This is an optimization exercise on Yosys and OpenROAD, whose aim is small area, not a production implementation.
RTL that was checked went through simulation tests only; none was proved equivalent to the original.
Some runs may be left out. An edit can pass the tests and still lose a function that they never use.
Function not checked in runs 2 to 7: the RTL went through the layout flow alone.

$ cat flow/config.mk
export PLATFORM = sky130hd
export DESIGN_NAME = top
export DESIGN_NICKNAME = top
export VERILOG_FILES = /design/flow/design.v
export SDC_FILE = /design/flow/constraint.sdc
export NUM_CORES = 4
export LEC_CHECK = 0
export CAP_MARGIN = 20
export CORE_MARGIN = 2
export CORE_UTILIZATION = 40
export SLEW_MARGIN = 20
$ cat flow/constraint.sdc
create_clock -name core_clock -period 12.0 [get_ports {clk}]
set_input_delay 2.4000 -clock core_clock [delete_from_list [all_inputs] [get_ports {clk}]]
set_output_delay 2.4000 -clock core_clock [all_outputs]
set_load 0.01 [all_outputs]
$ cat flow/design.v
module DeBounce (
    input  logic clk,
    input  logic n_reset,
    input  logic button_in,
    input  logic [3:0] columnas,            
    output logic DB_out,                    
    output logic [3:0] columna_presionada   
);
    parameter N = 6;
    parameter integer MAX_COUNT = 15_000;  
    reg [N-1:0] q_reg, q_next;
    reg DFF1, DFF2;
    wire q_reset = (DFF1 ^ DFF2);
    wire q_add   = ~q_reg[N-1];
    logic [31:0] counter;
    logic active;
    always @(*) begin
        case ({q_reset, q_add})
            2'b00: q_next = q_reg;
            2'b01: q_next = q_reg + 1;
            default: q_next = {N{1'b0}};
        endcase
    end
    always_ff @(posedge clk or negedge n_reset) begin
        if (!n_reset) begin
            DFF1               <= 0;
            DFF2               <= 0;
            q_reg              <= 0;
            DB_out             <= 0;
            active             <= 0;
            counter            <= 0;
            columna_presionada <= 4'b0000;
        end else begin
            DFF1  <= button_in;
            DFF2  <= DFF1;
            q_reg <= q_next;
            if (q_reg[N-1] && DFF2 && !active) begin
                DB_out             <= 1;
                active             <= 1;
                counter            <= 0;
                columna_presionada <= columnas;  
            end
            else if (active) begin
                if (counter < MAX_COUNT) begin
                    counter <= counter + 1;
                end else begin
                    DB_out  <= 0;
                    active  <= 0;
                    columna_presionada <= 4'b0000;  
                end
            end
        end
    end
endmodule
`timescale 1ns/1ns
module disp_dec(
    input logic [3:0] w, 
    output logic [6:0] d
);
    always_comb begin
        case (w)
            4'h0: d = 7'b1111110;
            4'h1: d = 7'b0110000;
            4'h2: d = 7'b1101101;
            4'h3: d = 7'b1111001;
            4'h4: d = 7'b0110011;
            4'h5: d = 7'b1011011;
            4'h6: d = 7'b1011111;
            4'h7: d = 7'b1110000;
            4'h8: d = 7'b1111111;
            4'h9: d = 7'b1111011;
            4'hA: d = 7'b1110111;
            4'hB: d = 7'b0011111;
            4'hC: d = 7'b1001110;
            4'hD: d = 7'b0111101;
            4'hE: d = 7'b1001111;
            4'hF: d = 7'b1000111;
            default: d = 7'b0000000;
        endcase
    end
endmodule
`timescale 1ns/1ps
module mux(
    input logic [3:0] a,     
    input logic [15:0] cdu,     
    output logic [3:0] w     
);
    always_comb begin
        case (a)
            4'b0001: w = cdu[3:0];       
            4'b0010: w = cdu[7:4];       
            4'b0100: w = cdu[11:8];      
            4'b1000: w = cdu[15:12];     
            default: w = 4'b0000;
        endcase
    end
endmodule
`timescale 1ns/1ps
module disp_controller(
    input logic clk,
    input logic n_reset,
    output logic [3:0] a
);
    parameter int frequency = 2_700_000;                
    parameter int max_count = frequency * 1/1000;  
    logic [24:0] count;   
    always_ff @(posedge clk or negedge n_reset) begin
        if (!n_reset) begin
            count <= 0;
            a <= 4'b0001;  
        end
        else if (count == max_count - 1) begin
            case (a)
                4'b0001: a <= 4'b0010;
                4'b0010: a <= 4'b0100;
                4'b0100: a <= 4'b1000;
                4'b1000: a <= 4'b0001;
                default: a <= 4'b1000;
            endcase
            count <= 0;
        end 
        else begin
            count <= count + 1;
        end
    end
endmodule
`timescale 1 ns / 1 ns
module lecture (
    input logic clk,
    input logic n_reset,
    input logic [3:0] filas_raw,         
    output logic [3:0] columnas,
    output logic [3:0] sample            
);
    logic [3:0] columna_presionada0;  
    logic [3:0] columna_presionada1;
    logic [3:0] columna_presionada2;
    logic [3:0] columna_presionada3;
    logic [3:0] columna_presionada_total;
    logic [3:0] filas_db;  
    columnas_fsm fsm (
        .clk(clk),
        .n_reset(n_reset),
        .columnas(columnas)
    );
    DeBounce db0 (
        .clk(clk),
        .n_reset(n_reset),
        .button_in(filas_raw[0]),
        .columnas(columnas),
        .DB_out(filas_db[0]),
        .columna_presionada(columna_presionada0)
    );
    DeBounce db1 (
        .clk(clk),
        .n_reset(n_reset),
        .button_in(filas_raw[1]),
        .columnas(columnas),
        .DB_out(filas_db[1]),
        .columna_presionada(columna_presionada1)
    );
    DeBounce db2 (
        .clk(clk),
        .n_reset(n_reset),
        .button_in(filas_raw[2]),
        .columnas(columnas),
        .DB_out(filas_db[2]),
        .columna_presionada(columna_presionada2)
    );
    DeBounce db3 (
        .clk(clk),
        .n_reset(n_reset),
        .button_in(filas_raw[3]),
        .columnas(columnas),
        .DB_out(filas_db[3]),
        .columna_presionada(columna_presionada3)
    );
    assign columna_presionada_total = columna_presionada0 | columna_presionada1 | columna_presionada2 | columna_presionada3;  
    always @(posedge clk or negedge n_reset) begin
        if (!n_reset)
            sample <= 4'b1111;
        else
        case({columna_presionada_total, filas_db})
            8'b1000_1000 : sample <= 4'b0001;  
            8'b0100_1000 : sample <= 4'b0010;  
            8'b0010_1000 : sample <= 4'b0011;  
            8'b0001_1000 : sample <= 4'b1010;  
            8'b1000_0100 : sample <= 4'b0100;  
            8'b0100_0100 : sample <= 4'b0101;  
            8'b0010_0100 : sample <= 4'b0110;  
            8'b0001_0100 : sample <= 4'b1011;  
            8'b1000_0010 : sample <= 4'b0111;  
            8'b0100_0010 : sample <= 4'b1000;  
            8'b0010_0010 : sample <= 4'b1001;  
            8'b0001_0010 : sample <= 4'b1100;  
            8'b1000_0001 : sample <= 4'b1101;  
            8'b0100_0001 : sample <= 4'b0000;  
            8'b0010_0001 : sample <= 4'b1110;  
            default: sample <= 4'b1111;  
        endcase
    end
endmodule
module columnas_fsm(
    input  logic clk,
    input  logic n_reset,
    output logic [3:0] columnas
);
    parameter int N = 10;  
    logic [N-1:0] count;
    always_ff @(posedge clk or negedge n_reset) begin
        if (!n_reset) begin
            count <= '0;
            columnas <= 4'b0000;
        end
        else if (count[N-1]) begin  
            count <= '0;  
            case (columnas)
                4'b1000: columnas <= 4'b0100;
                4'b0100: columnas <= 4'b0010;
                4'b0010: columnas <= 4'b0001;
                4'b0001: columnas <= 4'b1000;
                default: columnas <= 4'b1000;
            endcase
        end else begin
            count <= count + 1;
        end
    end
endmodule
module sume (
    input  logic clk,
    input  logic n_reset,
    input  logic [3:0] sample,   
    output logic [15:0] cdu,     
    output logic [3:0] debug
);
    typedef enum logic [2:0] {S0, S1, S2, S3, S4, S5, S6} statetype;
    statetype state;
    logic [9:0] w1, w2;
    logic [3:0] sample_A;
    logic flag;
    logic [11:0] sum;
    assign debug = ~state;
    logic [3:0] unidades1, unidades2, decenas1, decenas2;
    logic [3:0] centenas1, centenas2;
    always_comb begin
        w1 = (centenas1 * 100) +
             (decenas1  * 10) +
             unidades1;
        w2 = (centenas2 * 100) +
             (decenas2  * 10) +
             unidades2;  
    end
    always_ff @(posedge clk or negedge n_reset) begin
        if (!n_reset)
            sample_A <= 4'b1111;
        else
            sample_A <= sample;
    end
    assign flag = (sample_A != sample);
    always_ff @(posedge clk or negedge n_reset) begin
        if (!n_reset) begin
            state <= S0;
            centenas1 <= 4'd0;
            decenas1  <= 4'd0;
            unidades1 <= 4'd0;
            centenas2 <= 4'd0;
            decenas2  <= 4'd0;
            unidades2 <= 4'd0;
            sum <= 12'd0;
        end
        else if (flag && sample != 4'b1111) begin
            case (state)
                S0: centenas1 <= sample;
                S1: decenas1  <= sample;
                S2: unidades1  <= sample;
                S3: centenas2 <= sample;
                S4: decenas2  <= sample;
                S5: unidades2  <= sample;
                S6: sum <= w1 + w2;
            endcase
            case (state)
                S0: state <= S1;
                S1: state <= S2;
                S2: state <= S3;
                S3: state <= S4;
                S4: state <= S5;
                S5: state <= S6;
                S6: state <= S0;
                default: state <= S0;
            endcase
        end
    end
    bin_to_bcd conv_bcd (
        .i_bin(sum),
        .o_bcd(cdu)
    );
endmodule
module bin_to_bcd (
    input  logic [11:0] i_bin,   
    output logic [15:0] o_bcd    
);
    logic [11:0] bin_shift;   
    logic [15:0] bcd;         
    integer i;
    always @(*) begin
        bcd = 16'd0;   
        bin_shift = i_bin;
        for (i = 0; i < 12; i = i + 1) begin
            if (bcd[3:0] > 4)
                bcd[3:0] = bcd[3:0] + 3;
            if (bcd[7:4] > 4)
                bcd[7:4] = bcd[7:4] + 3;
            if (bcd[11:8] > 4)
                bcd[11:8] = bcd[11:8] + 3;
            if (bcd[15:12] > 4)
                bcd[15:12] = bcd[15:12] + 3;
            bcd = {bcd[14:0], bin_shift[11]};
            bin_shift = bin_shift << 1;
        end
        o_bcd = bcd;
    end
endmodule
`timescale 1ns/1ps
module top(
    input logic clk,
    input logic n_reset,  
    input logic [3:0] filas_raw,  
    output logic [6:0] d,   
    output logic [3:0] a,  
    output logic [3:0] columnas,  
    output logic [3:0] led   
    );      
    logic [3:0] w;
    logic [3:0] sample;  
    logic [15:0] cdu;
    disp_dec decoder (.w(w), .d(d));
    disp_controller controller (.clk(clk), .n_reset(n_reset), .a(a));
    mux mux (.a(a), .cdu(cdu), .w(w));
    sume suma (
    .clk(clk),              
    .n_reset(n_reset),
    .sample(sample),       
    .cdu(cdu),
    .debug(led)              
    );
    lecture lect (
        .clk(clk),
        .n_reset(n_reset),
        .filas_raw(filas_raw),
        .columnas(columnas),
        .sample(sample)
    );
endmodule
$ cat flow/run.sh
#!/bin/bash
# synth_recipe.tcl (not shown) runs the flow's synth.tcl, then flattens the netlist and writes it again
# the make line also repeats each setting of config.mk as NAME=value (left out here)
make -C /OpenROAD-flow-scripts/flow DESIGN_CONFIG=/design/flow/config.mk WORK_HOME=/design/flow/orfs CLKGATE_MAP_FILE= SYNTH_SCRIPT=/design/flow/synth_recipe.tcl finish
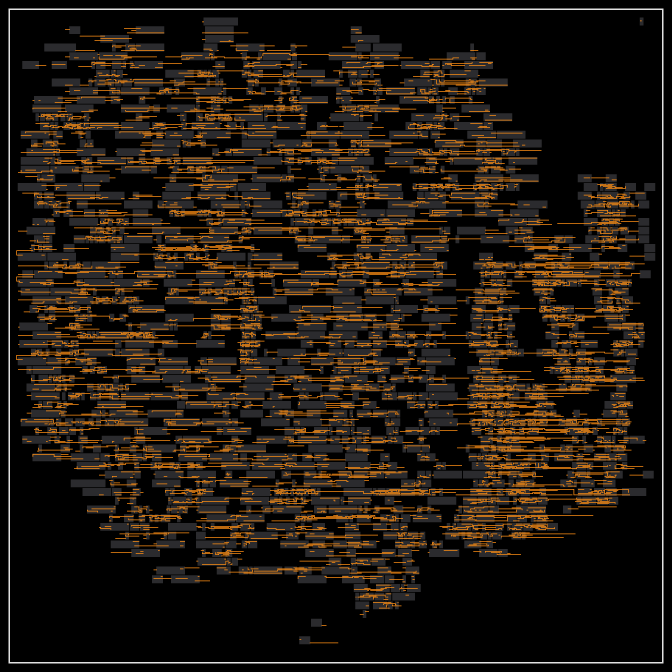
Figure 1: run 1, the metal 1 layer.
The wires run mostly horizontal. The longest straight run is 45.1 um. 1661 nets have wire on it. The layer holds 48% of the routed length. The layer carries 14700 um of wire.
total wire length: 30.5 mm
met1 layer usage reported by global route: 0.204
DR vias: 11.6k

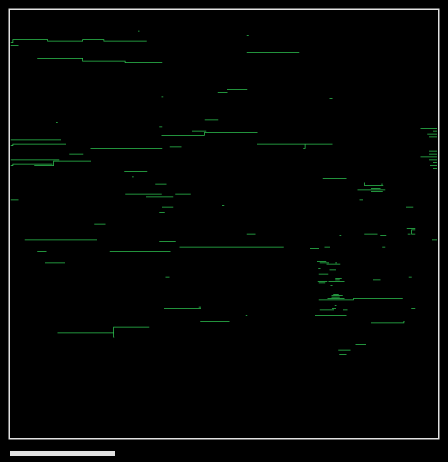
Figure 2: run 1, signal wires on met3.
Bar = 50 um.
The wires run mostly horizontal. The layer carries 1010 um of wire. The longest straight run is 49.2 um. The layer holds 3.3% of the routed length.
met3 Track Usage GR: 0.0201

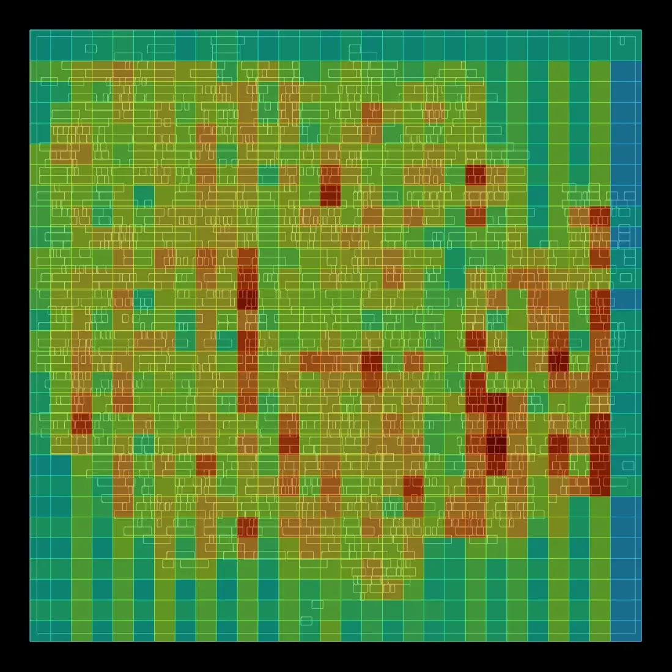
Figure 3: run 1, routing congestion.
core utilization of the finished layout: 0.453
final routed wire length divided by cell count: 13.8 um
Most Crowded Layer GR: met2
All-Layer GR Usage: 0.149
global-route met2 utilization: 0.250

==> out/metrics.json, run 1 <==
{
  "placement_rows": {"value": 73},
  "final_number_of_max_transition_violations": {"value": 0},
  "synth_nets": {"value": 1750},
  "floorplan.initialDensity": {"value": 0.402},
  "io-pin-count": {"value": 25},
  "hpwl": {"value": 21.5, "unit": "mm"},
  "worst_path_max_delay_cell": {"value": "sky130_fd_sc_hd__clkdlybuf4s50_1"},
  "syn-cell-area": {"value": 15900, "unit": "um^2"},
  "required": {"value": 9.60, "unit": "ns"},
  "nets_finish": {"value": 1772},
  "floorplan.die.height": {"value": 203, "unit": "um"},
  "min_delay_path_depth": {"value": 0},
  "status": {"value": "complete, no violations"},
  "die-width": {"value": 203, "unit": "um"},
  "place_congestion": {"value": 0.838},
  "final_cells": {"value": 2208},
  "detailed_place.area": {"value": 16700, "unit": "um^2"},
  "worst-endpoint-arrival": {"value": 9.00, "unit": "ns"},
  "critical_path.startpoint": {"value": "suma.sum[8]"},
  "synth_enable_flop_cells": {"value": 0},
  "synth-async-reset-ratio": {"value": 1.00},
  "postSynth.topFlopCell": {"value": "sky130_fd_sc_hd__dfrtp_1"},
  "grt_start_max_net_pins": {"value": 136},
  "antennaDiodeCount": {"value": 0},
  "postSynthAreaPerCell": {"value": 9.72, "unit": "um^2"},
  "yosys_register_bits": {"value": 273},
  "commonest_cells_after_routing_fill_and_taps_aside": {"value": "263 x sky130_fd_sc_hd__dfrtp_1, 158 x sky130_fd_sc_hd__nor2_1, 139 x sky130_fd_sc_hd__nand2_1"},
  "cpPeakStageDelay": {"value": 0.57, "unit": "ns"},
  "drtPass1Iterations": {"value": 5},
  "drc_errors": {"value": 0},
  "finalSetupViolCount": {"value": 0},
  "synth_warnings": {"value": 8},
  "via_per_inst": {"value": 5.24},
  "cts_root_buffer": {"value": "sky130_fd_sc_hd__clkbuf_16"},
  "timing.max_cap.violations": {"value": 0},
  "timing.slew.headroom": {"value": 0.422},
  "grt_pass1_vias": {"value": 11400},
  "startpoint_class": {"value": "register"},
  "cts_inserted_buffers": {"value": 31},
  "drt_first_iter_violations": {"value": 516},
  "coreArea": {"value": 39500, "unit": "um^2"},
  "ys_seq_area_frac": {"value": 0.430},
  "cts-root-to-sink-buffers": {"value": 3},
  "post_route_cells_drive_above_1_share": {"value": 0.0957},
  "dp_cells": {"value": 2147},
  "fin_setup_tns": {"value": 0, "unit": "ns"},
  "timing.hold.worst.class": {"value": "reg -> reg"},
  "timing.final.hold_violations": {"value": 0},
  "layout.cell_area.non_filler": {"value": 17900, "unit": "um^2"},
  "crit_path_frequent_cell": {"value": "sky130_fd_sc_hd__ha_1"},
  "timing.critical_path.to": {"value": "d[2]"},
  "regToRegSetupSlack": {"value": 8.36, "unit": "ns"},
  "reg2reg_depth": {"value": 14},
  "drtAntennaViolNets": {"value": 0},
  "worstReg2RegStart": {"value": "suma.decenas2[1]"},
  "place.port_buffers": {"value": 23},
  "clock_network_latency_to_the_later_pin_of_the_worst_skew_pair": {"value": 0.57, "unit": "ns"},
  "cts.htree.levels": {"value": 1},
  "fin_crit_sh": {"value": 0.950},
  "critPathCaptureType": {"value": "output pin"},
  "netlist_instances": {"value": 1637},
  "worstMarginPinSlew": {"value": 0.867, "unit": "ns"},
  "path_clk_slew": {"value": 0.07, "unit": "ns"},
  "clock-skew-final": {"value": 0.0274, "unit": "ns"},
  "die_area": {"value": 41400, "unit": "um^2"},
  "min_delay_worst_endpoint": {"value": "lect.db0.DFF2"},
  "period_needed": {"value": 11.40, "unit": "ns"},
  "criticalPathCategory": {"value": "reg -> out"},
  "worst-path-max-fanout": {"value": 14},
  "timing.fmax": {"value": 87.7, "unit": "MHz"},
  "nFillCells": {"value": 3732},
  "grt_first_pass_wirelength": {"value": 53.4, "unit": "mm"},
  "cts_tree": {"value": "done"},
  "tritoncts_num_sinks": {"value": 273},
  "remaining_global_route_overflow": {"value": 0},
  "reg2reg_capture_point": {"value": "suma.sum[9]"},
  "hold_bufs_inserted_after_cts": {"value": 0},
  "layout.cells.most_common": {"value": "sky130_fd_sc_hd__dfrtp_1"},
  "area.growth.synth_to_final": {"value": 12.7, "unit": "%"},
  "antenna_found_initial": {"value": 0},
  "holdCritStartpoint": {"value": "lect.db0.DFF1"},
  "ys_types": {"value": 94}
}
run 1: synthesized netlist by cell type, types with 4 or more instances:
master                        n  area share
sky130_fd_sc_hd__o31ai_1      5      0.0024
sky130_fd_sc_hd__nand4_1     29       0.011
sky130_fd_sc_hd__fa_1        11       0.014
sky130_fd_sc_hd__nor4b_1      9      0.0050
sky130_fd_sc_hd__and3_1      27       0.011
sky130_fd_sc_hd__xor2_1      57       0.031
sky130_fd_sc_hd__ha_1        96       0.075
sky130_fd_sc_hd__o221ai_1     7      0.0039
sky130_fd_sc_hd__or2_2        5      0.0020
sky130_fd_sc_hd__mux2i_1     24       0.015
sky130_fd_sc_hd__or4_1        7      0.0033
sky130_fd_sc_hd__nand2b_1    14      0.0055
sky130_fd_sc_hd__o21bai_1    11      0.0052
sky130_fd_sc_hd__a211oi_1     8      0.0038
sky130_fd_sc_hd__a21o_1      17      0.0080
sky130_fd_sc_hd__o211a_1      5      0.0031
sky130_fd_sc_hd__o22ai_1      9      0.0035
sky130_fd_sc_hd__o21a_1       6      0.0028
sky130_fd_sc_hd__and4_1       5      0.0028
sky130_fd_sc_hd__nor3_1      30      0.0094
sky130_fd_sc_hd__a31oi_1     17      0.0067
sky130_fd_sc_hd__a41oi_1      4      0.0022
sky130_fd_sc_hd__nor2_1     159       0.037
sky130_fd_sc_hd__buf_2        8      0.0025
sky130_fd_sc_hd__clkbuf_1    32      0.0075
sky130_fd_sc_hd__a2bb2oi_1    6      0.0033
sky130_fd_sc_hd__nor4_1      32       0.013
sky130_fd_sc_hd__inv_1       83       0.020
sky130_fd_sc_hd__nor2b_1     17      0.0067
sky130_fd_sc_hd__nand3_1     57       0.018
sky130_fd_sc_hd__a21oi_1     59       0.019
sky130_fd_sc_hd__and2_1      69       0.027
sky130_fd_sc_hd__a22oi_1      5      0.0024
sky130_fd_sc_hd__a21boi_0     4      0.0019
sky130_fd_sc_hd__xnor2_1     68       0.037
sky130_fd_sc_hd__nand2_1    140       0.033
sky130_fd_sc_hd__dfstp_2      9       0.015
sky130_fd_sc_hd__o21ai_0     75       0.024
sky130_fd_sc_hd__dfrtp_1    264        0.42
sky130_fd_sc_hd__or3_1       19      0.0075
sky130_fd_sc_hd__mux2_2      36       0.025
sky130_fd_sc_hd__buf_6        4      0.0028
sky130_fd_sc_hd__o211ai_1     8      0.0038
run 1: critical path: cells and delay by family (launching register included):
family,cells,cell delay [ns]
AND/OR/NAND/NOR,5,1.12
AO/OA/AOI/OAI,13,3.07
XOR/XNOR,1,0.27
multiplexers,2,0.76
adder cells (fa/ha/maj),6,1.67
buffers and inverters,5,1.05
flip-flops,1,0.47
run 1: kinds of logic after synthesis:
| family | synth area share |
|---|---|
| XOR/XNOR | 0.0712 |
| other | 0.000236 |
| adder cells (fa/ha/maj) | 0.0893 |
| flip-flops | 0.430 |
| buffers and inverters | 0.0334 |
| multiplexers | 0.0433 |
| AO/OA/AOI/OAI | 0.128 |
| AND/OR/NAND/NOR | 0.205 |
run 1: routing by layer:
layer / track usage / vias up / share of wire / wire (um)
li1: - / 5850 / - / -
met1: 0.204 / 5517 / 0.48 / 14700
met2: 0.250 / 165 / 0.47 / 14300
met3: 0.0201 / 48 / 0.033 / 1010
met4: 0.0344 / 0 / 0.015 / 470
met5: 0 / - / 0 / 0
run 1: what timing repair did:
item / CTS / global route
gates resized for setup: 3 / 20
endpoints found under the setup margin: 7 / 7
pin swaps: 0 / 3
buffers inserted: 0 / 3
run 1: cell type report:
cell class              instances  area, um^2  share of cell area
inverters                      83         312              0.0174
multi-input cells            1234        8650               0.482
flip-flops and latches        273        6840               0.382
repair buffers                 36         353              0.0197
well taps                     525         657              0.0366
clock buffers                  43         901              0.0502
clock inverters                14         220              0.0123
run 1: per-stage QoR:
stage | worst slack, ns | hold WS, ns
final | 0.604 | 0.392
after global routing | -0.0389 | 0.401
after CTS | 0.0366 | 0.394
after detailed placement | 0.352 | 0.381
after global placement | 0.708 | 0.381
after floorplan | 1.88 | 0.353
## Run 2: files that changed since run 1, shown whole
==> flow/design.v <==
module DeBounce (
    input  logic       clk,
    input  logic       n_reset,
    input  logic       button_in,
    input  logic       cvalid,      
    input  logic [1:0] cidx,        
    output logic       DB_out,
    output logic       col_v,       
    output logic [1:0] col_i        
);
    logic       DFF1, DFF2;
    logic [4:0] qL;
    logic       q5;
    logic [13:0] hc;               
    wire q_reset = DFF1 ^ DFF2;
    wire start   = q5 & DFF2 & ~DB_out;
    wire hc_end  = (hc == 14'b01101100110111);
    wire [13:0] hc_step = {hc[12:0], ~(hc[13] ^ hc[1] ^ hc[0])};
    always_ff @(posedge clk or negedge n_reset) begin
        if (!n_reset) begin
            DFF1   <= 1'b0;
            DFF2   <= 1'b0;
            qL     <= 5'd0;
            q5     <= 1'b0;
            DB_out <= 1'b0;
        end else begin
            DFF1 <= button_in;
            DFF2 <= DFF1;
            if (q_reset) begin
                qL <= 5'd0;
                q5 <= 1'b0;
            end else begin
                qL <= qL + 5'd1;
                q5 <= q5 | (&qL);
            end
            if (start)
                DB_out <= 1'b1;
            else if (hc_end)
                DB_out <= 1'b0;
        end
    end
    always_ff @(posedge clk) begin
        if (start) begin
            hc    <= 14'd0;
            col_v <= cvalid;
            col_i <= cidx;
        end else begin
            hc    <= hc_step;
        end
    end
endmodule
module disp_dec (
    input  logic [3:0] w,
    output logic [6:0] d
);
    always_comb begin
        case (w)
            4'h0: d = 7'b1111110;
            4'h1: d = 7'b0110000;
            4'h2: d = 7'b1101101;
            4'h3: d = 7'b1111001;
            4'h4: d = 7'b0110011;
            4'h5: d = 7'b1011011;
            4'h6: d = 7'b1011111;
            4'h7: d = 7'b1110000;
            4'h8: d = 7'b1111111;
            4'h9: d = 7'b1111011;
            default: d = 7'bxxxxxxx;
        endcase
    end
endmodule
module mux (
    input  logic [1:0]  ai,
    input  logic [15:0] cdu,
    output logic [3:0]  w
);
    always_comb begin
        case (ai)
            2'd0: w = cdu[3:0];
            2'd1: w = cdu[7:4];
            2'd2: w = cdu[11:8];
            default: w = cdu[15:12];
        endcase
    end
endmodule
module disp_controller (
    input  logic       clk,
    input  logic       n_reset,
    output logic [1:0] ai,
    output logic [3:0] a
);
    logic [11:0] count;   
    wire d_end = (count == 12'b110101010011);
    always_ff @(posedge clk or negedge n_reset) begin
        if (!n_reset) begin
            count <= 12'd0;
            ai    <= 2'd0;
        end else if (d_end) begin
            count <= 12'd0;
            ai    <= ai + 2'd1;
        end else begin
            count <= {count[10:0], ~(count[11] ^ count[0])};
        end
    end
    assign a = 4'b0001 << ai;
endmodule
module lecture (
    input  logic       clk,
    input  logic       n_reset,
    input  logic [3:0] filas_raw,
    output logic [3:0] columnas,
    output logic [3:0] sample,
    output logic       ev           
);
    logic       cvalid;
    logic [1:0] cidx;
    logic [3:0] db;
    logic [3:0] cv;
    logic [1:0] ci [4];
    columnas_fsm fsm (.clk(clk), .n_reset(n_reset), .cvalid(cvalid), .cidx(cidx), .columnas(columnas));
    genvar g;
    generate
        for (g = 0; g < 4; g++) begin : row
            DeBounce db_i (
                .clk(clk), .n_reset(n_reset), .button_in(filas_raw[g]),
                .cvalid(cvalid), .cidx(cidx),
                .DB_out(db[g]), .col_v(cv[g]), .col_i(ci[g])
            );
        end
    endgenerate
    logic       one;
    logic [1:0] r;
    logic       v;
    logic [1:0] c;
    logic [3:0] key;
    always_comb begin
        one = 1'b0; r = 2'd0; v = 1'b0; c = 2'd0;
        case (db)
            4'b1000: begin one = 1'b1; r = 2'd0; v = cv[3]; c = ci[3]; end
            4'b0100: begin one = 1'b1; r = 2'd1; v = cv[2]; c = ci[2]; end
            4'b0010: begin one = 1'b1; r = 2'd2; v = cv[1]; c = ci[1]; end
            4'b0001: begin one = 1'b1; r = 2'd3; v = cv[0]; c = ci[0]; end
            default: ;
        endcase
        key = 4'b1111;
        if (one && v) begin
            case ({r, c})
                4'b00_00: key = 4'd1;
                4'b00_01: key = 4'd2;
                4'b00_10: key = 4'd3;
                4'b00_11: key = 4'd10;
                4'b01_00: key = 4'd4;
                4'b01_01: key = 4'd5;
                4'b01_10: key = 4'd6;
                4'b01_11: key = 4'd11;
                4'b10_00: key = 4'd7;
                4'b10_01: key = 4'd8;
                4'b10_10: key = 4'd9;
                4'b10_11: key = 4'd12;
                4'b11_00: key = 4'd13;
                4'b11_01: key = 4'd0;
                4'b11_10: key = 4'd14;
                default:  key = 4'b1111;
            endcase
        end
    end
    always_ff @(posedge clk or negedge n_reset) begin
        if (!n_reset) begin
            sample <= 4'b1111;
            ev     <= 1'b0;
        end else begin
            sample <= key;
            ev     <= (key != sample) && (key != 4'b1111);
        end
    end
endmodule
module columnas_fsm (
    input  logic       clk,
    input  logic       n_reset,
    output logic       cvalid,
    output logic [1:0] cidx,
    output logic [3:0] columnas
);
    logic [9:0] count;    
    wire c_end = (count == 10'b1001111110);
    always_ff @(posedge clk or negedge n_reset) begin
        if (!n_reset) begin
            count  <= 10'd0;
            cvalid <= 1'b0;
            cidx   <= 2'd0;
        end else if (c_end) begin
            count  <= 10'd0;
            cvalid <= 1'b1;
            cidx   <= cidx + {1'b0, cvalid};
        end else begin
            count  <= {count[8:0], ~(count[9] ^ count[0])};
        end
    end
    assign columnas = cvalid ? (4'b1000 >> cidx) : 4'b0000;
endmodule
module sume (
    input  logic        clk,
    input  logic        n_reset,
    input  logic [3:0]  sample,
    input  logic        ev,
    output logic [10:0] sum,
    output logic [3:0]  debug
);
    logic [2:0]  state;
    logic [11:0] acc;
    logic [1:0]  cls;    
    assign debug = {1'b1, ~state};
    wire [3:0] s = sample;
    logic [11:0] term;
    logic [11:0] base;
    logic [1:0]  cls_n;
    logic        ovf;
    always_comb begin
        case (state)
            3'd0, 3'd3: term = s * 7'd100;
            3'd1, 3'd4: term = s * 4'd10;
            default:    term = {8'd0, s};
        endcase
        base = (state == 3'd0) ? 12'd0 : acc;
        ovf = (cls == 2'b11) || (cls == 2'b01 && s >= 4'd4) || (cls == 2'b10 && s >= 4'd14);
        if (state == 3'd3)
            cls_n = (s >= 4'd11) ? 2'b11 : (s == 4'd10) ? 2'b10 : (s == 4'd9) ? 2'b01 : 2'b00;
        else if (cls == 2'b01)
            cls_n = (s >= 4'd13) ? 2'b11 : (s == 4'd12) ? 2'b01 : (s == 4'd11) ? 2'b10 : 2'b00;
        else if (cls == 2'b10)
            cls_n = (s >= 4'd3) ? 2'b11 : (s == 4'd2) ? 2'b01 : (s == 4'd1) ? 2'b10 : 2'b00;
        else
            cls_n = cls;
    end
    wire [11:0] acc_add = base + term;
    always_ff @(posedge clk or negedge n_reset) begin
        if (!n_reset) begin
            state <= 3'd0;
            sum   <= 11'd0;
        end else if (ev) begin
            state <= (state == 3'd6) ? 3'd0 : state + 3'd1;
            if (state == 3'd6)
                sum <= acc[10:0];
        end
    end
    always_ff @(posedge clk) begin
        if (ev) begin
            case (state)
                3'd2:    acc <= {2'b00, acc_add[9:0]};
                3'd5:    acc <= acc_add - {ovf, 11'd0} - {ovf, 10'd0};
                3'd6:    acc <= acc;
                default: acc <= acc_add;
            endcase
            if (state == 3'd3 || state == 3'd4)
                cls <= cls_n;
        end
    end
endmodule
module bin_to_bcd (
    input  logic [10:0] i_bin,
    output logic [15:0] o_bcd
);
    logic [15:0] bcd;
    integer i;
    always_comb begin
        bcd = 16'd0;
        for (i = 10; i >= 0; i = i - 1) begin
            if (bcd[3:0] > 4)   bcd[3:0]   = bcd[3:0] + 4'd3;
            if (bcd[7:4] > 4)   bcd[7:4]   = bcd[7:4] + 4'd3;
            if (bcd[11:8] > 4)  bcd[11:8]  = bcd[11:8] + 4'd3;
            bcd = {bcd[14:0], i_bin[i]};
        end
        o_bcd = bcd;
    end
endmodule
module top (
    input  logic       clk,
    input  logic       n_reset,
    input  logic [3:0] filas_raw,
    output logic [6:0] d,
    output logic [3:0] a,
    output logic [3:0] columnas,
    output logic [3:0] led
);
    logic [3:0]  sample;
    logic        ev;
    logic [10:0] sum;
    logic [15:0] cdu;
    logic [1:0]  ai;
    logic [3:0]  w;
    lecture lect (.clk(clk), .n_reset(n_reset), .filas_raw(filas_raw),
                  .columnas(columnas), .sample(sample), .ev(ev));
    sume suma (.clk(clk), .n_reset(n_reset), .sample(sample), .ev(ev),
               .sum(sum), .debug(led));
    bin_to_bcd conv (.i_bin(sum), .o_bcd(cdu));
    disp_controller controller (.clk(clk), .n_reset(n_reset), .ai(ai), .a(a));
    mux mux (.ai(ai), .cdu(cdu), .w(w));
    disp_dec decoder (.w(w), .d(d));
endmodule
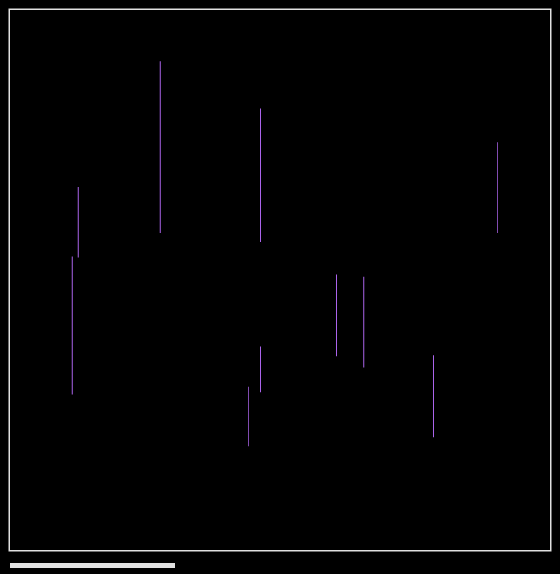
Figure 4: run 2, met4 routing.
Bar = 50 um.
The longest straight run is 51.7 um. 7 nets have wire on it. The layer holds 1.5% of the routed length. The layer carries 289 um of wire. The wires run mostly vertical.
DR vias: 7600
total wire length: 19.8 mm

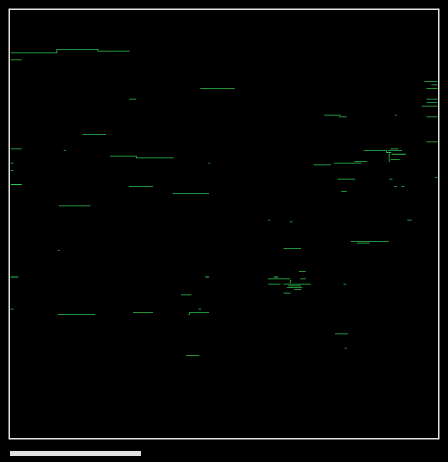
Figure 5: run 2, signal wires on met3.
Bar = 50 um.
The layer holds 1.9% of the routed length. The wires run mostly horizontal. The layer carries 368 um of wire. 54 nets have wire on it. The longest straight run is 17.5 um.
met3 Track Usage GR: 0.0213

==> run 2 against run 1 <==
Register-to-register slack worse by 0.75 ns. Sequential cell count is 110 lower. Utilization is 0.61 points lower. Synthesized area is 36% lower. Global-route usage is 0.25 points higher. Cell area is 37% lower. Worst hold slack worse by 0.010 ns. Wire length is 35% lower. Highest routed layer unchanged.
==> out/metrics.json, run 2 <==
{
  "status": {"value": "complete, no violations"},
  "remaining_global_route_overflow": {"value": 0},
  "grt_first_pass_wirelength": {"value": 33.5, "unit": "mm"},
  "cts_root_buffer": {"value": "sky130_fd_sc_hd__clkbuf_16"},
  "finish.utilization": {"value": 0.447},
  "ys_seq_area_frac": {"value": 0.386},
  "drc_errors": {"value": 0},
  "startpoint_class": {"value": "register"},
  "timing.critical_path.max_delay_family": {"value": "compound AO/OA/AOI/OAI gates"},
  "reg2reg_depth": {"value": 18},
  "floorplan.die.height": {"value": 164, "unit": "um"},
  "clock_network_latency_to_the_later_pin_of_the_worst_skew_pair": {"value": 0.42, "unit": "ns"},
  "synth_warnings": {"value": 9},
  "syn-cell-area": {"value": 10200, "unit": "um^2"},
  "synthTopCellsByArea": {"value": "sky130_fd_sc_hd__dfrtp_1 19%, sky130_fd_sc_hd__dfxtp_1 11%, sky130_fd_sc_hd__ha_1 9.2%"},
  "worstMarginPinSlew": {"value": 0.955, "unit": "ns"},
  "multiInputGateArea": {"value": 5770, "unit": "um^2"},
  "wire_per_inst": {"value": 13.9, "unit": "um"},
  "period_needed": {"value": 11.19, "unit": "ns"},
  "finalSetupViolCount": {"value": 0},
  "postSynth.topFlopCell": {"value": "sky130_fd_sc_hd__dfrtp_1"},
  "coreArea": {"value": 25100, "unit": "um^2"},
  "nFillCells": {"value": 2462},
  "cts-root-to-sink-buffers": {"value": 2},
  "stages_on_worst_setup_path": {"value": 29},
  "post_route_cells_drive_above_1_share": {"value": 0.0830},
  "via_per_inst": {"value": 5.33},
  "postSynthAreaPerCell": {"value": 9.38, "unit": "um^2"},
  "unrepaired_setup_endpoints_after_global_routing": {"value": "no"},
  "nets_finish": {"value": 1167},
  "synth_nets": {"value": 1170},
  "antennaDiodeCount": {"value": 0},
  "synth_enable_flop_cells": {"value": 25},
  "worst_path_max_delay_cell": {"value": "sky130_fd_sc_hd__o2bb2ai_1"},
  "hpwl": {"value": 14.1, "unit": "mm"},
  "floorplan.initialDensity": {"value": 0.406},
  "holdCritStartpoint": {"value": "controller.count[2]"},
  "final_cells": {"value": 1426},
  "path_clk_slew": {"value": 0.07, "unit": "ns"},
  "place.port_buffers": {"value": 23},
  "drtPass1Iterations": {"value": 6},
  "biggest_area_consumer_among_synthesized_cells": {"value": "sky130_fd_sc_hd__dfrtp_1"},
  "place_congestion": {"value": 0.836},
  "critical_path.startpoint": {"value": "suma.sum[8]"},
  "synth_most_common_cell": {"value": "sky130_fd_sc_hd__nor2_1"},
  "hold_bufs_inserted_after_cts": {"value": 0},
  "largest_registers": {"value": "lect.row.db_i.hc (56), lect.row.db_i.qL (20), controller.count (12)"},
  "antenna_found_initial": {"value": 0},
  "cts-resized-gates": {"value": 0},
  "min_delay_worst_endpoint": {"value": "controller.count[3]"},
  "synth-async-reset-ratio": {"value": 0.503},
  "tritoncts_num_sinks": {"value": 163},
  "hold_slack": {"value": 0.382, "unit": "ns"},
  "worst-path-max-fanout": {"value": 11},
  "io-pin-count": {"value": 25},
  "regToRegSetupSlack": {"value": 7.61, "unit": "ns"},
  "reg2reg_capture_point": {"value": "suma.acc[10]"},
  "dp_cells": {"value": 1394},
  "placement_rows": {"value": 58},
  "critical_path.n_buffers_inverters": {"value": 4},
  "timing.final.hold_violations": {"value": 0},
  "drt_first_iter_violations": {"value": 499},
  "layout.cells.most_common": {"value": "sky130_fd_sc_hd__nor2_1"},
  "worstReg2RegStart": {"value": "suma.state[0]"},
  "die_area": {"value": 26800, "unit": "um^2"},
  "crit_path_frequent_cell": {"value": "sky130_fd_sc_hd__ha_1"},
  "fin_crit_sh": {"value": 0.932},
  "final_number_of_max_transition_violations": {"value": 0},
  "netlist_top_cells_count": {"value": "90 x sky130_fd_sc_hd__nor2_1, 78 x sky130_fd_sc_hd__dfrtp_1, 75 x sky130_fd_sc_hd__ha_1, 73 x sky130_fd_sc_hd__and2_1, 69 x sky130_fd_sc_hd__inv_1"},
  "worst-endpoint-arrival": {"value": 8.79, "unit": "ns"},
  "drtAntennaViolNets": {"value": 0},
  "cpPeakStageDelay": {"value": 0.73, "unit": "ns"},
  "cts_inserted_buffers": {"value": 17},
  "required": {"value": 9.60, "unit": "ns"},
  "die-width": {"value": 164, "unit": "um"},
  "timing.fmax": {"value": 89.4, "unit": "MHz"},
  "layout.cell_area.non_filler": {"value": 11200, "unit": "um^2"},
  "commonest_cells_after_routing_fill_and_taps_aside": {"value": "90 x sky130_fd_sc_hd__nor2_1, 78 x sky130_fd_sc_hd__dfrtp_1, 75 x sky130_fd_sc_hd__ha_1"},
  "critPathCaptureType": {"value": "output pin"},
  "detailed_place.area": {"value": 10600, "unit": "um^2"},
  "ys_types": {"value": 108},
  "globalRouteTotalUtil": {"value": 0.151},
  "final-seq-area": {"value": 3930, "unit": "um^2"},
  "cts.repair_timing.setup_buffer_count": {"value": 0},
  "synth_top_area_frac": {"value": 0.192},
  "max_reg_flops": {"value": 56},
  "fin_setup_tns": {"value": 0, "unit": "ns"},
  "cts.htree.levels": {"value": 4},
  "grt_pass1_vias": {"value": 7043},
  "cts_tree": {"value": "done"},
  "grt_start_max_net_pins": {"value": 73},
  "area.growth.synth_to_final": {"value": 10.2, "unit": "%"},
  "netlist_instances": {"value": 1086},
  "min_delay_path_depth": {"value": 0},
  "criticalPathCategory": {"value": "reg -> out"},
  "timing.hold.worst.class": {"value": "reg -> reg"},
  "timing.slew.headroom": {"value": 0.363},
  "timing.max_cap.violations": {"value": 0},
  "clock-skew-final": {"value": 0.00853, "unit": "ns"},
  "top_register": {"value": "lect.row.db_i.hc"},
  "yosys_register_bits": {"value": 163}
}
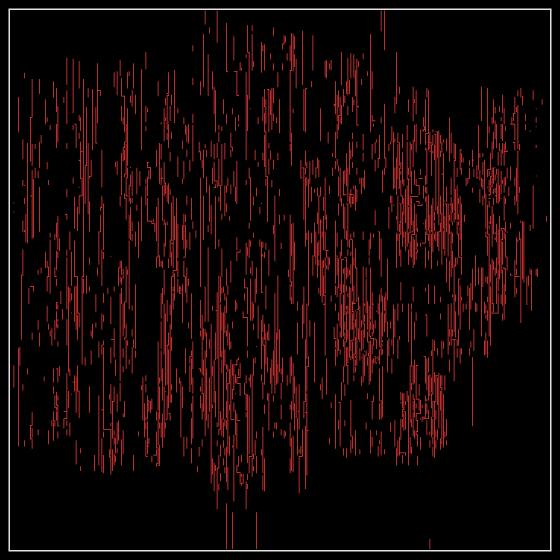
Figure 6: run 2, signal wires on met2.
The longest straight run is 59.8 um. 935 nets have wire on it. The wires run mostly vertical. The layer carries 9390 um of wire. The layer holds 48% of the routed length.
global-route met2 utilization: 0.250

run 2: worst max path at each step:
stage                      end
after floorplan           d[0]
after global placement    d[0]
after detailed placement  d[0]
after CTS                 d[3]
after global routing      d[3]
final                     d[3]
run 2: cell type report:
| class | instances | area share |
|---|---|---|
| flip-flops and latches | 163 | 0.350 |
| inverters | 70 | 0.0234 |
| clock buffers | 17 | 0.0379 |
| repair buffers | 24 | 0.0209 |
| clock inverters | 15 | 0.0175 |
| well taps | 330 | 0.0368 |
| multi-input cells | 807 | 0.514 |
run 2: metal layers:
layer | GRT usage | vias up | wire, um | part of all wire
li1 | - | 3865 | - | -
met3 | 0.0213 | 22 | 368 | 0.019
met5 | 0 | - | 0 | 0
met2 | 0.250 | 111 | 9390 | 0.48
met1 | 0.203 | 3602 | 9700 | 0.49
met4 | 0.0526 | 0 | 289 | 0.015
run 2: kinds of logic (layout without fill, tap and decap cells):
logic type	count (synthesis)	after routing	synth area share
multiplexers	28	28	0.0305
adder cells (fa/ha/maj)	79	79	0.0990
buffers and inverters	116	126	0.0481
other	1	1	0.000368
AO/OA/AOI/OAI	236	236	0.168
AND/OR/NAND/NOR	404	404	0.214
XOR/XNOR	59	59	0.0542
flip-flops	163	163	0.386
run 2: metrics by stage:
step	worst slack [ns]
after floorplan	2.78
after global placement	1.61
after detailed placement	1.30
after CTS	0.816
after global routing	0.111
final	0.814
--- run 3 (changed files replaced; the others as in run 2) ---
removed: flow/run.sh
==> flow/design.v <==
module DeBounce (
    input  logic       clk,
    input  logic       n_reset,
    input  logic       button_in,
    input  logic       cvalid,      
    input  logic [1:0] cidx,        
    output logic       DB_out,
    output logic       col_v,       
    output logic [1:0] col_i        
);
    logic       DFF1, DFF2;
    logic [4:0] qL;
    logic       q5;
    logic [13:0] hc;               
    wire q_reset = DFF1 ^ DFF2;
    wire start   = q5 & DFF2 & ~DB_out;
    wire hc_end  = (hc == 14'b01101100110111);
    wire [13:0] hc_step = {hc[12:0], ~(hc[13] ^ hc[1] ^ hc[0])};
    always_ff @(posedge clk or negedge n_reset) begin
        if (!n_reset) begin
            DFF1   <= 1'b0;
            DFF2   <= 1'b0;
            qL     <= 5'd0;
            q5     <= 1'b0;
            DB_out <= 1'b0;
        end else begin
            DFF1 <= button_in;
            DFF2 <= DFF1;
            if (q_reset) begin
                qL <= 5'd0;
                q5 <= 1'b0;
            end else begin
                qL <= qL + 5'd1;
                q5 <= q5 | (&qL);
            end
            if (start)
                DB_out <= 1'b1;
            else if (hc_end)
                DB_out <= 1'b0;
        end
    end
    always_ff @(posedge clk) begin
        if (start) begin
            hc    <= 14'd0;
            col_v <= cvalid;
            col_i <= cidx;
        end else begin
            hc    <= hc_step;
        end
    end
endmodule
module disp_dec (
    input  logic [3:0] w,
    output logic [6:0] d
);
    always_comb begin
        case (w)
            4'h0: d = 7'b1111110;
            4'h1: d = 7'b0110000;
            4'h2: d = 7'b1101101;
            4'h3: d = 7'b1111001;
            4'h4: d = 7'b0110011;
            4'h5: d = 7'b1011011;
            4'h6: d = 7'b1011111;
            4'h7: d = 7'b1110000;
            4'h8: d = 7'b1111111;
            4'h9: d = 7'b1111011;
            default: d = 7'bxxxxxxx;
        endcase
    end
endmodule
module mux (
    input  logic [1:0]  ai,
    input  logic [15:0] cdu,
    output logic [3:0]  w
);
    always_comb begin
        case (ai)
            2'd0: w = cdu[3:0];
            2'd1: w = cdu[7:4];
            2'd2: w = cdu[11:8];
            default: w = cdu[15:12];
        endcase
    end
endmodule
module disp_controller (
    input  logic       clk,
    input  logic       n_reset,
    output logic [1:0] ai,
    output logic [3:0] a
);
    logic [11:0] count;   
    wire d_end = (count == 12'b110101010011);
    always_ff @(posedge clk or negedge n_reset) begin
        if (!n_reset) begin
            count <= 12'd0;
            ai    <= 2'd0;
        end else if (d_end) begin
            count <= 12'd0;
            ai    <= ai + 2'd1;
        end else begin
            count <= {count[10:0], ~(count[11] ^ count[0])};
        end
    end
    assign a = 4'b0001 << ai;
endmodule
module lecture (
    input  logic       clk,
    input  logic       n_reset,
    input  logic [3:0] filas_raw,
    output logic [3:0] columnas,
    output logic [3:0] sample,
    output logic       ev           
);
    logic       cvalid;
    logic [1:0] cidx;
    logic [3:0] db;
    logic [3:0] cv;
    logic [1:0] ci [4];
    columnas_fsm fsm (.clk(clk), .n_reset(n_reset), .cvalid(cvalid), .cidx(cidx), .columnas(columnas));
    genvar g;
    generate
        for (g = 0; g < 4; g++) begin : row
            DeBounce db_i (
                .clk(clk), .n_reset(n_reset), .button_in(filas_raw[g]),
                .cvalid(cvalid), .cidx(cidx),
                .DB_out(db[g]), .col_v(cv[g]), .col_i(ci[g])
            );
        end
    endgenerate
    logic       one;
    logic [1:0] r;
    logic       v;
    logic [1:0] c;
    logic [3:0] key;
    always_comb begin
        one = 1'b0; r = 2'd0; v = 1'b0; c = 2'd0;
        case (db)
            4'b1000: begin one = 1'b1; r = 2'd0; v = cv[3]; c = ci[3]; end
            4'b0100: begin one = 1'b1; r = 2'd1; v = cv[2]; c = ci[2]; end
            4'b0010: begin one = 1'b1; r = 2'd2; v = cv[1]; c = ci[1]; end
            4'b0001: begin one = 1'b1; r = 2'd3; v = cv[0]; c = ci[0]; end
            default: ;
        endcase
        key = 4'b1111;
        if (one && v) begin
            case ({r, c})
                4'b00_00: key = 4'd1;
                4'b00_01: key = 4'd2;
                4'b00_10: key = 4'd3;
                4'b00_11: key = 4'd10;
                4'b01_00: key = 4'd4;
                4'b01_01: key = 4'd5;
                4'b01_10: key = 4'd6;
                4'b01_11: key = 4'd11;
                4'b10_00: key = 4'd7;
                4'b10_01: key = 4'd8;
                4'b10_10: key = 4'd9;
                4'b10_11: key = 4'd12;
                4'b11_00: key = 4'd13;
                4'b11_01: key = 4'd0;
                4'b11_10: key = 4'd14;
                default:  key = 4'b1111;
            endcase
        end
    end
    always_ff @(posedge clk or negedge n_reset) begin
        if (!n_reset) begin
            sample <= 4'b1111;
            ev     <= 1'b0;
        end else begin
            sample <= key;
            ev     <= (key != sample) && (key != 4'b1111);
        end
    end
endmodule
module columnas_fsm (
    input  logic       clk,
    input  logic       n_reset,
    output logic       cvalid,
    output logic [1:0] cidx,
    output logic [3:0] columnas
);
    logic [9:0] count;    
    wire c_end = (count == 10'b1001111110);
    always_ff @(posedge clk or negedge n_reset) begin
        if (!n_reset) begin
            count  <= 10'd0;
            cvalid <= 1'b0;
            cidx   <= 2'd0;
        end else if (c_end) begin
            count  <= 10'd0;
            cvalid <= 1'b1;
            cidx   <= cidx + {1'b0, cvalid};
        end else begin
            count  <= {count[8:0], ~(count[9] ^ count[0])};
        end
    end
    assign columnas = cvalid ? (4'b1000 >> cidx) : 4'b0000;
endmodule
module sume (
    input  logic        clk,
    input  logic        n_reset,
    input  logic [3:0]  sample,
    input  logic        ev,
    output logic [15:0] cdu,
    output logic [3:0]  debug
);
    logic [2:0] state;
    logic [1:0] M;
    logic [3:0] H, T, U;
    logic [1:0] cls;    
    logic [1:0] sM;
    logic [3:0] sH, sT, sU;
    assign debug = {1'b1, ~state};
    wire [3:0] s = sample;
    wire first = (state == 3'd0);
    wire p_h = (state == 3'd0) || (state == 3'd3);
    wire p_t = (state == 3'd1) || (state == 3'd4);
    wire p_u = (state == 3'd2) || (state == 3'd5);
    function automatic logic [5:0] dadd(input logic [3:0] x, input logic [3:0] y);
        logic [4:0] t;
        t = {1'b0, x} + {1'b0, y};
        if (t >= 5'd20)      dadd = {2'd2, 4'(t - 5'd20)};
        else if (t >= 5'd10) dadd = {2'd1, 4'(t - 5'd10)};
        else                 dadd = {2'd0, t[3:0]};
    endfunction
    logic [3:0] bU, bT, bH;
    logic [1:0] bM;
    logic [5:0] ru, rt, rh;
    logic [1:0] m1;
    logic [3:0] u2, t2, h2;
    logic [3:0] u3, t3, h3;
    logic [1:0] m3;
    logic       r, b0, b1, b2;
    logic [1:0] cls_n;
    always_comb begin
        bU = first ? 4'd0 : U;
        bT = first ? 4'd0 : T;
        bH = first ? 4'd0 : H;
        bM = first ? 2'd0 : M;
        ru = dadd(bU, p_u ? s : 4'd0);
        rt = dadd(bT, (p_t ? s : 4'd0) | {2'b00, ru[5:4]});
        rh = dadd(bH, (p_h ? s : 4'd0) | {2'b00, rt[5:4]});
        m1 = bM + rh[5:4];
        u2 = ru[3:0];
        t2 = rt[3:0];
        h2 = rh[3:0];
        r = p_u && ((cls == 2'b11) || (cls == 2'b01 && s >= 4'd4) || (cls == 2'b10 && s >= 4'd14));
        b0 = u2 < 4'd4;
        u3 = b0 ? u2 + 4'd6 : u2 - 4'd4;
        b1 = t2 < 4'd2 + {3'd0, b0};
        t3 = b1 ? t2 + 4'd8 - {3'd0, b0} : t2 - 4'd2 - {3'd0, b0};
        b2 = (h2 == 4'd0) && b1;
        h3 = b2 ? 4'd9 : h2 - {3'd0, b1};
        m3 = m1 - 2'd1 - {1'b0, b2};
        if (!r) begin
            u3 = u2; t3 = t2; h3 = h2; m3 = m1;
        end
        if (p_h)
            cls_n = (s >= 4'd11) ? 2'b11 : (s == 4'd10) ? 2'b10 : (s == 4'd9) ? 2'b01 : 2'b00;
        else if (cls == 2'b01)
            cls_n = (s >= 4'd13) ? 2'b11 : (s == 4'd12) ? 2'b01 : (s == 4'd11) ? 2'b10 : 2'b00;
        else if (cls == 2'b10)
            cls_n = (s >= 4'd3) ? 2'b11 : (s == 4'd2) ? 2'b01 : (s == 4'd1) ? 2'b10 : 2'b00;
        else
            cls_n = cls;
    end
    always_ff @(posedge clk or negedge n_reset) begin
        if (!n_reset) begin
            state <= 3'd0;
            sM <= 2'd0;
            sH <= 4'd0;
            sT <= 4'd0;
            sU <= 4'd0;
        end else if (ev) begin
            state <= (state == 3'd6) ? 3'd0 : state + 3'd1;
            if (state == 3'd6) begin
                sM <= M;
                sH <= H;
                sT <= T;
                sU <= U;
            end
        end
    end
    always_ff @(posedge clk) begin
        if (ev && state != 3'd6) begin
            M <= m3;
            H <= h3;
            T <= t3;
            U <= u3;
        end
        if (ev && (p_h || p_t))
            cls <= cls_n;
    end
    assign cdu = {2'b00, sM, sH, sT, sU};
endmodule
module top (
    input  logic       clk,
    input  logic       n_reset,
    input  logic [3:0] filas_raw,
    output logic [6:0] d,
    output logic [3:0] a,
    output logic [3:0] columnas,
    output logic [3:0] led
);
    logic [3:0]  sample;
    logic        ev;
    logic [15:0] cdu;
    logic [1:0]  ai;
    logic [3:0]  w;
    lecture lect (.clk(clk), .n_reset(n_reset), .filas_raw(filas_raw),
                  .columnas(columnas), .sample(sample), .ev(ev));
    sume suma (.clk(clk), .n_reset(n_reset), .sample(sample), .ev(ev),
               .cdu(cdu), .debug(led));
    disp_controller controller (.clk(clk), .n_reset(n_reset), .ai(ai), .a(a));
    mux mux (.ai(ai), .cdu(cdu), .w(w));
    disp_dec decoder (.w(w), .d(d));
endmodule
==> flow/flow/run.sh <==
#!/bin/bash
# Layout flow: the standard synthesis, then the combinational logic of
# the synthesized netlist is re-mapped by ABC for area (flip-flops untouched,
# same names and cell types), then the standard layout from floorplan on.
set -euo pipefail
HERE=$(pwd)
RES=$HERE/orfs/results/sky130hd/top/base
LIB=$FLOW_HOME/platforms/sky130hd/lib/sky130_fd_sc_hd__tt_025C_1v80.lib

# 1. standard synthesis (netlist only)
bash standard.sh $RES/1_2_yosys.v > synth_standard.log 2>&1
cp $RES/1_2_yosys.v $HERE/std_netlist.v

# 2. re-map combinational logic
SEQ=$(tr '\n' ' ' < flow/seq_cells.txt)
cat > resynth.ys <<EOY
read_liberty -ignore_miss_func $LIB
blackbox $SEQ
read_verilog $HERE/std_netlist.v
hierarchy -top top
flatten
opt -full
abc -liberty $LIB -script $HERE/flow/resynth.abc -dont_use *lpflow* -dont_use *probe* -dont_use *diode* -dont_use *clkdly* -dont_use *dlygate*
opt_clean -purge
hilomap -singleton -hicell sky130_fd_sc_hd__conb_1 HI -locell sky130_fd_sc_hd__conb_1 LO
stat -liberty $LIB
write_verilog -noattr -nohex -nodec $RES/1_2_yosys.v
EOY
yosys -s resynth.ys > resynth.log 2>&1

# 3. standard layout on the re-mapped netlist
bash standard.sh > layout.log 2>&1
==> flow/flow/resynth.abc <==
strash; &get -n; &deepsyn -T 60; &put; strash; &get -n; &dch -f; &nf -R 1000; &put
==> flow/flow/seq_cells.txt <==
sky130_fd_sc_hd__dfbbn_1
sky130_fd_sc_hd__dfbbn_2
sky130_fd_sc_hd__dfbbp_1
sky130_fd_sc_hd__dfrbp_1
sky130_fd_sc_hd__dfrbp_2
sky130_fd_sc_hd__dfrtn_1
sky130_fd_sc_hd__dfrtp_1
sky130_fd_sc_hd__dfrtp_2
sky130_fd_sc_hd__dfrtp_4
sky130_fd_sc_hd__dfsbp_1
sky130_fd_sc_hd__dfsbp_2
sky130_fd_sc_hd__dfstp_1
sky130_fd_sc_hd__dfstp_2
sky130_fd_sc_hd__dfstp_4
sky130_fd_sc_hd__dfxbp_1
sky130_fd_sc_hd__dfxbp_2
sky130_fd_sc_hd__dfxtp_1
sky130_fd_sc_hd__dfxtp_2
sky130_fd_sc_hd__dfxtp_4
sky130_fd_sc_hd__dlrbn_1
sky130_fd_sc_hd__dlrbn_2
sky130_fd_sc_hd__dlrbp_1
sky130_fd_sc_hd__dlrbp_2
sky130_fd_sc_hd__dlrtn_1
sky130_fd_sc_hd__dlrtn_2
sky130_fd_sc_hd__dlrtn_4
sky130_fd_sc_hd__dlrtp_1
sky130_fd_sc_hd__dlrtp_2
sky130_fd_sc_hd__dlrtp_4
sky130_fd_sc_hd__dlxbn_1
sky130_fd_sc_hd__dlxbn_2
sky130_fd_sc_hd__dlxbp_1
sky130_fd_sc_hd__dlxtn_1
sky130_fd_sc_hd__dlxtn_2
sky130_fd_sc_hd__dlxtn_4
sky130_fd_sc_hd__dlxtp_1
sky130_fd_sc_hd__edfxbp_1
sky130_fd_sc_hd__edfxtp_1
sky130_fd_sc_hd__lpflow_inputisolatch_1
sky130_fd_sc_hd__sdfbbn_1
sky130_fd_sc_hd__sdfbbn_2
sky130_fd_sc_hd__sdfbbp_1
sky130_fd_sc_hd__sdfrbp_1
sky130_fd_sc_hd__sdfrbp_2
sky130_fd_sc_hd__sdfrtn_1
sky130_fd_sc_hd__sdfrtp_1
sky130_fd_sc_hd__sdfrtp_2
sky130_fd_sc_hd__sdfrtp_4
sky130_fd_sc_hd__sdfsbp_1
sky130_fd_sc_hd__sdfsbp_2
sky130_fd_sc_hd__sdfstp_1
sky130_fd_sc_hd__sdfstp_2
sky130_fd_sc_hd__sdfstp_4
sky130_fd_sc_hd__sdfxbp_1
sky130_fd_sc_hd__sdfxbp_2
sky130_fd_sc_hd__sdfxtp_1
sky130_fd_sc_hd__sdfxtp_2
sky130_fd_sc_hd__sdfxtp_4
sky130_fd_sc_hd__sedfxbp_1
sky130_fd_sc_hd__sedfxbp_2
sky130_fd_sc_hd__sedfxtp_1
sky130_fd_sc_hd__sedfxtp_2
sky130_fd_sc_hd__sedfxtp_4
==> flow/standard.sh <==
#!/bin/bash
# synth_recipe.tcl (not shown) runs the flow's synth.tcl, then flattens the netlist and writes it again
# the make line also repeats each setting of config.mk as NAME=value (left out here)
make -C /OpenROAD-flow-scripts/flow DESIGN_CONFIG=/design/flow/config.mk WORK_HOME=/design/flow/orfs CLKGATE_MAP_FILE= SYNTH_SCRIPT=/design/flow/synth_recipe.tcl "${@:-finish}"
==> flow/config.mk <==
export PLATFORM = sky130hd
export DESIGN_NAME = top
export DESIGN_NICKNAME = top
export VERILOG_FILES = /design/flow/design.v
export SDC_FILE = /design/flow/constraint.sdc
export NUM_CORES = 4
export LEC_CHECK = 0
export CAP_MARGIN = 20
export CORE_MARGIN = 2
export CORE_UTILIZATION = 70
export SLEW_MARGIN = 20
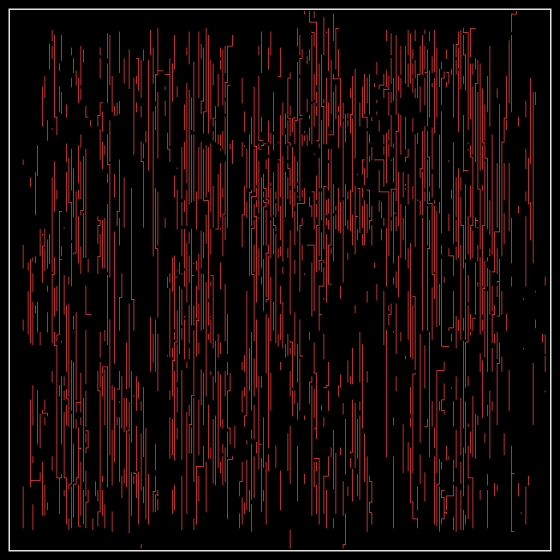
Figure 7: run 3, signal wires on met2.
The longest straight run is 32.6 um. The wires run mostly vertical. 641 nets have wire on it. The layer carries 7040 um of wire. The layer holds 52% of the routed length.
total wire length: 13.6 mm
DR vias: 4868
global-route met2 utilization: 0.469

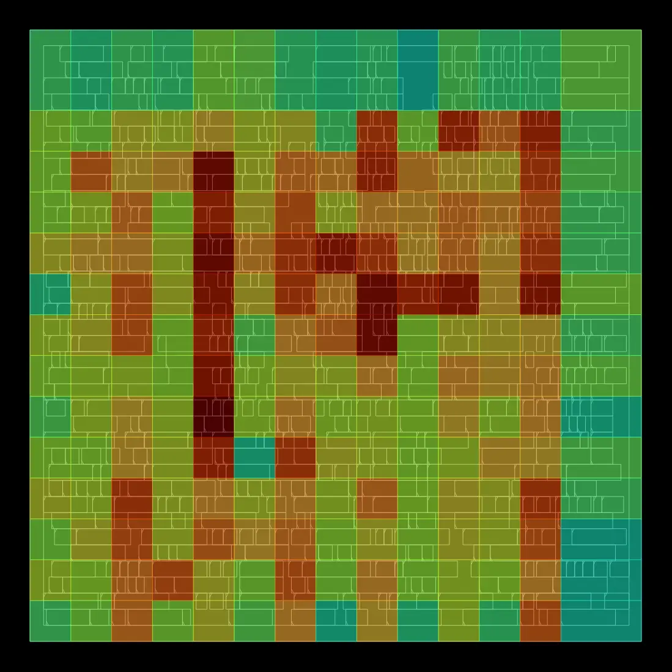
Figure 8: run 3, routing congestion.
All-Layer GR Usage: 0.278
met1 layer usage reported by global route: 0.332
core utilization of the finished layout: 0.814
final routed wire length divided by cell count: 16.3 um
met3 Track Usage GR: 0.0820

==> run 3 against run 2 <==
Largest cell class is now sequential cells. Final cell count down 41%. Synthesized cell count fell by 40%. Register-to-register slack worse by 4.2 ns. Non-clock buffer count increased by 1. Still clean on timing, DRC and antenna. Highest routed layer unchanged. Clock skew increased by 0.0012 ns. Count of clock-buffer cells in the layout increased by 4.
==> out/metrics.json, run 3 <==
{
  "required": {"value": 12.28, "unit": "ns"},
  "worst-endpoint-arrival": {"value": 8.82, "unit": "ns"},
  "clock-skew-final": {"value": 0.00976, "unit": "ns"},
  "timing.hold.worst.class": {"value": "reg -> reg"},
  "layout.cells.most_common": {"value": "sky130_fd_sc_hd__dfrtp_1"},
  "drtPass1Iterations": {"value": 5},
  "timing.max_cap.violations": {"value": 0},
  "place_congestion": {"value": 0.845},
  "nets_finish": {"value": 697},
  "grt_pass1_vias": {"value": 4755},
  "status": {"value": "complete, no violations"},
  "hpwl": {"value": 8.59, "unit": "mm"},
  "cts_inserted_buffers": {"value": 17},
  "unrepaired_setup_endpoints_after_global_routing": {"value": "no"},
  "worst_path_max_delay_cell": {"value": "sky130_fd_sc_hd__dfrtp_1"},
  "cts.htree.levels": {"value": 4},
  "tritoncts_num_sinks": {"value": 169},
  "io-pin-count": {"value": 25},
  "min_delay_path_depth": {"value": 0},
  "timing.critical_path.max_delay_family": {"value": "compound AO/OA/AOI/OAI gates"},
  "worstMarginPinSlew": {"value": 0.950, "unit": "ns"},
  "antenna_found_initial": {"value": 0},
  "timing.slew.headroom": {"value": 0.362},
  "layout.cell_area.non_filler": {"value": 7880, "unit": "um^2"},
  "stages_on_worst_setup_path": {"value": 46},
  "reg2reg_depth": {"value": 46},
  "coreArea": {"value": 9680, "unit": "um^2"},
  "holdCritStartpoint": {"value": "controller.count[9]"},
  "placement_rows": {"value": 36},
  "drt_first_iter_violations": {"value": 241},
  "place.port_buffers": {"value": 23},
  "fin_setup_tns": {"value": 0, "unit": "ns"},
  "die_area": {"value": 10700, "unit": "um^2"},
  "postSynthAreaPerCell": {"value": 10.7, "unit": "um^2"},
  "cts_root_buffer": {"value": "sky130_fd_sc_hd__clkbuf_8"},
  "synth_nets": {"value": 653},
  "floorplan.initialDensity": {"value": 0.713},
  "timing.fmax": {"value": 117, "unit": "MHz"},
  "nFillCells": {"value": 584},
  "floorplan.die.height": {"value": 103, "unit": "um"},
  "top_register": {"value": "lect.row.db_i.hc"},
  "timing.final.hold_violations": {"value": 0},
  "path_clk_slew": {"value": 0.07, "unit": "ns"},
  "post_route_cells_drive_above_1_share": {"value": 0.0526},
  "final_number_of_max_transition_violations": {"value": 0},
  "max_reg_flops": {"value": 56},
  "crit_path_frequent_cell": {"value": "sky130_fd_sc_hd__a21oi_1"},
  "criticalPathCategory": {"value": "reg -> reg"},
  "syn-cell-area": {"value": 6900, "unit": "um^2"},
  "reg2reg_capture_point": {"value": "suma.M[1]"},
  "drc_errors": {"value": 0},
  "place_ws": {"value": 3.77, "unit": "ns"},
  "largest_registers": {"value": "lect.row.db_i.hc (56), lect.row.db_i.qL (20), controller.count (12)"},
  "die-width": {"value": 103, "unit": "um"},
  "clock_network_latency_to_the_later_pin_of_the_worst_skew_pair": {"value": 0.54, "unit": "ns"},
  "grt_first_pass_wirelength": {"value": 22.2, "unit": "mm"},
  "area.growth.synth_to_final": {"value": 14.2, "unit": "%"},
  "antennaDiodeCount": {"value": 0},
  "cpPeakStageDelay": {"value": 0.44, "unit": "ns"},
  "cts.repair_timing.setup_buffer_count": {"value": 0},
  "commonest_cells_after_routing_fill_and_taps_aside": {"value": "81 x sky130_fd_sc_hd__dfrtp_1, 68 x sky130_fd_sc_hd__nand2_1, 56 x sky130_fd_sc_hd__dfxtp_1"},
  "startpoint_class": {"value": "register"},
  "worst-path-max-fanout": {"value": 7},
  "period_needed": {"value": 8.54, "unit": "ns"},
  "fin_crit_sh": {"value": 0.712},
  "cts-resized-gates": {"value": 0},
  "min_delay_worst_endpoint": {"value": "controller.count[10]"},
  "drtAntennaViolNets": {"value": 0},
  "finalSetupViolCount": {"value": 0},
  "regToRegSetupSlack": {"value": 3.46, "unit": "ns"},
  "critical_path.n_buffers_inverters": {"value": 1},
  "cts-root-to-sink-buffers": {"value": 2},
  "netlist_instances": {"value": 647},
  "synth_warnings": {"value": 8},
  "postLayoutSetupSlackWorst": {"value": 3.46, "unit": "ns"},
  "hold_bufs_inserted_after_cts": {"value": 0},
  "cts_tree": {"value": "done"},
  "via_per_inst": {"value": 5.82},
  "remaining_global_route_overflow": {"value": 0},
  "critPathCaptureType": {"value": "register"},
  "worstReg2RegStart": {"value": "suma.state[1]"},
  "grt_start_max_net_pins": {"value": 86},
  "detailed_place.area": {"value": 7310, "unit": "um^2"}
}
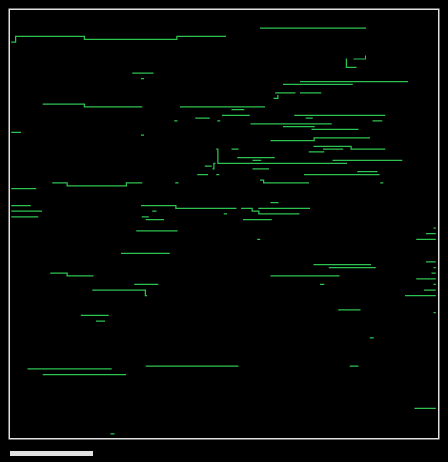
Figure 9: run 3, signal wires on met3.
Bar = 20 um.
The longest straight run is 31.1 um. The layer holds 5.4% of the routed length.

[run 3: how the worst max path moves through the flow]
| stage | slack (ns) | start | endpoint |
|---|---|---|---|
| after floorplan | 4.75 | suma.state[1] | suma.M[1] |
| after global placement | 4.41 | suma.state[1] | suma.M[1] |
| after detailed placement | 3.77 | suma.state[1] | suma.M[1] |
| after CTS | 3.60 | suma.state[1] | suma.M[1] |
| after global routing | 2.34 | suma.state[1] | suma.M[1] |
| final | 3.46 | suma.state[1] | suma.M[1] |
[run 3: cell type report]
type,instances,area [um^2],area share
Sequential cell,169,4090,0.520
Multi-Input combinational cell,457,2730,0.346
Clock buffer,21,470,0.0597
Timing Repair Buffer,25,246,0.0313
Tap cell,133,166,0.0211
Clock inverter,11,95.1,0.0121
Inverter,21,78.8,0.0100
[run 3: metal layers]
| layer | wire (um) | track usage |
|---|---|---|
| met2 | 7040 | 0.469 |
| met1 | 5570 | 0.332 |
| met3 | 738 | 0.0820 |
| met4 | 293 | 0.122 |
| met5 | 0 | 0 |
[run 3: stage by stage]
stage / utilization / std cells / hold slack (ns)
2_1_floorplan: - / 647 / 0.345
3_3_place_gp: 0.755 / 805 / 0.354
3_5_place_dp: 0.755 / 805 / 0.362
4_1_cts: 0.813 / 837 / 0.371
5_1_grt: 0.814 / 837 / 0.388
6_report: 0.814 / 837 / 0.371
==> run 4, diff against run 3 <==
--- a/flow/config.mk
+++ b/flow/config.mk
@@ -8,4 +8,5 @@
 export CAP_MARGIN = 20
 export CORE_MARGIN = 2
 export CORE_UTILIZATION = 70
+export CTS_BUF_LIST = sky130_fd_sc_hd__clkbuf_8
 export SLEW_MARGIN = 20
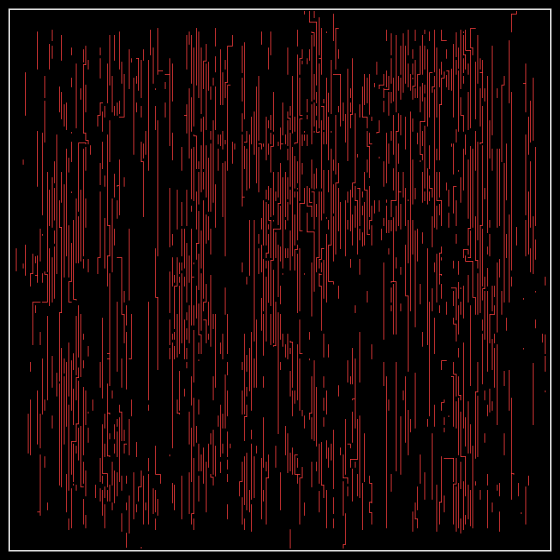
Figure 10: run 4, signal wires on met2.
636 nets have wire on it. The longest straight run is 38.1 um.
global-route met2 utilization: 0.438
total wire length: 12.6 mm
DR vias: 4800

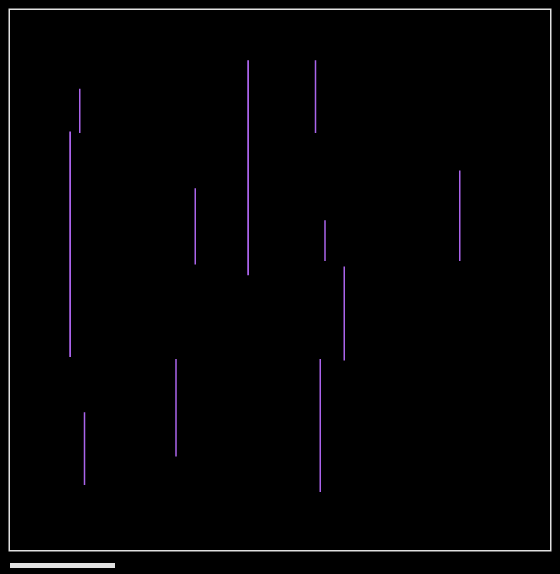
Figure 11: run 4, met4 routing.
Bar = 20 um.
6 nets have wire on it. The layer holds 1.7% of the routed length. The wires run mostly vertical.

==> run 4 against run 3 <==
Die area is the same. Sequential share of layout area rose by 1.2 points. Non-clock buffer count stayed put. Still clean on timing, DRC and antenna.
==> out/metrics.json, run 4 <==
{
  "status": {"value": "complete, no violations"},
  "timing.slew.headroom": {"value": 0.354},
  "area.growth.synth_to_final": {"value": 11.6, "unit": "%"},
  "finalSetupViolCount": {"value": 0},
  "floorplan.initialDensity": {"value": 0.713},
  "required": {"value": 12.20, "unit": "ns"},
  "grt_pass1_vias": {"value": 4625},
  "clock_network_latency_to_the_later_pin_of_the_worst_skew_pair": {"value": 0.45, "unit": "ns"},
  "nets_finish": {"value": 697},
  "criticalPathCategory": {"value": "reg -> reg"},
  "cts_tree": {"value": "done"},
  "tritoncts_num_sinks": {"value": 169},
  "post_route_cells_drive_above_1_share": {"value": 0.0526},
  "final-seq-area": {"value": 4090, "unit": "um^2"},
  "commonest_cells_after_routing_fill_and_taps_aside": {"value": "81 x sky130_fd_sc_hd__dfrtp_1, 68 x sky130_fd_sc_hd__nand2_1, 56 x sky130_fd_sc_hd__dfxtp_1"},
  "worstMarginPinSlew": {"value": 0.962, "unit": "ns"},
  "synth_warnings": {"value": 8},
  "worst-path-max-fanout": {"value": 7},
  "worst-endpoint-arrival": {"value": 8.76, "unit": "ns"},
  "cts_inserted_buffers": {"value": 17},
  "grt_start_max_net_pins": {"value": 86},
  "timing.max_cap.violations": {"value": 0},
  "clock-skew-final": {"value": 0.0105, "unit": "ns"},
  "floorplan.die.height": {"value": 103, "unit": "um"},
  "grt_first_pass_wirelength": {"value": 21.1, "unit": "mm"},
  "max_reg_flops": {"value": 56},
  "fin_crit_sh": {"value": 0.714},
  "drt_first_iter_violations": {"value": 222},
  "finish.utilization": {"value": 0.795},
  "cts_root_buffer": {"value": "sky130_fd_sc_hd__clkbuf_8"},
  "cts.htree.levels": {"value": 4},
  "fin_setup_tns": {"value": 0, "unit": "ns"},
  "wire_per_inst": {"value": 15.1, "unit": "um"},
  "final_number_of_max_transition_violations": {"value": 0},
  "place.port_buffers": {"value": 23},
  "reg2reg_capture_point": {"value": "suma.M[1]"},
  "globalRouteTotalUtil": {"value": 0.260},
  "nFillCells": {"value": 631},
  "startpoint_class": {"value": "register"},
  "worstReg2RegStart": {"value": "suma.state[1]"},
  "regToRegSetupSlack": {"value": 3.43, "unit": "ns"},
  "min_delay_path_depth": {"value": 0},
  "synth_nets": {"value": 653},
  "path_clk_slew": {"value": 0.08, "unit": "ns"},
  "reg2reg_depth": {"value": 46},
  "crit_path_frequent_cell": {"value": "sky130_fd_sc_hd__a21oi_1"},
  "placement_rows": {"value": 36},
  "cts.repair_timing.setup_buffer_count": {"value": 0},
  "netlist_instances": {"value": 647},
  "cpPeakStageDelay": {"value": 0.45, "unit": "ns"},
  "antenna_found_initial": {"value": 0},
  "place_congestion": {"value": 0.845},
  "remaining_global_route_overflow": {"value": 0},
  "antennaDiodeCount": {"value": 0},
  "worst_path_max_delay_cell": {"value": "sky130_fd_sc_hd__dfrtp_1"},
  "top_register": {"value": "lect.row.db_i.hc"},
  "die-width": {"value": 103, "unit": "um"},
  "die_area": {"value": 10700, "unit": "um^2"},
  "hpwl": {"value": 8.59, "unit": "mm"},
  "layout.cells.most_common": {"value": "sky130_fd_sc_hd__dfrtp_1"},
  "cts-resized-gates": {"value": 0},
  "cts-root-to-sink-buffers": {"value": 2},
  "hold_bufs_inserted_after_cts": {"value": 0},
  "unrepaired_setup_endpoints_after_global_routing": {"value": "no"},
  "via_per_inst": {"value": 5.73},
  "timing.fmax": {"value": 117, "unit": "MHz"},
  "min_delay_worst_endpoint": {"value": "controller.count[6]"},
  "largest_registers": {"value": "lect.row.db_i.hc (56), lect.row.db_i.qL (20), controller.count (12)"},
  "holdCritStartpoint": {"value": "controller.count[5]"},
  "syn-cell-area": {"value": 6900, "unit": "um^2"},
  "io-pin-count": {"value": 25},
  "timing.hold.worst.class": {"value": "reg -> reg"},
  "postSynthAreaPerCell": {"value": 10.7, "unit": "um^2"},
  "drtAntennaViolNets": {"value": 0},
  "coreArea": {"value": 9680, "unit": "um^2"},
  "drc_errors": {"value": 0},
  "critPathCaptureType": {"value": "register"},
  "period_needed": {"value": 8.57, "unit": "ns"},
  "multiInputGateArea": {"value": 2730, "unit": "um^2"},
  "timing.final.hold_violations": {"value": 0},
  "drtPass1Iterations": {"value": 5}
}
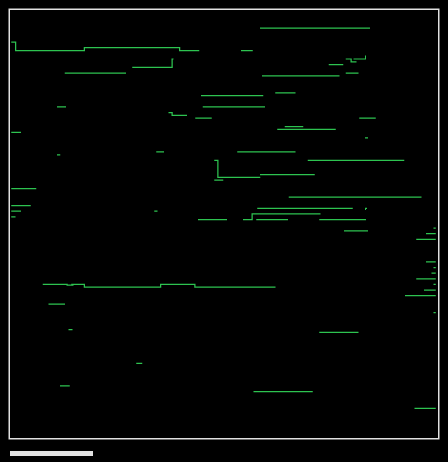
Figure 12: run 4, signal wires on met3.
Bar = 20 um.
The layer carries 507 um of wire. 41 nets have wire on it.
met3 Track Usage GR: 0.0665

-- run 4: per-layer routing --
metal	share of wire	vias to the layer above	track usage
met3	0.040	23	0.0665
li1	-	2338	-
met4	0.017	0	0.104
met2	0.51	98	0.438
met5	0	-	0
met1	0.43	2341	0.324
-- run 4: worst max-delay path by stage --
stage / slack (ns) / to / start / cells past startpoint
2_1_floorplan: 4.75 / suma.M[1] / suma.state[1] / 46
3_3_place_gp: 4.41 / suma.M[1] / suma.state[1] / 46
3_5_place_dp: 3.77 / suma.M[1] / suma.state[1] / 46
4_1_cts: 3.63 / suma.M[1] / suma.state[1] / 46
6_report: 3.43 / suma.M[1] / suma.state[1] / 46
5_1_grt: 2.34 / suma.M[1] / suma.state[1] / 46
-- run 4: through the flow --
stage,cell area [um^2],worst slack (ns),std cells,hold slack (ns)
floorplan,6900,4.75,647,0.345
global placement,7310,4.41,805,0.354
detailed placement,7310,3.77,805,0.362
CTS,7700,3.63,837,0.373
global route,7700,2.34,837,0.392
finish,7700,3.43,837,0.374
-- run 4: final cells by class --
class / instances / share of cell area
Sequential cell: 169 / 0.531
Multi-Input combinational cell: 457 / 0.354
Inverter: 21 / 0.0102
Clock buffer: 19 / 0.0339
Tap cell: 133 / 0.0216
Timing Repair Buffer: 25 / 0.0320
Clock inverter: 13 / 0.0167
-- run 4: critical path: cells and delay by family, from the launching register on --
kind	cells	cell delay, ns
buffers and inverters	1	0.18
flip-flops	1	0.45
XOR/XNOR	3	0.66
AO/OA/AOI/OAI	25	4.68
AND/OR/NAND/NOR	17	2.36
==> run 5, diff against run 4 <==
--- a/flow/design.v
+++ b/flow/design.v
@@ -1,21 +1,23 @@
-module DeBounce (
+module DeBounce #(
+    parameter bit LAST_ROW = 1'b0    
+) (
     input  logic       clk,
     input  logic       n_reset,
     input  logic       button_in,
     input  logic       cvalid,      
     input  logic [1:0] cidx,        
     output logic       DB_out,
-    output logic       col_v,       
-    output logic [1:0] col_i        
+    output logic [2:0] col          
 );
-    logic       DFF1, DFF2;
-    logic [4:0] qL;
-    logic       q5;
-    logic [13:0] hc;               
+    logic        DFF1, DFF2;
+    logic [4:0]  qL;
+    logic        q5;
+    logic [13:0] hc;
     wire q_reset = DFF1 ^ DFF2;
     wire start   = q5 & DFF2 & ~DB_out;
-    wire hc_end  = (hc == 14'b01101100110111);
-    wire [13:0] hc_step = {hc[12:0], ~(hc[13] ^ hc[1] ^ hc[0])};
+    wire hc_end  = (hc == 14'b10000011110110);
+    wire [13:0] hc_step = {~hc[12:0], hc[0] ^ hc[4] ^ hc[13]};
+    wire [4:0] q_step = {~qL[3:0], qL[1] ^ qL[4] ^ (qL[3:0] == 4'b0101)};
     always_ff @(posedge clk or negedge n_reset) begin
         if (!n_reset) begin
             DFF1   <= 1'b0;
@@ -30,7 +32,7 @@
                 qL <= 5'd0;
                 q5 <= 1'b0;
             end else begin
-                qL <= qL + 5'd1;
+                qL <= q_step;
                 q5 <= q5 | (&qL);
             end
             if (start)
@@ -39,14 +41,24 @@
                 DB_out <= 1'b0;
         end
     end
-    always_ff @(posedge clk) begin
-        if (start) begin
-            hc    <= 14'd0;
-            col_v <= cvalid;
-            col_i <= cidx;
-        end else begin
-            hc    <= hc_step;
+    generate
+        if (LAST_ROW) begin : g_last
+            logic [1:0] cc;
+            always_ff @(posedge clk)
+                if (start) cc <= cvalid ? cidx : 2'd3;
+            assign col = {cc != 2'd3, cc};
+        end else begin : g_row
+            logic [2:0] cc;
+            always_ff @(posedge clk)
+                if (start) cc <= {cvalid, cidx};
+            assign col = cc;
         end
+    endgenerate
+    always_ff @(posedge clk) begin
+        if (start)
+            hc <= 14'd0;
+        else
+            hc <= hc_step;
     end
 endmodule
 module disp_dec (
@@ -89,8 +101,8 @@
     output logic [1:0] ai,
     output logic [3:0] a
 );
-    logic [11:0] count;   
-    wire d_end = (count == 12'b110101010011);
+    logic [11:0] count;
+    wire d_end = (count == 12'b011001100010);
     always_ff @(posedge clk or negedge n_reset) begin
         if (!n_reset) begin
             count <= 12'd0;
@@ -99,7 +111,7 @@
             count <= 12'd0;
             ai    <= ai + 2'd1;
         end else begin
-            count <= {count[10:0], ~(count[11] ^ count[0])};
+            count <= {~count[10:0], count[11] ^ count[0]};
         end
     end
     assign a = 4'b0001 << ai;
@@ -115,16 +127,15 @@
     logic       cvalid;
     logic [1:0] cidx;
     logic [3:0] db;
-    logic [3:0] cv;
-    logic [1:0] ci [4];
+    logic [2:0] cl [4];
     columnas_fsm fsm (.clk(clk), .n_reset(n_reset), .cvalid(cvalid), .cidx(cidx), .columnas(columnas));
     genvar g;
     generate
         for (g = 0; g < 4; g++) begin : row
-            DeBounce db_i (
+            DeBounce #(.LAST_ROW(g == 0)) db_i (
                 .clk(clk), .n_reset(n_reset), .button_in(filas_raw[g]),
                 .cvalid(cvalid), .cidx(cidx),
-                .DB_out(db[g]), .col_v(cv[g]), .col_i(ci[g])
+                .DB_out(db[g]), .col(cl[g])
             );
         end
     endgenerate
@@ -136,10 +147,10 @@
     always_comb begin
         one = 1'b0; r = 2'd0; v = 1'b0; c = 2'd0;
         case (db)
-            4'b1000: begin one = 1'b1; r = 2'd0; v = cv[3]; c = ci[3]; end
-            4'b0100: begin one = 1'b1; r = 2'd1; v = cv[2]; c = ci[2]; end
-            4'b0010: begin one = 1'b1; r = 2'd2; v = cv[1]; c = ci[1]; end
-            4'b0001: begin one = 1'b1; r = 2'd3; v = cv[0]; c = ci[0]; end
+            4'b1000: begin one = 1'b1; r = 2'd0; {v, c} = cl[3]; end
+            4'b0100: begin one = 1'b1; r = 2'd1; {v, c} = cl[2]; end
+            4'b0010: begin one = 1'b1; r = 2'd2; {v, c} = cl[1]; end
+            4'b0001: begin one = 1'b1; r = 2'd3; {v, c} = cl[0]; end
             default: ;
         endcase
         key = 4'b1111;
@@ -181,8 +192,8 @@
     output logic [1:0] cidx,
     output logic [3:0] columnas
 );
-    logic [9:0] count;    
-    wire c_end = (count == 10'b1001111110);
+    logic [9:0] count;
+    wire c_end = (count == 10'b1110101011);
     always_ff @(posedge clk or negedge n_reset) begin
         if (!n_reset) begin
             count  <= 10'd0;
@@ -193,7 +204,7 @@
             cvalid <= 1'b1;
             cidx   <= cidx + {1'b0, cvalid};
         end else begin
-            count  <= {count[8:0], ~(count[9] ^ count[0])};
+            count  <= {~count[8:0], count[9] ^ count[0]};
         end
     end
     assign columnas = cvalid ? (4'b1000 >> cidx) : 4'b0000;
--- a/flow/flow/run.sh
+++ b/flow/flow/run.sh
@@ -28,5 +28,8 @@
 EOY
 yosys -s resynth.ys > resynth.log 2>&1
 
-# 3. standard layout on the re-mapped netlist
-bash standard.sh > layout.log 2>&1
+# 3. standard layout on the re-mapped netlist; clock tree and port buffer
+#    choices from flow/cts_args.txt and flow/port_buf.txt
+CTS_ARGS_V=$(cat flow/cts_args.txt)
+PORT_BUF=$(cat flow/port_buf.txt)
+bash standard.sh "CTS_ARGS=$CTS_ARGS_V" "BUFFER_PORTS_ARGS=-buffer_cell $PORT_BUF" finish > layout.log 2>&1
==> flow/flow/cts_args.txt (new file) <==
-sink_clustering_enable -repair_clock_nets -dont_use_dummy_load -buf_list sky130_fd_sc_hd__clkbuf_8
==> flow/flow/port_buf.txt (new file) <==
sky130_fd_sc_hd__buf_1
--- a/flow/config.mk
+++ b/flow/config.mk
@@ -8,5 +8,4 @@
 export CAP_MARGIN = 20
 export CORE_MARGIN = 2
 export CORE_UTILIZATION = 70
-export CTS_BUF_LIST = sky130_fd_sc_hd__clkbuf_8
 export SLEW_MARGIN = 20
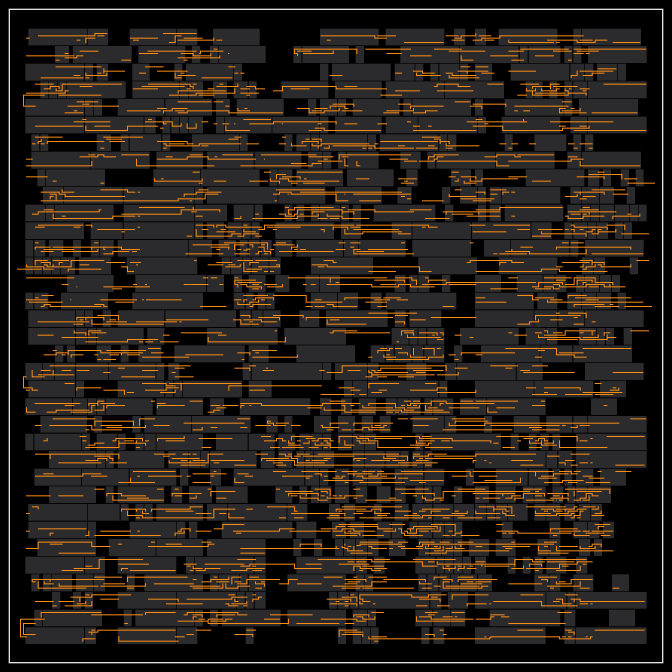
Figure 13: run 5, the metal 1 layer.
The layer carries 5230 um of wire. The layer holds 44% of the routed length.
met1 layer usage reported by global route: 0.325
DR vias: 4631

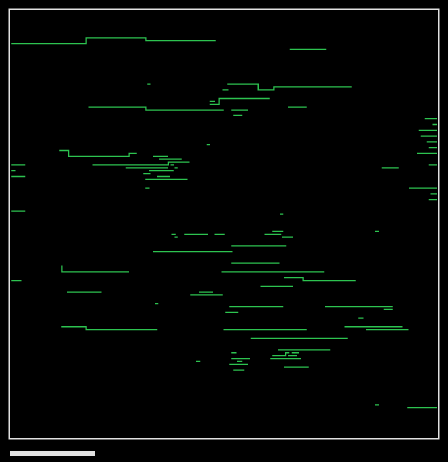
Figure 14: run 5, signal wires on met3.
Bar = 20 um.
The layer carries 593 um of wire. The wires run mostly horizontal. The layer holds 5.0% of the routed length.
total wire length: 11.8 mm
met3 Track Usage GR: 0.0666

==> run 5 against run 4 <==
Critical path depth shrank 7. Die area is 4.9% lower. Clock skew rose by 0.025 ns. Count of clock-buffer cells in the layout fell by 2. Cell area down 8.7%. Sequential share of layout area up 4.7 points. First-iteration DRC count shrank 16%. Global-route usage fell by 0.62 points. Critical endpoint unchanged.
==> out/metrics.json, run 5 <==
{
  "top_register": {"value": "lect.row.db_i.hc"},
  "unrepaired_setup_endpoints_after_global_routing": {"value": "no"},
  "netlist_instances": {"value": 624},
  "nets_finish": {"value": 674},
  "largest_registers": {"value": "lect.row.db_i.hc (56), lect.row.db_i.qL (20), controller.count (12)"},
  "final_cells": {"value": 777},
  "timing.final.hold_violations": {"value": 0},
  "holdCritStartpoint": {"value": "lect.row[1].db_i.hc[6]"},
  "nFillCells": {"value": 634},
  "clock_network_latency_to_the_later_pin_of_the_worst_skew_pair": {"value": 0.45, "unit": "ns"},
  "max_reg_flops": {"value": 56},
  "grt_start_max_net_pins": {"value": 86},
  "drt_first_iter_violations": {"value": 187},
  "min_delay_worst_endpoint": {"value": "lect.row[1].db_i.hc[7]"},
  "regToRegSetupSlack": {"value": 4.00, "unit": "ns"},
  "finalSetupViolCount": {"value": 0},
  "clock-skew-final": {"value": 0.0355, "unit": "ns"},
  "fin_crit_sh": {"value": 0.667},
  "post_route_cells_drive_above_1_share": {"value": 0.0360},
  "layout.cells.most_common": {"value": "sky130_fd_sc_hd__nor2_1"},
  "timing.slew.headroom": {"value": 0.294},
  "busiest_layer": {"value": "met2"},
  "io-pin-count": {"value": 25},
  "commonest_cells_after_routing_fill_and_taps_aside": {"value": "112 x sky130_fd_sc_hd__nor2_1, 81 x sky130_fd_sc_hd__dfrtp_1, 60 x sky130_fd_sc_hd__nand2_1"},
  "cts.htree.levels": {"value": 4},
  "status": {"value": "complete, no violations"},
  "postLayoutSetupSlackWorst": {"value": 4.00, "unit": "ns"},
  "dp_cells": {"value": 760},
  "place_congestion": {"value": 0.932},
  "drtAntennaViolNets": {"value": 0},
  "timing.hold.worst.class": {"value": "reg -> reg"},
  "cts.repair_timing.setup_buffer_count": {"value": 0},
  "place.port_buffers": {"value": 23},
  "path_clk_slew": {"value": 0.09, "unit": "ns"},
  "hold_slack": {"value": 0.390, "unit": "ns"},
  "critPathCaptureType": {"value": "register"},
  "reg2reg_depth": {"value": 39},
  "antenna_found_initial": {"value": 0},
  "criticalPathCategory": {"value": "reg -> reg"},
  "min_delay_path_depth": {"value": 1},
  "cts_root_buffer": {"value": "sky130_fd_sc_hd__clkbuf_8"},
  "area.growth.synth_to_final": {"value": 7.36, "unit": "%"},
  "cpPeakStageDelay": {"value": 0.48, "unit": "ns"},
  "cts-root-to-sink-buffers": {"value": 2},
  "remaining_global_route_overflow": {"value": 0},
  "floorplan.die.height": {"value": 101, "unit": "um"},
  "fin_setup_tns": {"value": 0, "unit": "ns"},
  "tritoncts_num_sinks": {"value": 168},
  "timing.fmax": {"value": 125, "unit": "MHz"},
  "die-width": {"value": 101, "unit": "um"},
  "floorplan.initialDensity": {"value": 0.716},
  "worst-endpoint-arrival": {"value": 8.19, "unit": "ns"},
  "synth_nets": {"value": 630},
  "startpoint_class": {"value": "register"},
  "worst_path_max_delay_cell": {"value": "sky130_fd_sc_hd__dfrtp_1"},
  "reg2reg_capture_point": {"value": "suma.M[1]"},
  "grt_pass1_vias": {"value": 4401},
  "timing.max_cap.violations": {"value": 0},
  "antennaDiodeCount": {"value": 0},
  "placement_rows": {"value": 35},
  "worst-path-max-fanout": {"value": 9},
  "worstReg2RegStart": {"value": "suma.state[0]"},
  "wire_per_inst": {"value": 15.2, "unit": "um"},
  "final_number_of_max_transition_violations": {"value": 0},
  "postSynthAreaPerCell": {"value": 10.5, "unit": "um^2"},
  "drc_errors": {"value": 0}
}
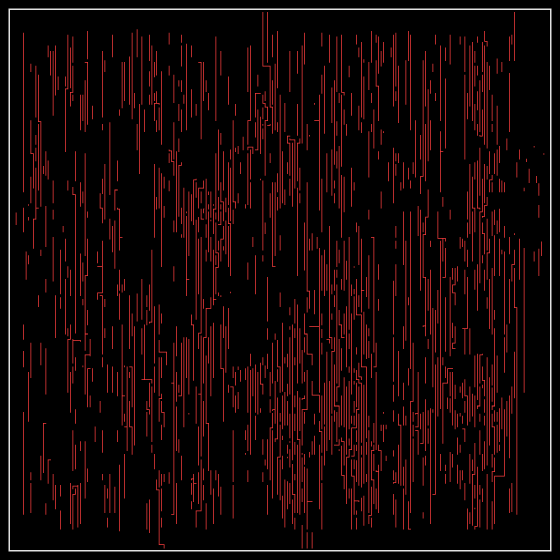
Figure 15: run 5, signal wires on met2.
The layer holds 49% of the routed length. 594 nets have wire on it. The longest straight run is 38.6 um. The layer carries 5800 um of wire. The wires run mostly vertical.
global-route met2 utilization: 0.411

==> run 5: how the worst max path moves through the flow <==
stage / startpoint / endpoint / slack (ns) / depth (start not counted)
after floorplan: suma.state[0] / suma.M[1] / 5.30 / 39
after global placement: suma.state[0] / suma.M[1] / 4.77 / 39
after detailed placement: suma.state[0] / suma.M[1] / 4.27 / 39
after CTS: suma.state[0] / suma.M[1] / 4.18 / 39
after global routing: suma.state[0] / suma.H[3] / 3.05 / 39
final: suma.state[0] / suma.M[1] / 4.00 / 39
==> run 5: critical path: cells and delay by family (launching register included) <==
| family | cells | cell delay [ns] |
|---|---|---|
| AOI/OAI and AO/OA | 24 | 4.85 |
| xor gates and xnor gates | 2 | 0.52 |
| DFF | 1 | 0.48 |
| muxes | 1 | 0.26 |
| and+or+nand+nor | 12 | 1.58 |
==> run 5: cell type report <==
class,instances,area [um^2],share of cell area
sequential,168,4060,0.578
clock buffer,17,234,0.0333
timing repair buffer,25,109,0.0155
inverter,24,90.1,0.0128
tap,111,139,0.0198
multi-input combinational,432,2390,0.341
==> run 5: metrics by stage <==
| step | utilization | cell area, um^2 |
|---|---|---|
| after floorplan | - | 6550 |
| after global placement | 0.742 | 6790 |
| after detailed placement | 0.742 | 6790 |
| after CTS | 0.768 | 7030 |
| after global routing | 0.768 | 7030 |
| final | 0.768 | 7030 |
==> run 5: per-layer routing <==
layer,vias to the layer above,wire [um]
met2,143,5800
met3,21,592
met1,2206,5230
li1,2261,-
met4,0,207
met5,-,0
==> run 6, diff against run 5 <==
==> flow/flow/cts_args.txt (replaced) <==
-sink_clustering_enable -repair_clock_nets -dont_use_dummy_load -buf_list sky130_fd_sc_hd__clkbuf_8 -sink_clustering_size 20 -sink_clustering_max_diameter 60
--- a/flow/config.mk
+++ b/flow/config.mk
@@ -7,5 +7,5 @@
 export LEC_CHECK = 0
 export CAP_MARGIN = 20
 export CORE_MARGIN = 2
-export CORE_UTILIZATION = 70
+export CORE_UTILIZATION = 85
 export SLEW_MARGIN = 20
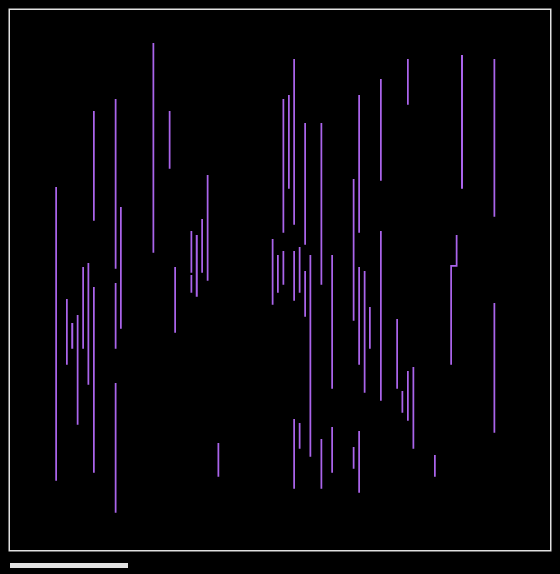
Figure 16: run 6, met4 routing.
Bar = 20 um.
The wires run mostly vertical. The layer holds 5.6% of the routed length. The longest straight run is 49.6 um. 51 nets have wire on it.
DR vias: 5179
total wire length: 16.0 mm

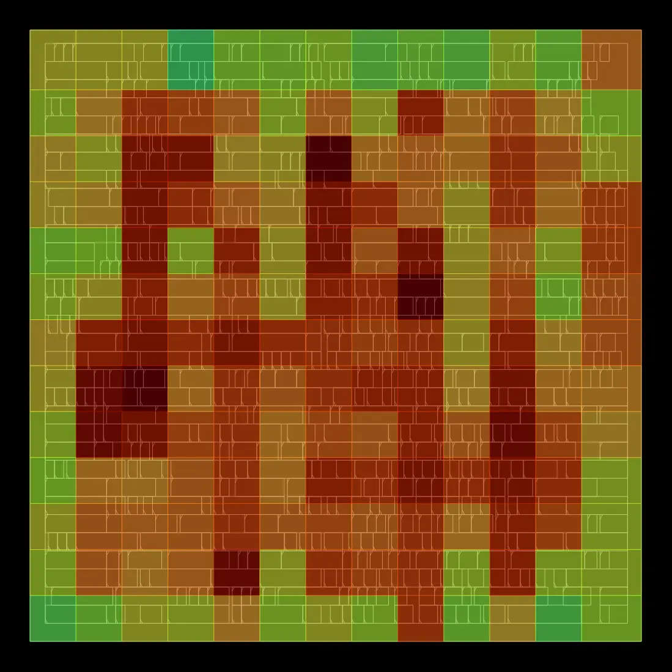
Figure 17: run 6, routing congestion.
met3 Track Usage GR: 0.0731
met1 layer usage reported by global route: 0.468

==> run 6 against run 5 <==
Worst hold slack better by 0.014 ns. Via count grew 12%. Sequential cell count unchanged. Register-to-register slack worse by 0.51 ns. Fmax decreased by 6.0%. Worst setup slack lost 0.51 ns. Die area down 17%. Count of clock-buffer cells in the layout unchanged. Largest cell class unchanged. Utilization is 15 points higher.
==> out/metrics.json, run 6 <==
{
  "drtPass1Iterations": {"value": 6},
  "final-seq-area": {"value": 4060, "unit": "um^2"},
  "drc_errors": {"value": 0},
  "cts-root-to-sink-buffers": {"value": 2},
  "via_per_inst": {"value": 6.74},
  "remaining_global_route_overflow": {"value": 0},
  "regToRegSetupSlack": {"value": 3.49, "unit": "ns"},
  "crit_path_frequent_cell": {"value": "sky130_fd_sc_hd__a21oi_1"},
  "antenna_found_initial": {"value": 0},
  "reg2reg_capture_point": {"value": "suma.M[1]"},
  "grt_start_max_net_pins": {"value": 86},
  "hpwl": {"value": 10.2, "unit": "mm"},
  "placement_rows": {"value": 32},
  "required": {"value": 12.18, "unit": "ns"},
  "timing.hold.worst.class": {"value": "reg -> reg"},
  "nets_finish": {"value": 674},
  "netlist_instances": {"value": 624},
  "die-width": {"value": 91.8, "unit": "um"},
  "multiInputGateArea": {"value": 2400, "unit": "um^2"},
  "place.port_buffers": {"value": 23},
  "worst-endpoint-arrival": {"value": 8.69, "unit": "ns"},
  "fin_setup_tns": {"value": 0, "unit": "ns"},
  "coreArea": {"value": 7610, "unit": "um^2"},
  "critPathCaptureType": {"value": "register"},
  "reg2reg_depth": {"value": 38},
  "drt_first_iter_violations": {"value": 623},
  "cts.repair_timing.setup_buffer_count": {"value": 0},
  "floorplan.die.height": {"value": 91.8, "unit": "um"},
  "criticalPathCategory": {"value": "reg -> reg"},
  "wire_per_inst": {"value": 20.9, "unit": "um"},
  "min_delay_path_depth": {"value": 1},
  "hold_bufs_inserted_after_cts": {"value": 0},
  "clock_network_latency_to_the_later_pin_of_the_worst_skew_pair": {"value": 0.46, "unit": "ns"},
  "timing.max_cap.violations": {"value": 0},
  "floorplan.initialDensity": {"value": 0.861},
  "die_area": {"value": 8420, "unit": "um^2"},
  "finish.utilization": {"value": 0.923},
  "worst-path-max-fanout": {"value": 9},
  "path_clk_slew": {"value": 0.08, "unit": "ns"},
  "finalSetupViolCount": {"value": 0},
  "nFillCells": {"value": 266},
  "post_route_cells_drive_above_1_share": {"value": 0.0375},
  "grt_pass1_vias": {"value": 5214},
  "period_needed": {"value": 8.51, "unit": "ns"},
  "detailed_place.area": {"value": 6770, "unit": "um^2"},
  "cts-resized-gates": {"value": 0},
  "drtAntennaViolNets": {"value": 0},
  "grt_first_pass_wirelength": {"value": 25.8, "unit": "mm"},
  "layout.cells.most_common": {"value": "sky130_fd_sc_hd__nor2_1"},
  "postSynthAreaPerCell": {"value": 10.5, "unit": "um^2"},
  "status": {"value": "complete, no violations"},
  "synth_warnings": {"value": 9},
  "globalRouteTotalUtil": {"value": 0.406},
  "synth_nets": {"value": 630},
  "antennaDiodeCount": {"value": 0},
  "commonest_cells_after_routing_fill_and_taps_aside": {"value": "111 x sky130_fd_sc_hd__nor2_1, 81 x sky130_fd_sc_hd__dfrtp_1, 60 x sky130_fd_sc_hd__nand2_1"},
  "layout.cell_area.non_filler": {"value": 7020, "unit": "um^2"},
  "worstMarginPinSlew": {"value": 1.08, "unit": "ns"},
  "max_reg_flops": {"value": 56},
  "io-pin-count": {"value": 25},
  "hold_slack": {"value": 0.404, "unit": "ns"},
  "cts_root_buffer": {"value": "sky130_fd_sc_hd__clkbuf_8"},
  "area.growth.synth_to_final": {"value": 7.22, "unit": "%"},
  "holdCritStartpoint": {"value": "lect.row[0].db_i.hc[10]"},
  "min_delay_worst_endpoint": {"value": "lect.row[0].db_i.hc[11]"},
  "fin_crit_sh": {"value": 0.709},
  "cts.htree.levels": {"value": 4},
  "syn-cell-area": {"value": 6550, "unit": "um^2"},
  "final_number_of_max_transition_violations": {"value": 0},
  "timing.fmax": {"value": 117, "unit": "MHz"},
  "worstReg2RegStart": {"value": "suma.state[0]"},
  "cts_inserted_buffers": {"value": 17},
  "worst_path_max_delay_cell": {"value": "sky130_fd_sc_hd__dfrtp_1"},
  "startpoint_class": {"value": "register"},
  "timing.final.hold_violations": {"value": 0},
  "clock-skew-final": {"value": 0.0317, "unit": "ns"},
  "largest_registers": {"value": "lect.row.db_i.hc (56), lect.row.db_i.qL (20), controller.count (12)"},
  "cts_tree": {"value": "done"},
  "unrepaired_setup_endpoints_after_global_routing": {"value": "no"}
}
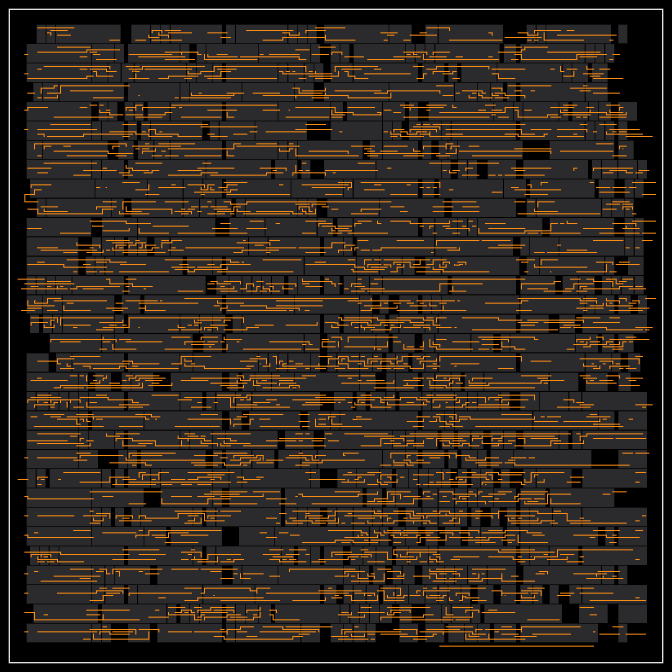
Figure 18: run 6, the metal 1 layer.
The longest straight run is 24.4 um. The wires run mostly horizontal. The layer holds 34% of the routed length. 648 nets have wire on it.

run 6: worst max-delay path, delay by kind of cell (launching register included):
family	cells	cell delay, ns
compound gates	24	5.18
xor+xnor	2	0.58
flops	1	0.47
mux	1	0.33
simple gates	11	1.67
run 6: worst max-delay path by stage:
stage                        from        end  slack, ns  depth (start not counted)
floorplan           suma.state[0]  suma.M[1]       5.30                         39
global placement    suma.state[0]  suma.M[1]       4.86                         39
detailed placement  suma.state[0]  suma.M[1]       4.03                         39
CTS                 suma.state[0]  suma.M[1]       3.80                         39
global route        suma.state[0]  suma.H[3]       2.54                         38
finish              suma.state[0]  suma.M[1]       3.49                         38
run 6: area by class of cell:
class                   instances  area share
repair buffers                 25      0.0155
multi-input cells             432       0.341
well taps                     102      0.0182
flip-flops and latches        168       0.579
clock buffers                  17      0.0333
inverters                      24      0.0128
run 6: metal layers:
layer / up-vias / global-route usage / share of wire
met3: 122 / 0.0731 / 0.083
met5: - / 0 / 0
met2: 400 / 0.720 / 0.52
met1: 2404 / 0.468 / 0.34
li1: 2253 / - / -
met4: 0 / 0.225 / 0.056
run 6: metrics by stage:
step,instances,setup WS [ns]
floorplan,624,5.30
global placement,750,4.86
detailed placement,750,4.03
CTS,767,3.80
global route,768,2.54
finish,768,3.49
==> run 7, diff against run 6 <==
==> flow/flow/cts_args.txt (replaced) <==
-sink_clustering_enable -repair_clock_nets -dont_use_dummy_load -buf_list sky130_fd_sc_hd__clkbuf_8 -sink_clustering_size 30 -sink_clustering_max_diameter 100
--- a/flow/config.mk
+++ b/flow/config.mk
@@ -7,5 +7,5 @@
 export LEC_CHECK = 0
 export CAP_MARGIN = 20
 export CORE_MARGIN = 2
-export CORE_UTILIZATION = 85
+export CORE_UTILIZATION = 70
 export SLEW_MARGIN = 20
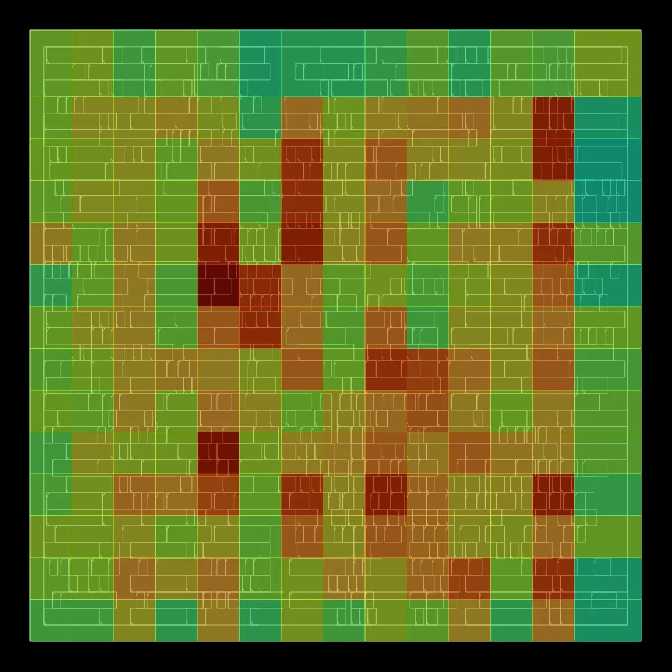
Figure 19: run 7, routing congestion.
core utilization of the finished layout: 0.768
met3 Track Usage GR: 0.0666
All-Layer GR Usage: 0.254
final routed wire length divided by cell count: 15.2 um
met1 layer usage reported by global route: 0.325

==> run 7 against run 6 <==
Sequential cell count did not move. Sequential share of layout area fell by 0.072 points. Worst setup slack improved by 0.51 ns. Via count fell by 11%. Register-to-register slack improved by 0.51 ns.
==> out/metrics.json, run 7 <==
{
  "synth_nets": {"value": 630},
  "hold_slack": {"value": 0.390, "unit": "ns"},
  "cts_root_buffer": {"value": "sky130_fd_sc_hd__clkbuf_8"},
  "worst_path_max_delay_cell": {"value": "sky130_fd_sc_hd__dfrtp_1"},
  "worstReg2RegStart": {"value": "suma.state[0]"},
  "path_clk_slew": {"value": 0.09, "unit": "ns"},
  "worstMarginPinSlew": {"value": 1.06, "unit": "ns"},
  "via_per_inst": {"value": 5.96},
  "regToRegSetupSlack": {"value": 4.00, "unit": "ns"},
  "place.port_buffers": {"value": 23},
  "remaining_global_route_overflow": {"value": 0},
  "nFillCells": {"value": 634},
  "floorplan.initialDensity": {"value": 0.716},
  "tritoncts_num_sinks": {"value": 168},
  "drtPass1Iterations": {"value": 5},
  "io-pin-count": {"value": 25},
  "nets_finish": {"value": 674},
  "place_ws": {"value": 4.27, "unit": "ns"},
  "grt_pass1_vias": {"value": 4401},
  "timing.slew.headroom": {"value": 0.294},
  "timing.fmax": {"value": 125, "unit": "MHz"},
  "floorplan.die.height": {"value": 101, "unit": "um"},
  "criticalPathCategory": {"value": "reg -> reg"},
  "status": {"value": "complete, no violations"},
  "antenna_found_initial": {"value": 0},
  "worst-endpoint-arrival": {"value": 8.19, "unit": "ns"},
  "antennaDiodeCount": {"value": 0},
  "postLayoutSetupSlackWorst": {"value": 4.00, "unit": "ns"},
  "min_delay_path_depth": {"value": 1},
  "postSynthAreaPerCell": {"value": 10.5, "unit": "um^2"},
  "hold_bufs_inserted_after_cts": {"value": 0},
  "unrepaired_setup_endpoints_after_global_routing": {"value": "no"},
  "timing.critical_path.to": {"value": "suma.M[1]"},
  "grt_start_max_net_pins": {"value": 86},
  "cts_inserted_buffers": {"value": 17},
  "clock-skew-final": {"value": 0.0355, "unit": "ns"},
  "die-width": {"value": 101, "unit": "um"},
  "drc_errors": {"value": 0},
  "die_area": {"value": 10100, "unit": "um^2"},
  "netlist_instances": {"value": 624},
  "max_reg_flops": {"value": 56},
  "hpwl": {"value": 8.35, "unit": "mm"},
  "layout.cells.most_common": {"value": "sky130_fd_sc_hd__nor2_1"},
  "timing.max_cap.violations": {"value": 0},
  "final-seq-area": {"value": 4060, "unit": "um^2"},
  "required": {"value": 12.18, "unit": "ns"},
  "area.growth.synth_to_final": {"value": 7.36, "unit": "%"},
  "coreArea": {"value": 9150, "unit": "um^2"},
  "cpPeakStageDelay": {"value": 0.48, "unit": "ns"},
  "timing.final.hold_violations": {"value": 0},
  "cts_tree": {"value": "done"},
  "timing.hold.worst.class": {"value": "reg -> reg"},
  "cts-root-to-sink-buffers": {"value": 2},
  "reg2reg_capture_point": {"value": "suma.M[1]"},
  "worst-path-max-fanout": {"value": 9},
  "cts.htree.levels": {"value": 4},
  "largest_registers": {"value": "lect.row.db_i.hc (56), lect.row.db_i.qL (20), controller.count (12)"},
  "fin_setup_tns": {"value": 0, "unit": "ns"},
  "top_register": {"value": "lect.row.db_i.hc"},
  "final_number_of_max_transition_violations": {"value": 0},
  "final_cells": {"value": 777},
  "drtAntennaViolNets": {"value": 0},
  "multiInputGateArea": {"value": 2390, "unit": "um^2"},
  "place_congestion": {"value": 0.932},
  "placement_rows": {"value": 35},
  "finalSetupViolCount": {"value": 0},
  "startpoint_class": {"value": "register"},
  "grt_first_pass_wirelength": {"value": 19.9, "unit": "mm"},
  "dr_total_vias": {"value": 4631},
  "post_route_cells_drive_above_1_share": {"value": 0.0360},
  "cts.repair_timing.setup_buffer_count": {"value": 0},
  "fin_crit_sh": {"value": 0.667},
  "dp_cells": {"value": 760},
  "commonest_cells_after_routing_fill_and_taps_aside": {"value": "112 x sky130_fd_sc_hd__nor2_1, 81 x sky130_fd_sc_hd__dfrtp_1, 60 x sky130_fd_sc_hd__nand2_1"},
  "clock_network_latency_to_the_later_pin_of_the_worst_skew_pair": {"value": 0.45, "unit": "ns"},
  "synth_warnings": {"value": 9},
  "cts-resized-gates": {"value": 0},
  "crit_path_frequent_cell": {"value": "sky130_fd_sc_hd__a21oi_1"},
  "syn-cell-area": {"value": 6550, "unit": "um^2"},
  "drt_first_iter_violations": {"value": 187},
  "period_needed": {"value": 8.00, "unit": "ns"},
  "critical_path.startpoint": {"value": "suma.state[0]"},
  "critPathCaptureType": {"value": "register"},
  "finalWirelength": {"value": 11.8, "unit": "mm"},
  "reg2reg_depth": {"value": 39}
}
## run 7: cell types whose count changed in the layout (fill, tap and decap cells not counted), sizes merged
cell | before | now
buf | 25 | 24
clkbuf | 17 | 18
## run 7: stage by stage
step           area [um^2]
3_3_place_gp          6790
2_1_floorplan         6550
6_report              7030
3_5_place_dp          6790
5_1_grt               7030
4_1_cts               7030
## run 7: critical path, delay by kind of cell, from the launching register on
kind,cells,cell delay (ns)
muxes,1,0.26
AOI/OAI and AO/OA,24,4.85
xor gates and xnor gates,2,0.52
and+or+nand+nor,12,1.58
DFF,1,0.48
## run 7: area by class of cell
type / instances / area share
Inverter: 24 / 0.0128
Multi-Input combinational cell: 432 / 0.341
Clock buffer: 17 / 0.0333
Tap cell: 111 / 0.0198
Timing Repair Buffer: 25 / 0.0155
Sequential cell: 168 / 0.578
## run 7: worst min-delay path by stage
stage / from / to / slack, ns
floorplan: lect.row[0].db_i.DFF1 / lect.row[0].db_i.DFF2 / 0.37
global placement: lect.row[0].db_i.DFF1 / lect.row[0].db_i.DFF2 / 0.38
detailed placement: lect.row[0].db_i.DFF1 / lect.row[0].db_i.DFF2 / 0.39
CTS: lect.row[1].db_i.hc[6] / lect.row[1].db_i.hc[7] / 0.39
global route: lect.row[1].db_i.hc[6] / lect.row[1].db_i.hc[7] / 0.39
finish: lect.row[1].db_i.hc[6] / lect.row[1].db_i.hc[7] / 0.39
## run 7: routing by layer
layer / vias to the layer above / global-route usage / wire length, um / share of wire
met3: 21 / 0.0666 / 592 / 0.050
met1: 2206 / 0.325 / 5230 / 0.44
met4: 0 / 0.109 / 207 / 0.017
met2: 143 / 0.411 / 5800 / 0.49
li1: 2261 / - / - / -
met5: - / 0 / 0 / 0
==> run 8, diff against run 7 <==
--- a/flow/design.v
+++ b/flow/design.v
@@ -95,24 +95,44 @@
         endcase
     end
 endmodule
+module timebase (
+    input  logic clk,
+    input  logic n_reset,
+    output logic col_move,
+    output logic disp_move
+);
+    logic [4:0] c27;
+    logic [4:0] c19;
+    logic [6:0] c100;
+    wire e27  = (c27  == 5'b00101);     
+    wire e19  = (c19  == 5'b10111);     
+    wire e100 = (c100 == 7'b1111010);   
+    always_ff @(posedge clk or negedge n_reset) begin
+        if (!n_reset) begin
+            c27  <= 5'd0;
+            c19  <= 5'd0;
+            c100 <= 7'd0;
+        end else begin
+            c27  <= e27  ? 5'd0 : {~c27[3:0], c27[1] ^ c27[4]};
+            c19  <= e19  ? 5'd0 : {~c19[3:0], c19[0] ^ c19[4]};
+            c100 <= e100 ? 7'd0 : {~c100[5:0], c100[0] ^ c100[6]};
+        end
+    end
+    assign col_move  = e27 & e19;
+    assign disp_move = e27 & e100;
+endmodule
 module disp_controller (
     input  logic       clk,
     input  logic       n_reset,
+    input  logic       disp_move,
     output logic [1:0] ai,
     output logic [3:0] a
 );
-    logic [11:0] count;
-    wire d_end = (count == 12'b011001100010);
     always_ff @(posedge clk or negedge n_reset) begin
-        if (!n_reset) begin
-            count <= 12'd0;
-            ai    <= 2'd0;
-        end else if (d_end) begin
-            count <= 12'd0;
-            ai    <= ai + 2'd1;
-        end else begin
-            count <= {~count[10:0], count[11] ^ count[0]};
-        end
+        if (!n_reset)
+            ai <= 2'd0;
+        else if (disp_move)
+            ai <= ai + 2'd1;
     end
     assign a = 4'b0001 << ai;
 endmodule
@@ -120,6 +140,7 @@
     input  logic       clk,
     input  logic       n_reset,
     input  logic [3:0] filas_raw,
+    input  logic       col_move,
     output logic [3:0] columnas,
     output logic [3:0] sample,
     output logic       ev           
@@ -128,7 +149,7 @@
     logic [1:0] cidx;
     logic [3:0] db;
     logic [2:0] cl [4];
-    columnas_fsm fsm (.clk(clk), .n_reset(n_reset), .cvalid(cvalid), .cidx(cidx), .columnas(columnas));
+    columnas_fsm fsm (.clk(clk), .n_reset(n_reset), .col_move(col_move), .cvalid(cvalid), .cidx(cidx), .columnas(columnas));
     genvar g;
     generate
         for (g = 0; g < 4; g++) begin : row
@@ -188,23 +209,18 @@
 module columnas_fsm (
     input  logic       clk,
     input  logic       n_reset,
+    input  logic       col_move,
     output logic       cvalid,
     output logic [1:0] cidx,
     output logic [3:0] columnas
 );
-    logic [9:0] count;
-    wire c_end = (count == 10'b1110101011);
     always_ff @(posedge clk or negedge n_reset) begin
         if (!n_reset) begin
-            count  <= 10'd0;
             cvalid <= 1'b0;
             cidx   <= 2'd0;
-        end else if (c_end) begin
-            count  <= 10'd0;
+        end else if (col_move) begin
             cvalid <= 1'b1;
             cidx   <= cidx + {1'b0, cvalid};
-        end else begin
-            count  <= {~count[8:0], count[9] ^ count[0]};
         end
     end
     assign columnas = cvalid ? (4'b1000 >> cidx) : 4'b0000;
@@ -320,11 +336,13 @@
     logic [15:0] cdu;
     logic [1:0]  ai;
     logic [3:0]  w;
-    lecture lect (.clk(clk), .n_reset(n_reset), .filas_raw(filas_raw),
+    logic        col_move, disp_move;
+    timebase tb_i (.clk(clk), .n_reset(n_reset), .col_move(col_move), .disp_move(disp_move));
+    lecture lect (.clk(clk), .n_reset(n_reset), .filas_raw(filas_raw), .col_move(col_move),
                   .columnas(columnas), .sample(sample), .ev(ev));
     sume suma (.clk(clk), .n_reset(n_reset), .sample(sample), .ev(ev),
                .cdu(cdu), .debug(led));
-    disp_controller controller (.clk(clk), .n_reset(n_reset), .ai(ai), .a(a));
+    disp_controller controller (.clk(clk), .n_reset(n_reset), .disp_move(disp_move), .ai(ai), .a(a));
     mux mux (.ai(ai), .cdu(cdu), .w(w));
     disp_dec decoder (.w(w), .d(d));
 endmodule
==> flow/flow/cts_args.txt (replaced) <==
-sink_clustering_enable -repair_clock_nets -dont_use_dummy_load -buf_list sky130_fd_sc_hd__clkbuf_8
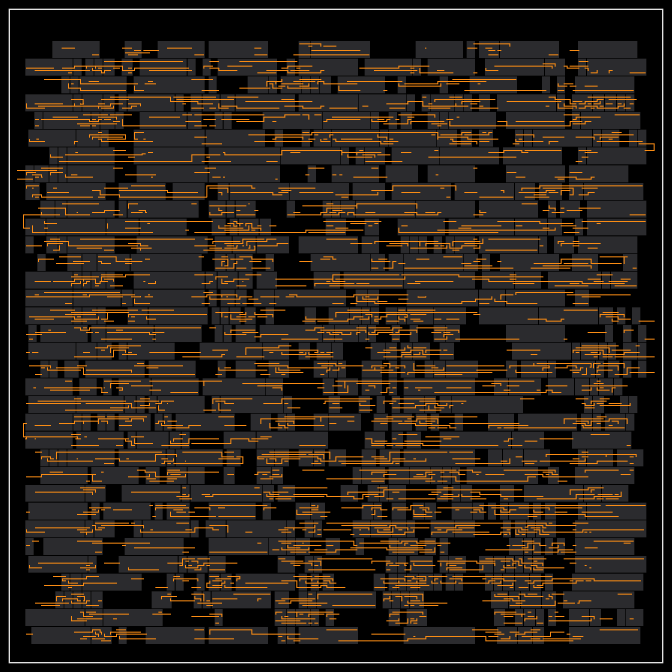
Figure 20: run 8, the metal 1 layer.
632 nets have wire on it. The layer holds 44% of the routed length. The wires run mostly horizontal.
met1 layer usage reported by global route: 0.327
total wire length: 12.1 mm
DR vias: 4561

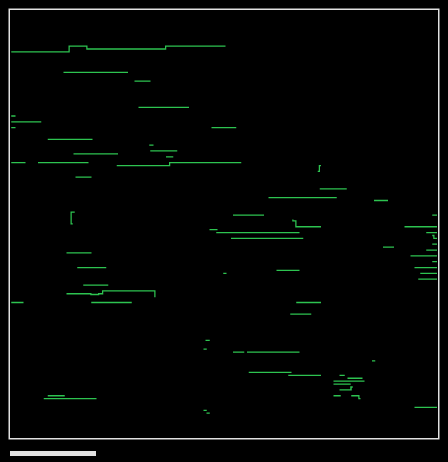
Figure 21: run 8, signal wires on met3.
Bar = 20 um.
The wires run mostly horizontal. The layer holds 3.6% of the routed length. The longest straight run is 19.1 um. 51 nets have wire on it. The layer carries 433 um of wire.
met3 Track Usage GR: 0.0501

==> run 8 against run 7 <==
Sequential share of layout area shrank 1.1 points. Critical path depth decreased by 10. Highest routed layer unchanged. Worst setup slack better by 1.4 ns. Critical endpoint unchanged.
==> out/metrics.json, run 8 <==
{
  "grt_pass1_vias": {"value": 4506},
  "netlist_instances": {"value": 614},
  "die_area": {"value": 9980, "unit": "um^2"},
  "dp_cells": {"value": 746},
  "commonest_cells_after_routing_fill_and_taps_aside": {"value": "122 x sky130_fd_sc_hd__nor2_1, 76 x sky130_fd_sc_hd__dfrtp_1, 60 x sky130_fd_sc_hd__nand2_1"},
  "period_needed": {"value": 6.62, "unit": "ns"},
  "drtAntennaViolNets": {"value": 0},
  "top_register": {"value": "lect.row.db_i.hc"},
  "layout.cells.most_common": {"value": "sky130_fd_sc_hd__nor2_1"},
  "timing.slew.headroom": {"value": 0.299},
  "clock-skew-final": {"value": 0.0308, "unit": "ns"},
  "cts-root-to-sink-buffers": {"value": 2},
  "via_per_inst": {"value": 5.95},
  "startpoint_class": {"value": "register"},
  "postSynthAreaPerCell": {"value": 10.5, "unit": "um^2"},
  "largest_registers": {"value": "lect.row.db_i.hc (56), lect.row.db_i.qL (20), lect.row.db_i.g_row.cc (9)"},
  "cts.repair_timing.setup_buffer_count": {"value": 0},
  "drt_first_iter_violations": {"value": 239},
  "hpwl": {"value": 8.54, "unit": "mm"},
  "final-seq-area": {"value": 3940, "unit": "um^2"},
  "antennaDiodeCount": {"value": 0},
  "cts_root_buffer": {"value": "sky130_fd_sc_hd__clkbuf_8"},
  "status": {"value": "complete, no violations"},
  "cts-resized-gates": {"value": 0},
  "floorplan.die.height": {"value": 99.9, "unit": "um"},
  "fin_setup_tns": {"value": 0, "unit": "ns"},
  "cpPeakStageDelay": {"value": 0.66, "unit": "ns"},
  "place_congestion": {"value": 0.920},
  "finalSetupViolCount": {"value": 0},
  "worst-endpoint-arrival": {"value": 6.78, "unit": "ns"},
  "placement_rows": {"value": 34},
  "syn-cell-area": {"value": 6430, "unit": "um^2"},
  "nFillCells": {"value": 578},
  "cts.htree.levels": {"value": 4},
  "crit_path_frequent_cell": {"value": "sky130_fd_sc_hd__nor2_1"},
  "worstMarginPinSlew": {"value": 1.05, "unit": "ns"},
  "grt_first_pass_wirelength": {"value": 20.5, "unit": "mm"},
  "required": {"value": 12.15, "unit": "ns"},
  "timing.final.hold_violations": {"value": 0},
  "worst-path-max-fanout": {"value": 9},
  "hold_bufs_inserted_after_cts": {"value": 0},
  "drtPass1Iterations": {"value": 7},
  "place.port_buffers": {"value": 23},
  "globalRouteTotalUtil": {"value": 0.262},
  "timing.max_cap.violations": {"value": 0},
  "drc_errors": {"value": 0},
  "nets_finish": {"value": 666},
  "wire_per_inst": {"value": 15.8, "unit": "um"},
  "area.growth.synth_to_final": {"value": 7.91, "unit": "%"},
  "path_clk_slew": {"value": 0.08, "unit": "ns"},
  "clock_network_latency_to_the_later_pin_of_the_worst_skew_pair": {"value": 0.44, "unit": "ns"},
  "max_reg_flops": {"value": 56},
  "synth_warnings": {"value": 10},
  "multiInputGateArea": {"value": 2420, "unit": "um^2"},
  "post_route_cells_drive_above_1_share": {"value": 0.0410},
  "floorplan.initialDensity": {"value": 0.731},
  "grt_start_max_net_pins": {"value": 81},
  "cts_inserted_buffers": {"value": 17},
  "worst_path_max_delay_cell": {"value": "sky130_fd_sc_hd__a2111oi_0"},
  "cts_tree": {"value": "done"},
  "fin_crit_sh": {"value": 0.552},
  "finish.utilization": {"value": 0.789},
  "antenna_found_initial": {"value": 0},
  "die-width": {"value": 99.9, "unit": "um"},
  "io-pin-count": {"value": 25},
  "critPathCaptureType": {"value": "register"},
  "final_number_of_max_transition_violations": {"value": 0},
  "synth_nets": {"value": 620},
  "timing.hold.worst.class": {"value": "reg -> reg"},
  "criticalPathCategory": {"value": "reg -> reg"},
  "unrepaired_setup_endpoints_after_global_routing": {"value": "no"},
  "coreArea": {"value": 8810, "unit": "um^2"},
  "tritoncts_num_sinks": {"value": 163},
  "timing.fmax": {"value": 151, "unit": "MHz"},
  "hold_slack": {"value": 0.379, "unit": "ns"},
  "final_cells": {"value": 766},
  "remaining_global_route_overflow": {"value": 0}
}
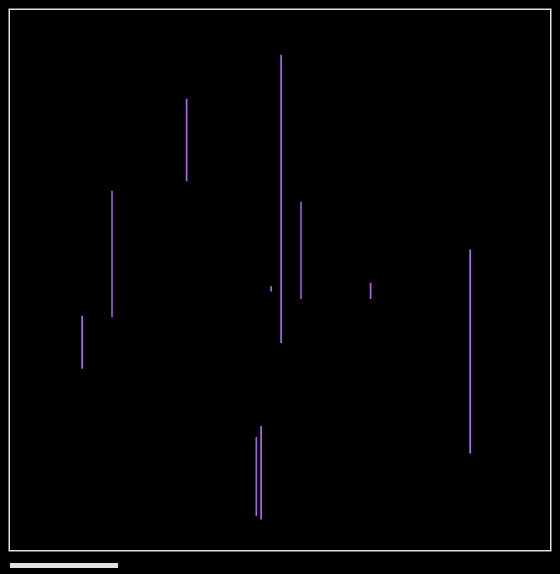
Figure 22: run 8, met4 routing.
Bar = 20 um.
The longest straight run is 53.0 um. The layer carries 190 um of wire. 7 nets have wire on it. The layer holds 1.6% of the routed length. The wires run mostly vertical.

## run 8: path summary, 6_finish.rpt
path | startpoint | endpoint | slack [ns] | cells after the start
worst max-delay path | lect.sample[1] | suma.M[1] | 5.38 | 29
worst min-delay path | lect.row[1].db_i.DFF1 | lect.row[1].db_i.DFF2 | 0.38 | 0
worst max register to register | lect.sample[1] | suma.M[1] | 5.38 | 29
worst min register to register | lect.row[1].db_i.DFF1 | lect.row[1].db_i.DFF2 | 0.38 | 0
max in group asynchronous | n_reset | lect.sample[0] | 9.46 | 2
min in group asynchronous | n_reset | tb_i.c100[2] | 1.90 | 1
## run 8: critical path, delay by kind of cell, from the launching register on
| family | cells | cell delay, ns |
|---|---|---|
| compound gates | 10 | 2.27 |
| xor+xnor | 2 | 0.47 |
| fa+ha+maj | 2 | 0.64 |
| flops | 1 | 0.63 |
| simple gates | 15 | 2.34 |
## run 8: per-layer routing
metal	global-route usage	routed length, um
met4	0.121	190
met1	0.327	5340
met3	0.0501	432
met5	0	0
met2	0.448	6140
## run 8: layout make-up
cell class,count,share of cell area
sequential,163,0.567
multi-input combinational,430,0.348
inverter,21,0.0114
timing repair buffer,27,0.0202
tap,108,0.0195
clock buffer,17,0.0337
## run 8: through the flow
step	area, um^2	worst slack, ns
after floorplan	6430	6.28
after global placement	6670	5.88
after detailed placement	6670	5.56
after CTS	6900	5.52
after global routing	6940	4.63
final	6940	5.38

## separate check: timing with driven ports
The results above use ideal ports. As a check the final layouts listed here were re-extracted and re-timed, cells and wires unchanged.
Step 1: set_driving_cell puts a clkbuf_16 on clk and a buf_2 on each other input, an assumption about the parent block.
Step 2 also shifts input and output timing later by t, the mid clock arrival at the registers, as if the neighbouring blocks saw the same clock.
Slacks: ideal ports / drivers / drivers and shift; pairs: ideal ports / drivers.
run	shift t [ns]	setup WS [ns]	pins driven straight from the clock port
run 1	0.603	0.604 / 0.555 / 1.158	1
run 2	0.461	0.814 / 0.773 / 1.234	1
run 3	0.569	3.458 / 3.458 / 3.458	1
run 4	0.480	3.434 / 3.434 / 3.434	1
run 5	0.469	3.998 / 3.998 / 3.998	1
run 6	0.482	3.488 / 3.488 / 3.488	1
run 7	0.469	3.998 / 3.998 / 3.998	1
run 8	0.457	5.378 / 5.378 / 5.378	1
After both steps every run listed still meets setup and hold.
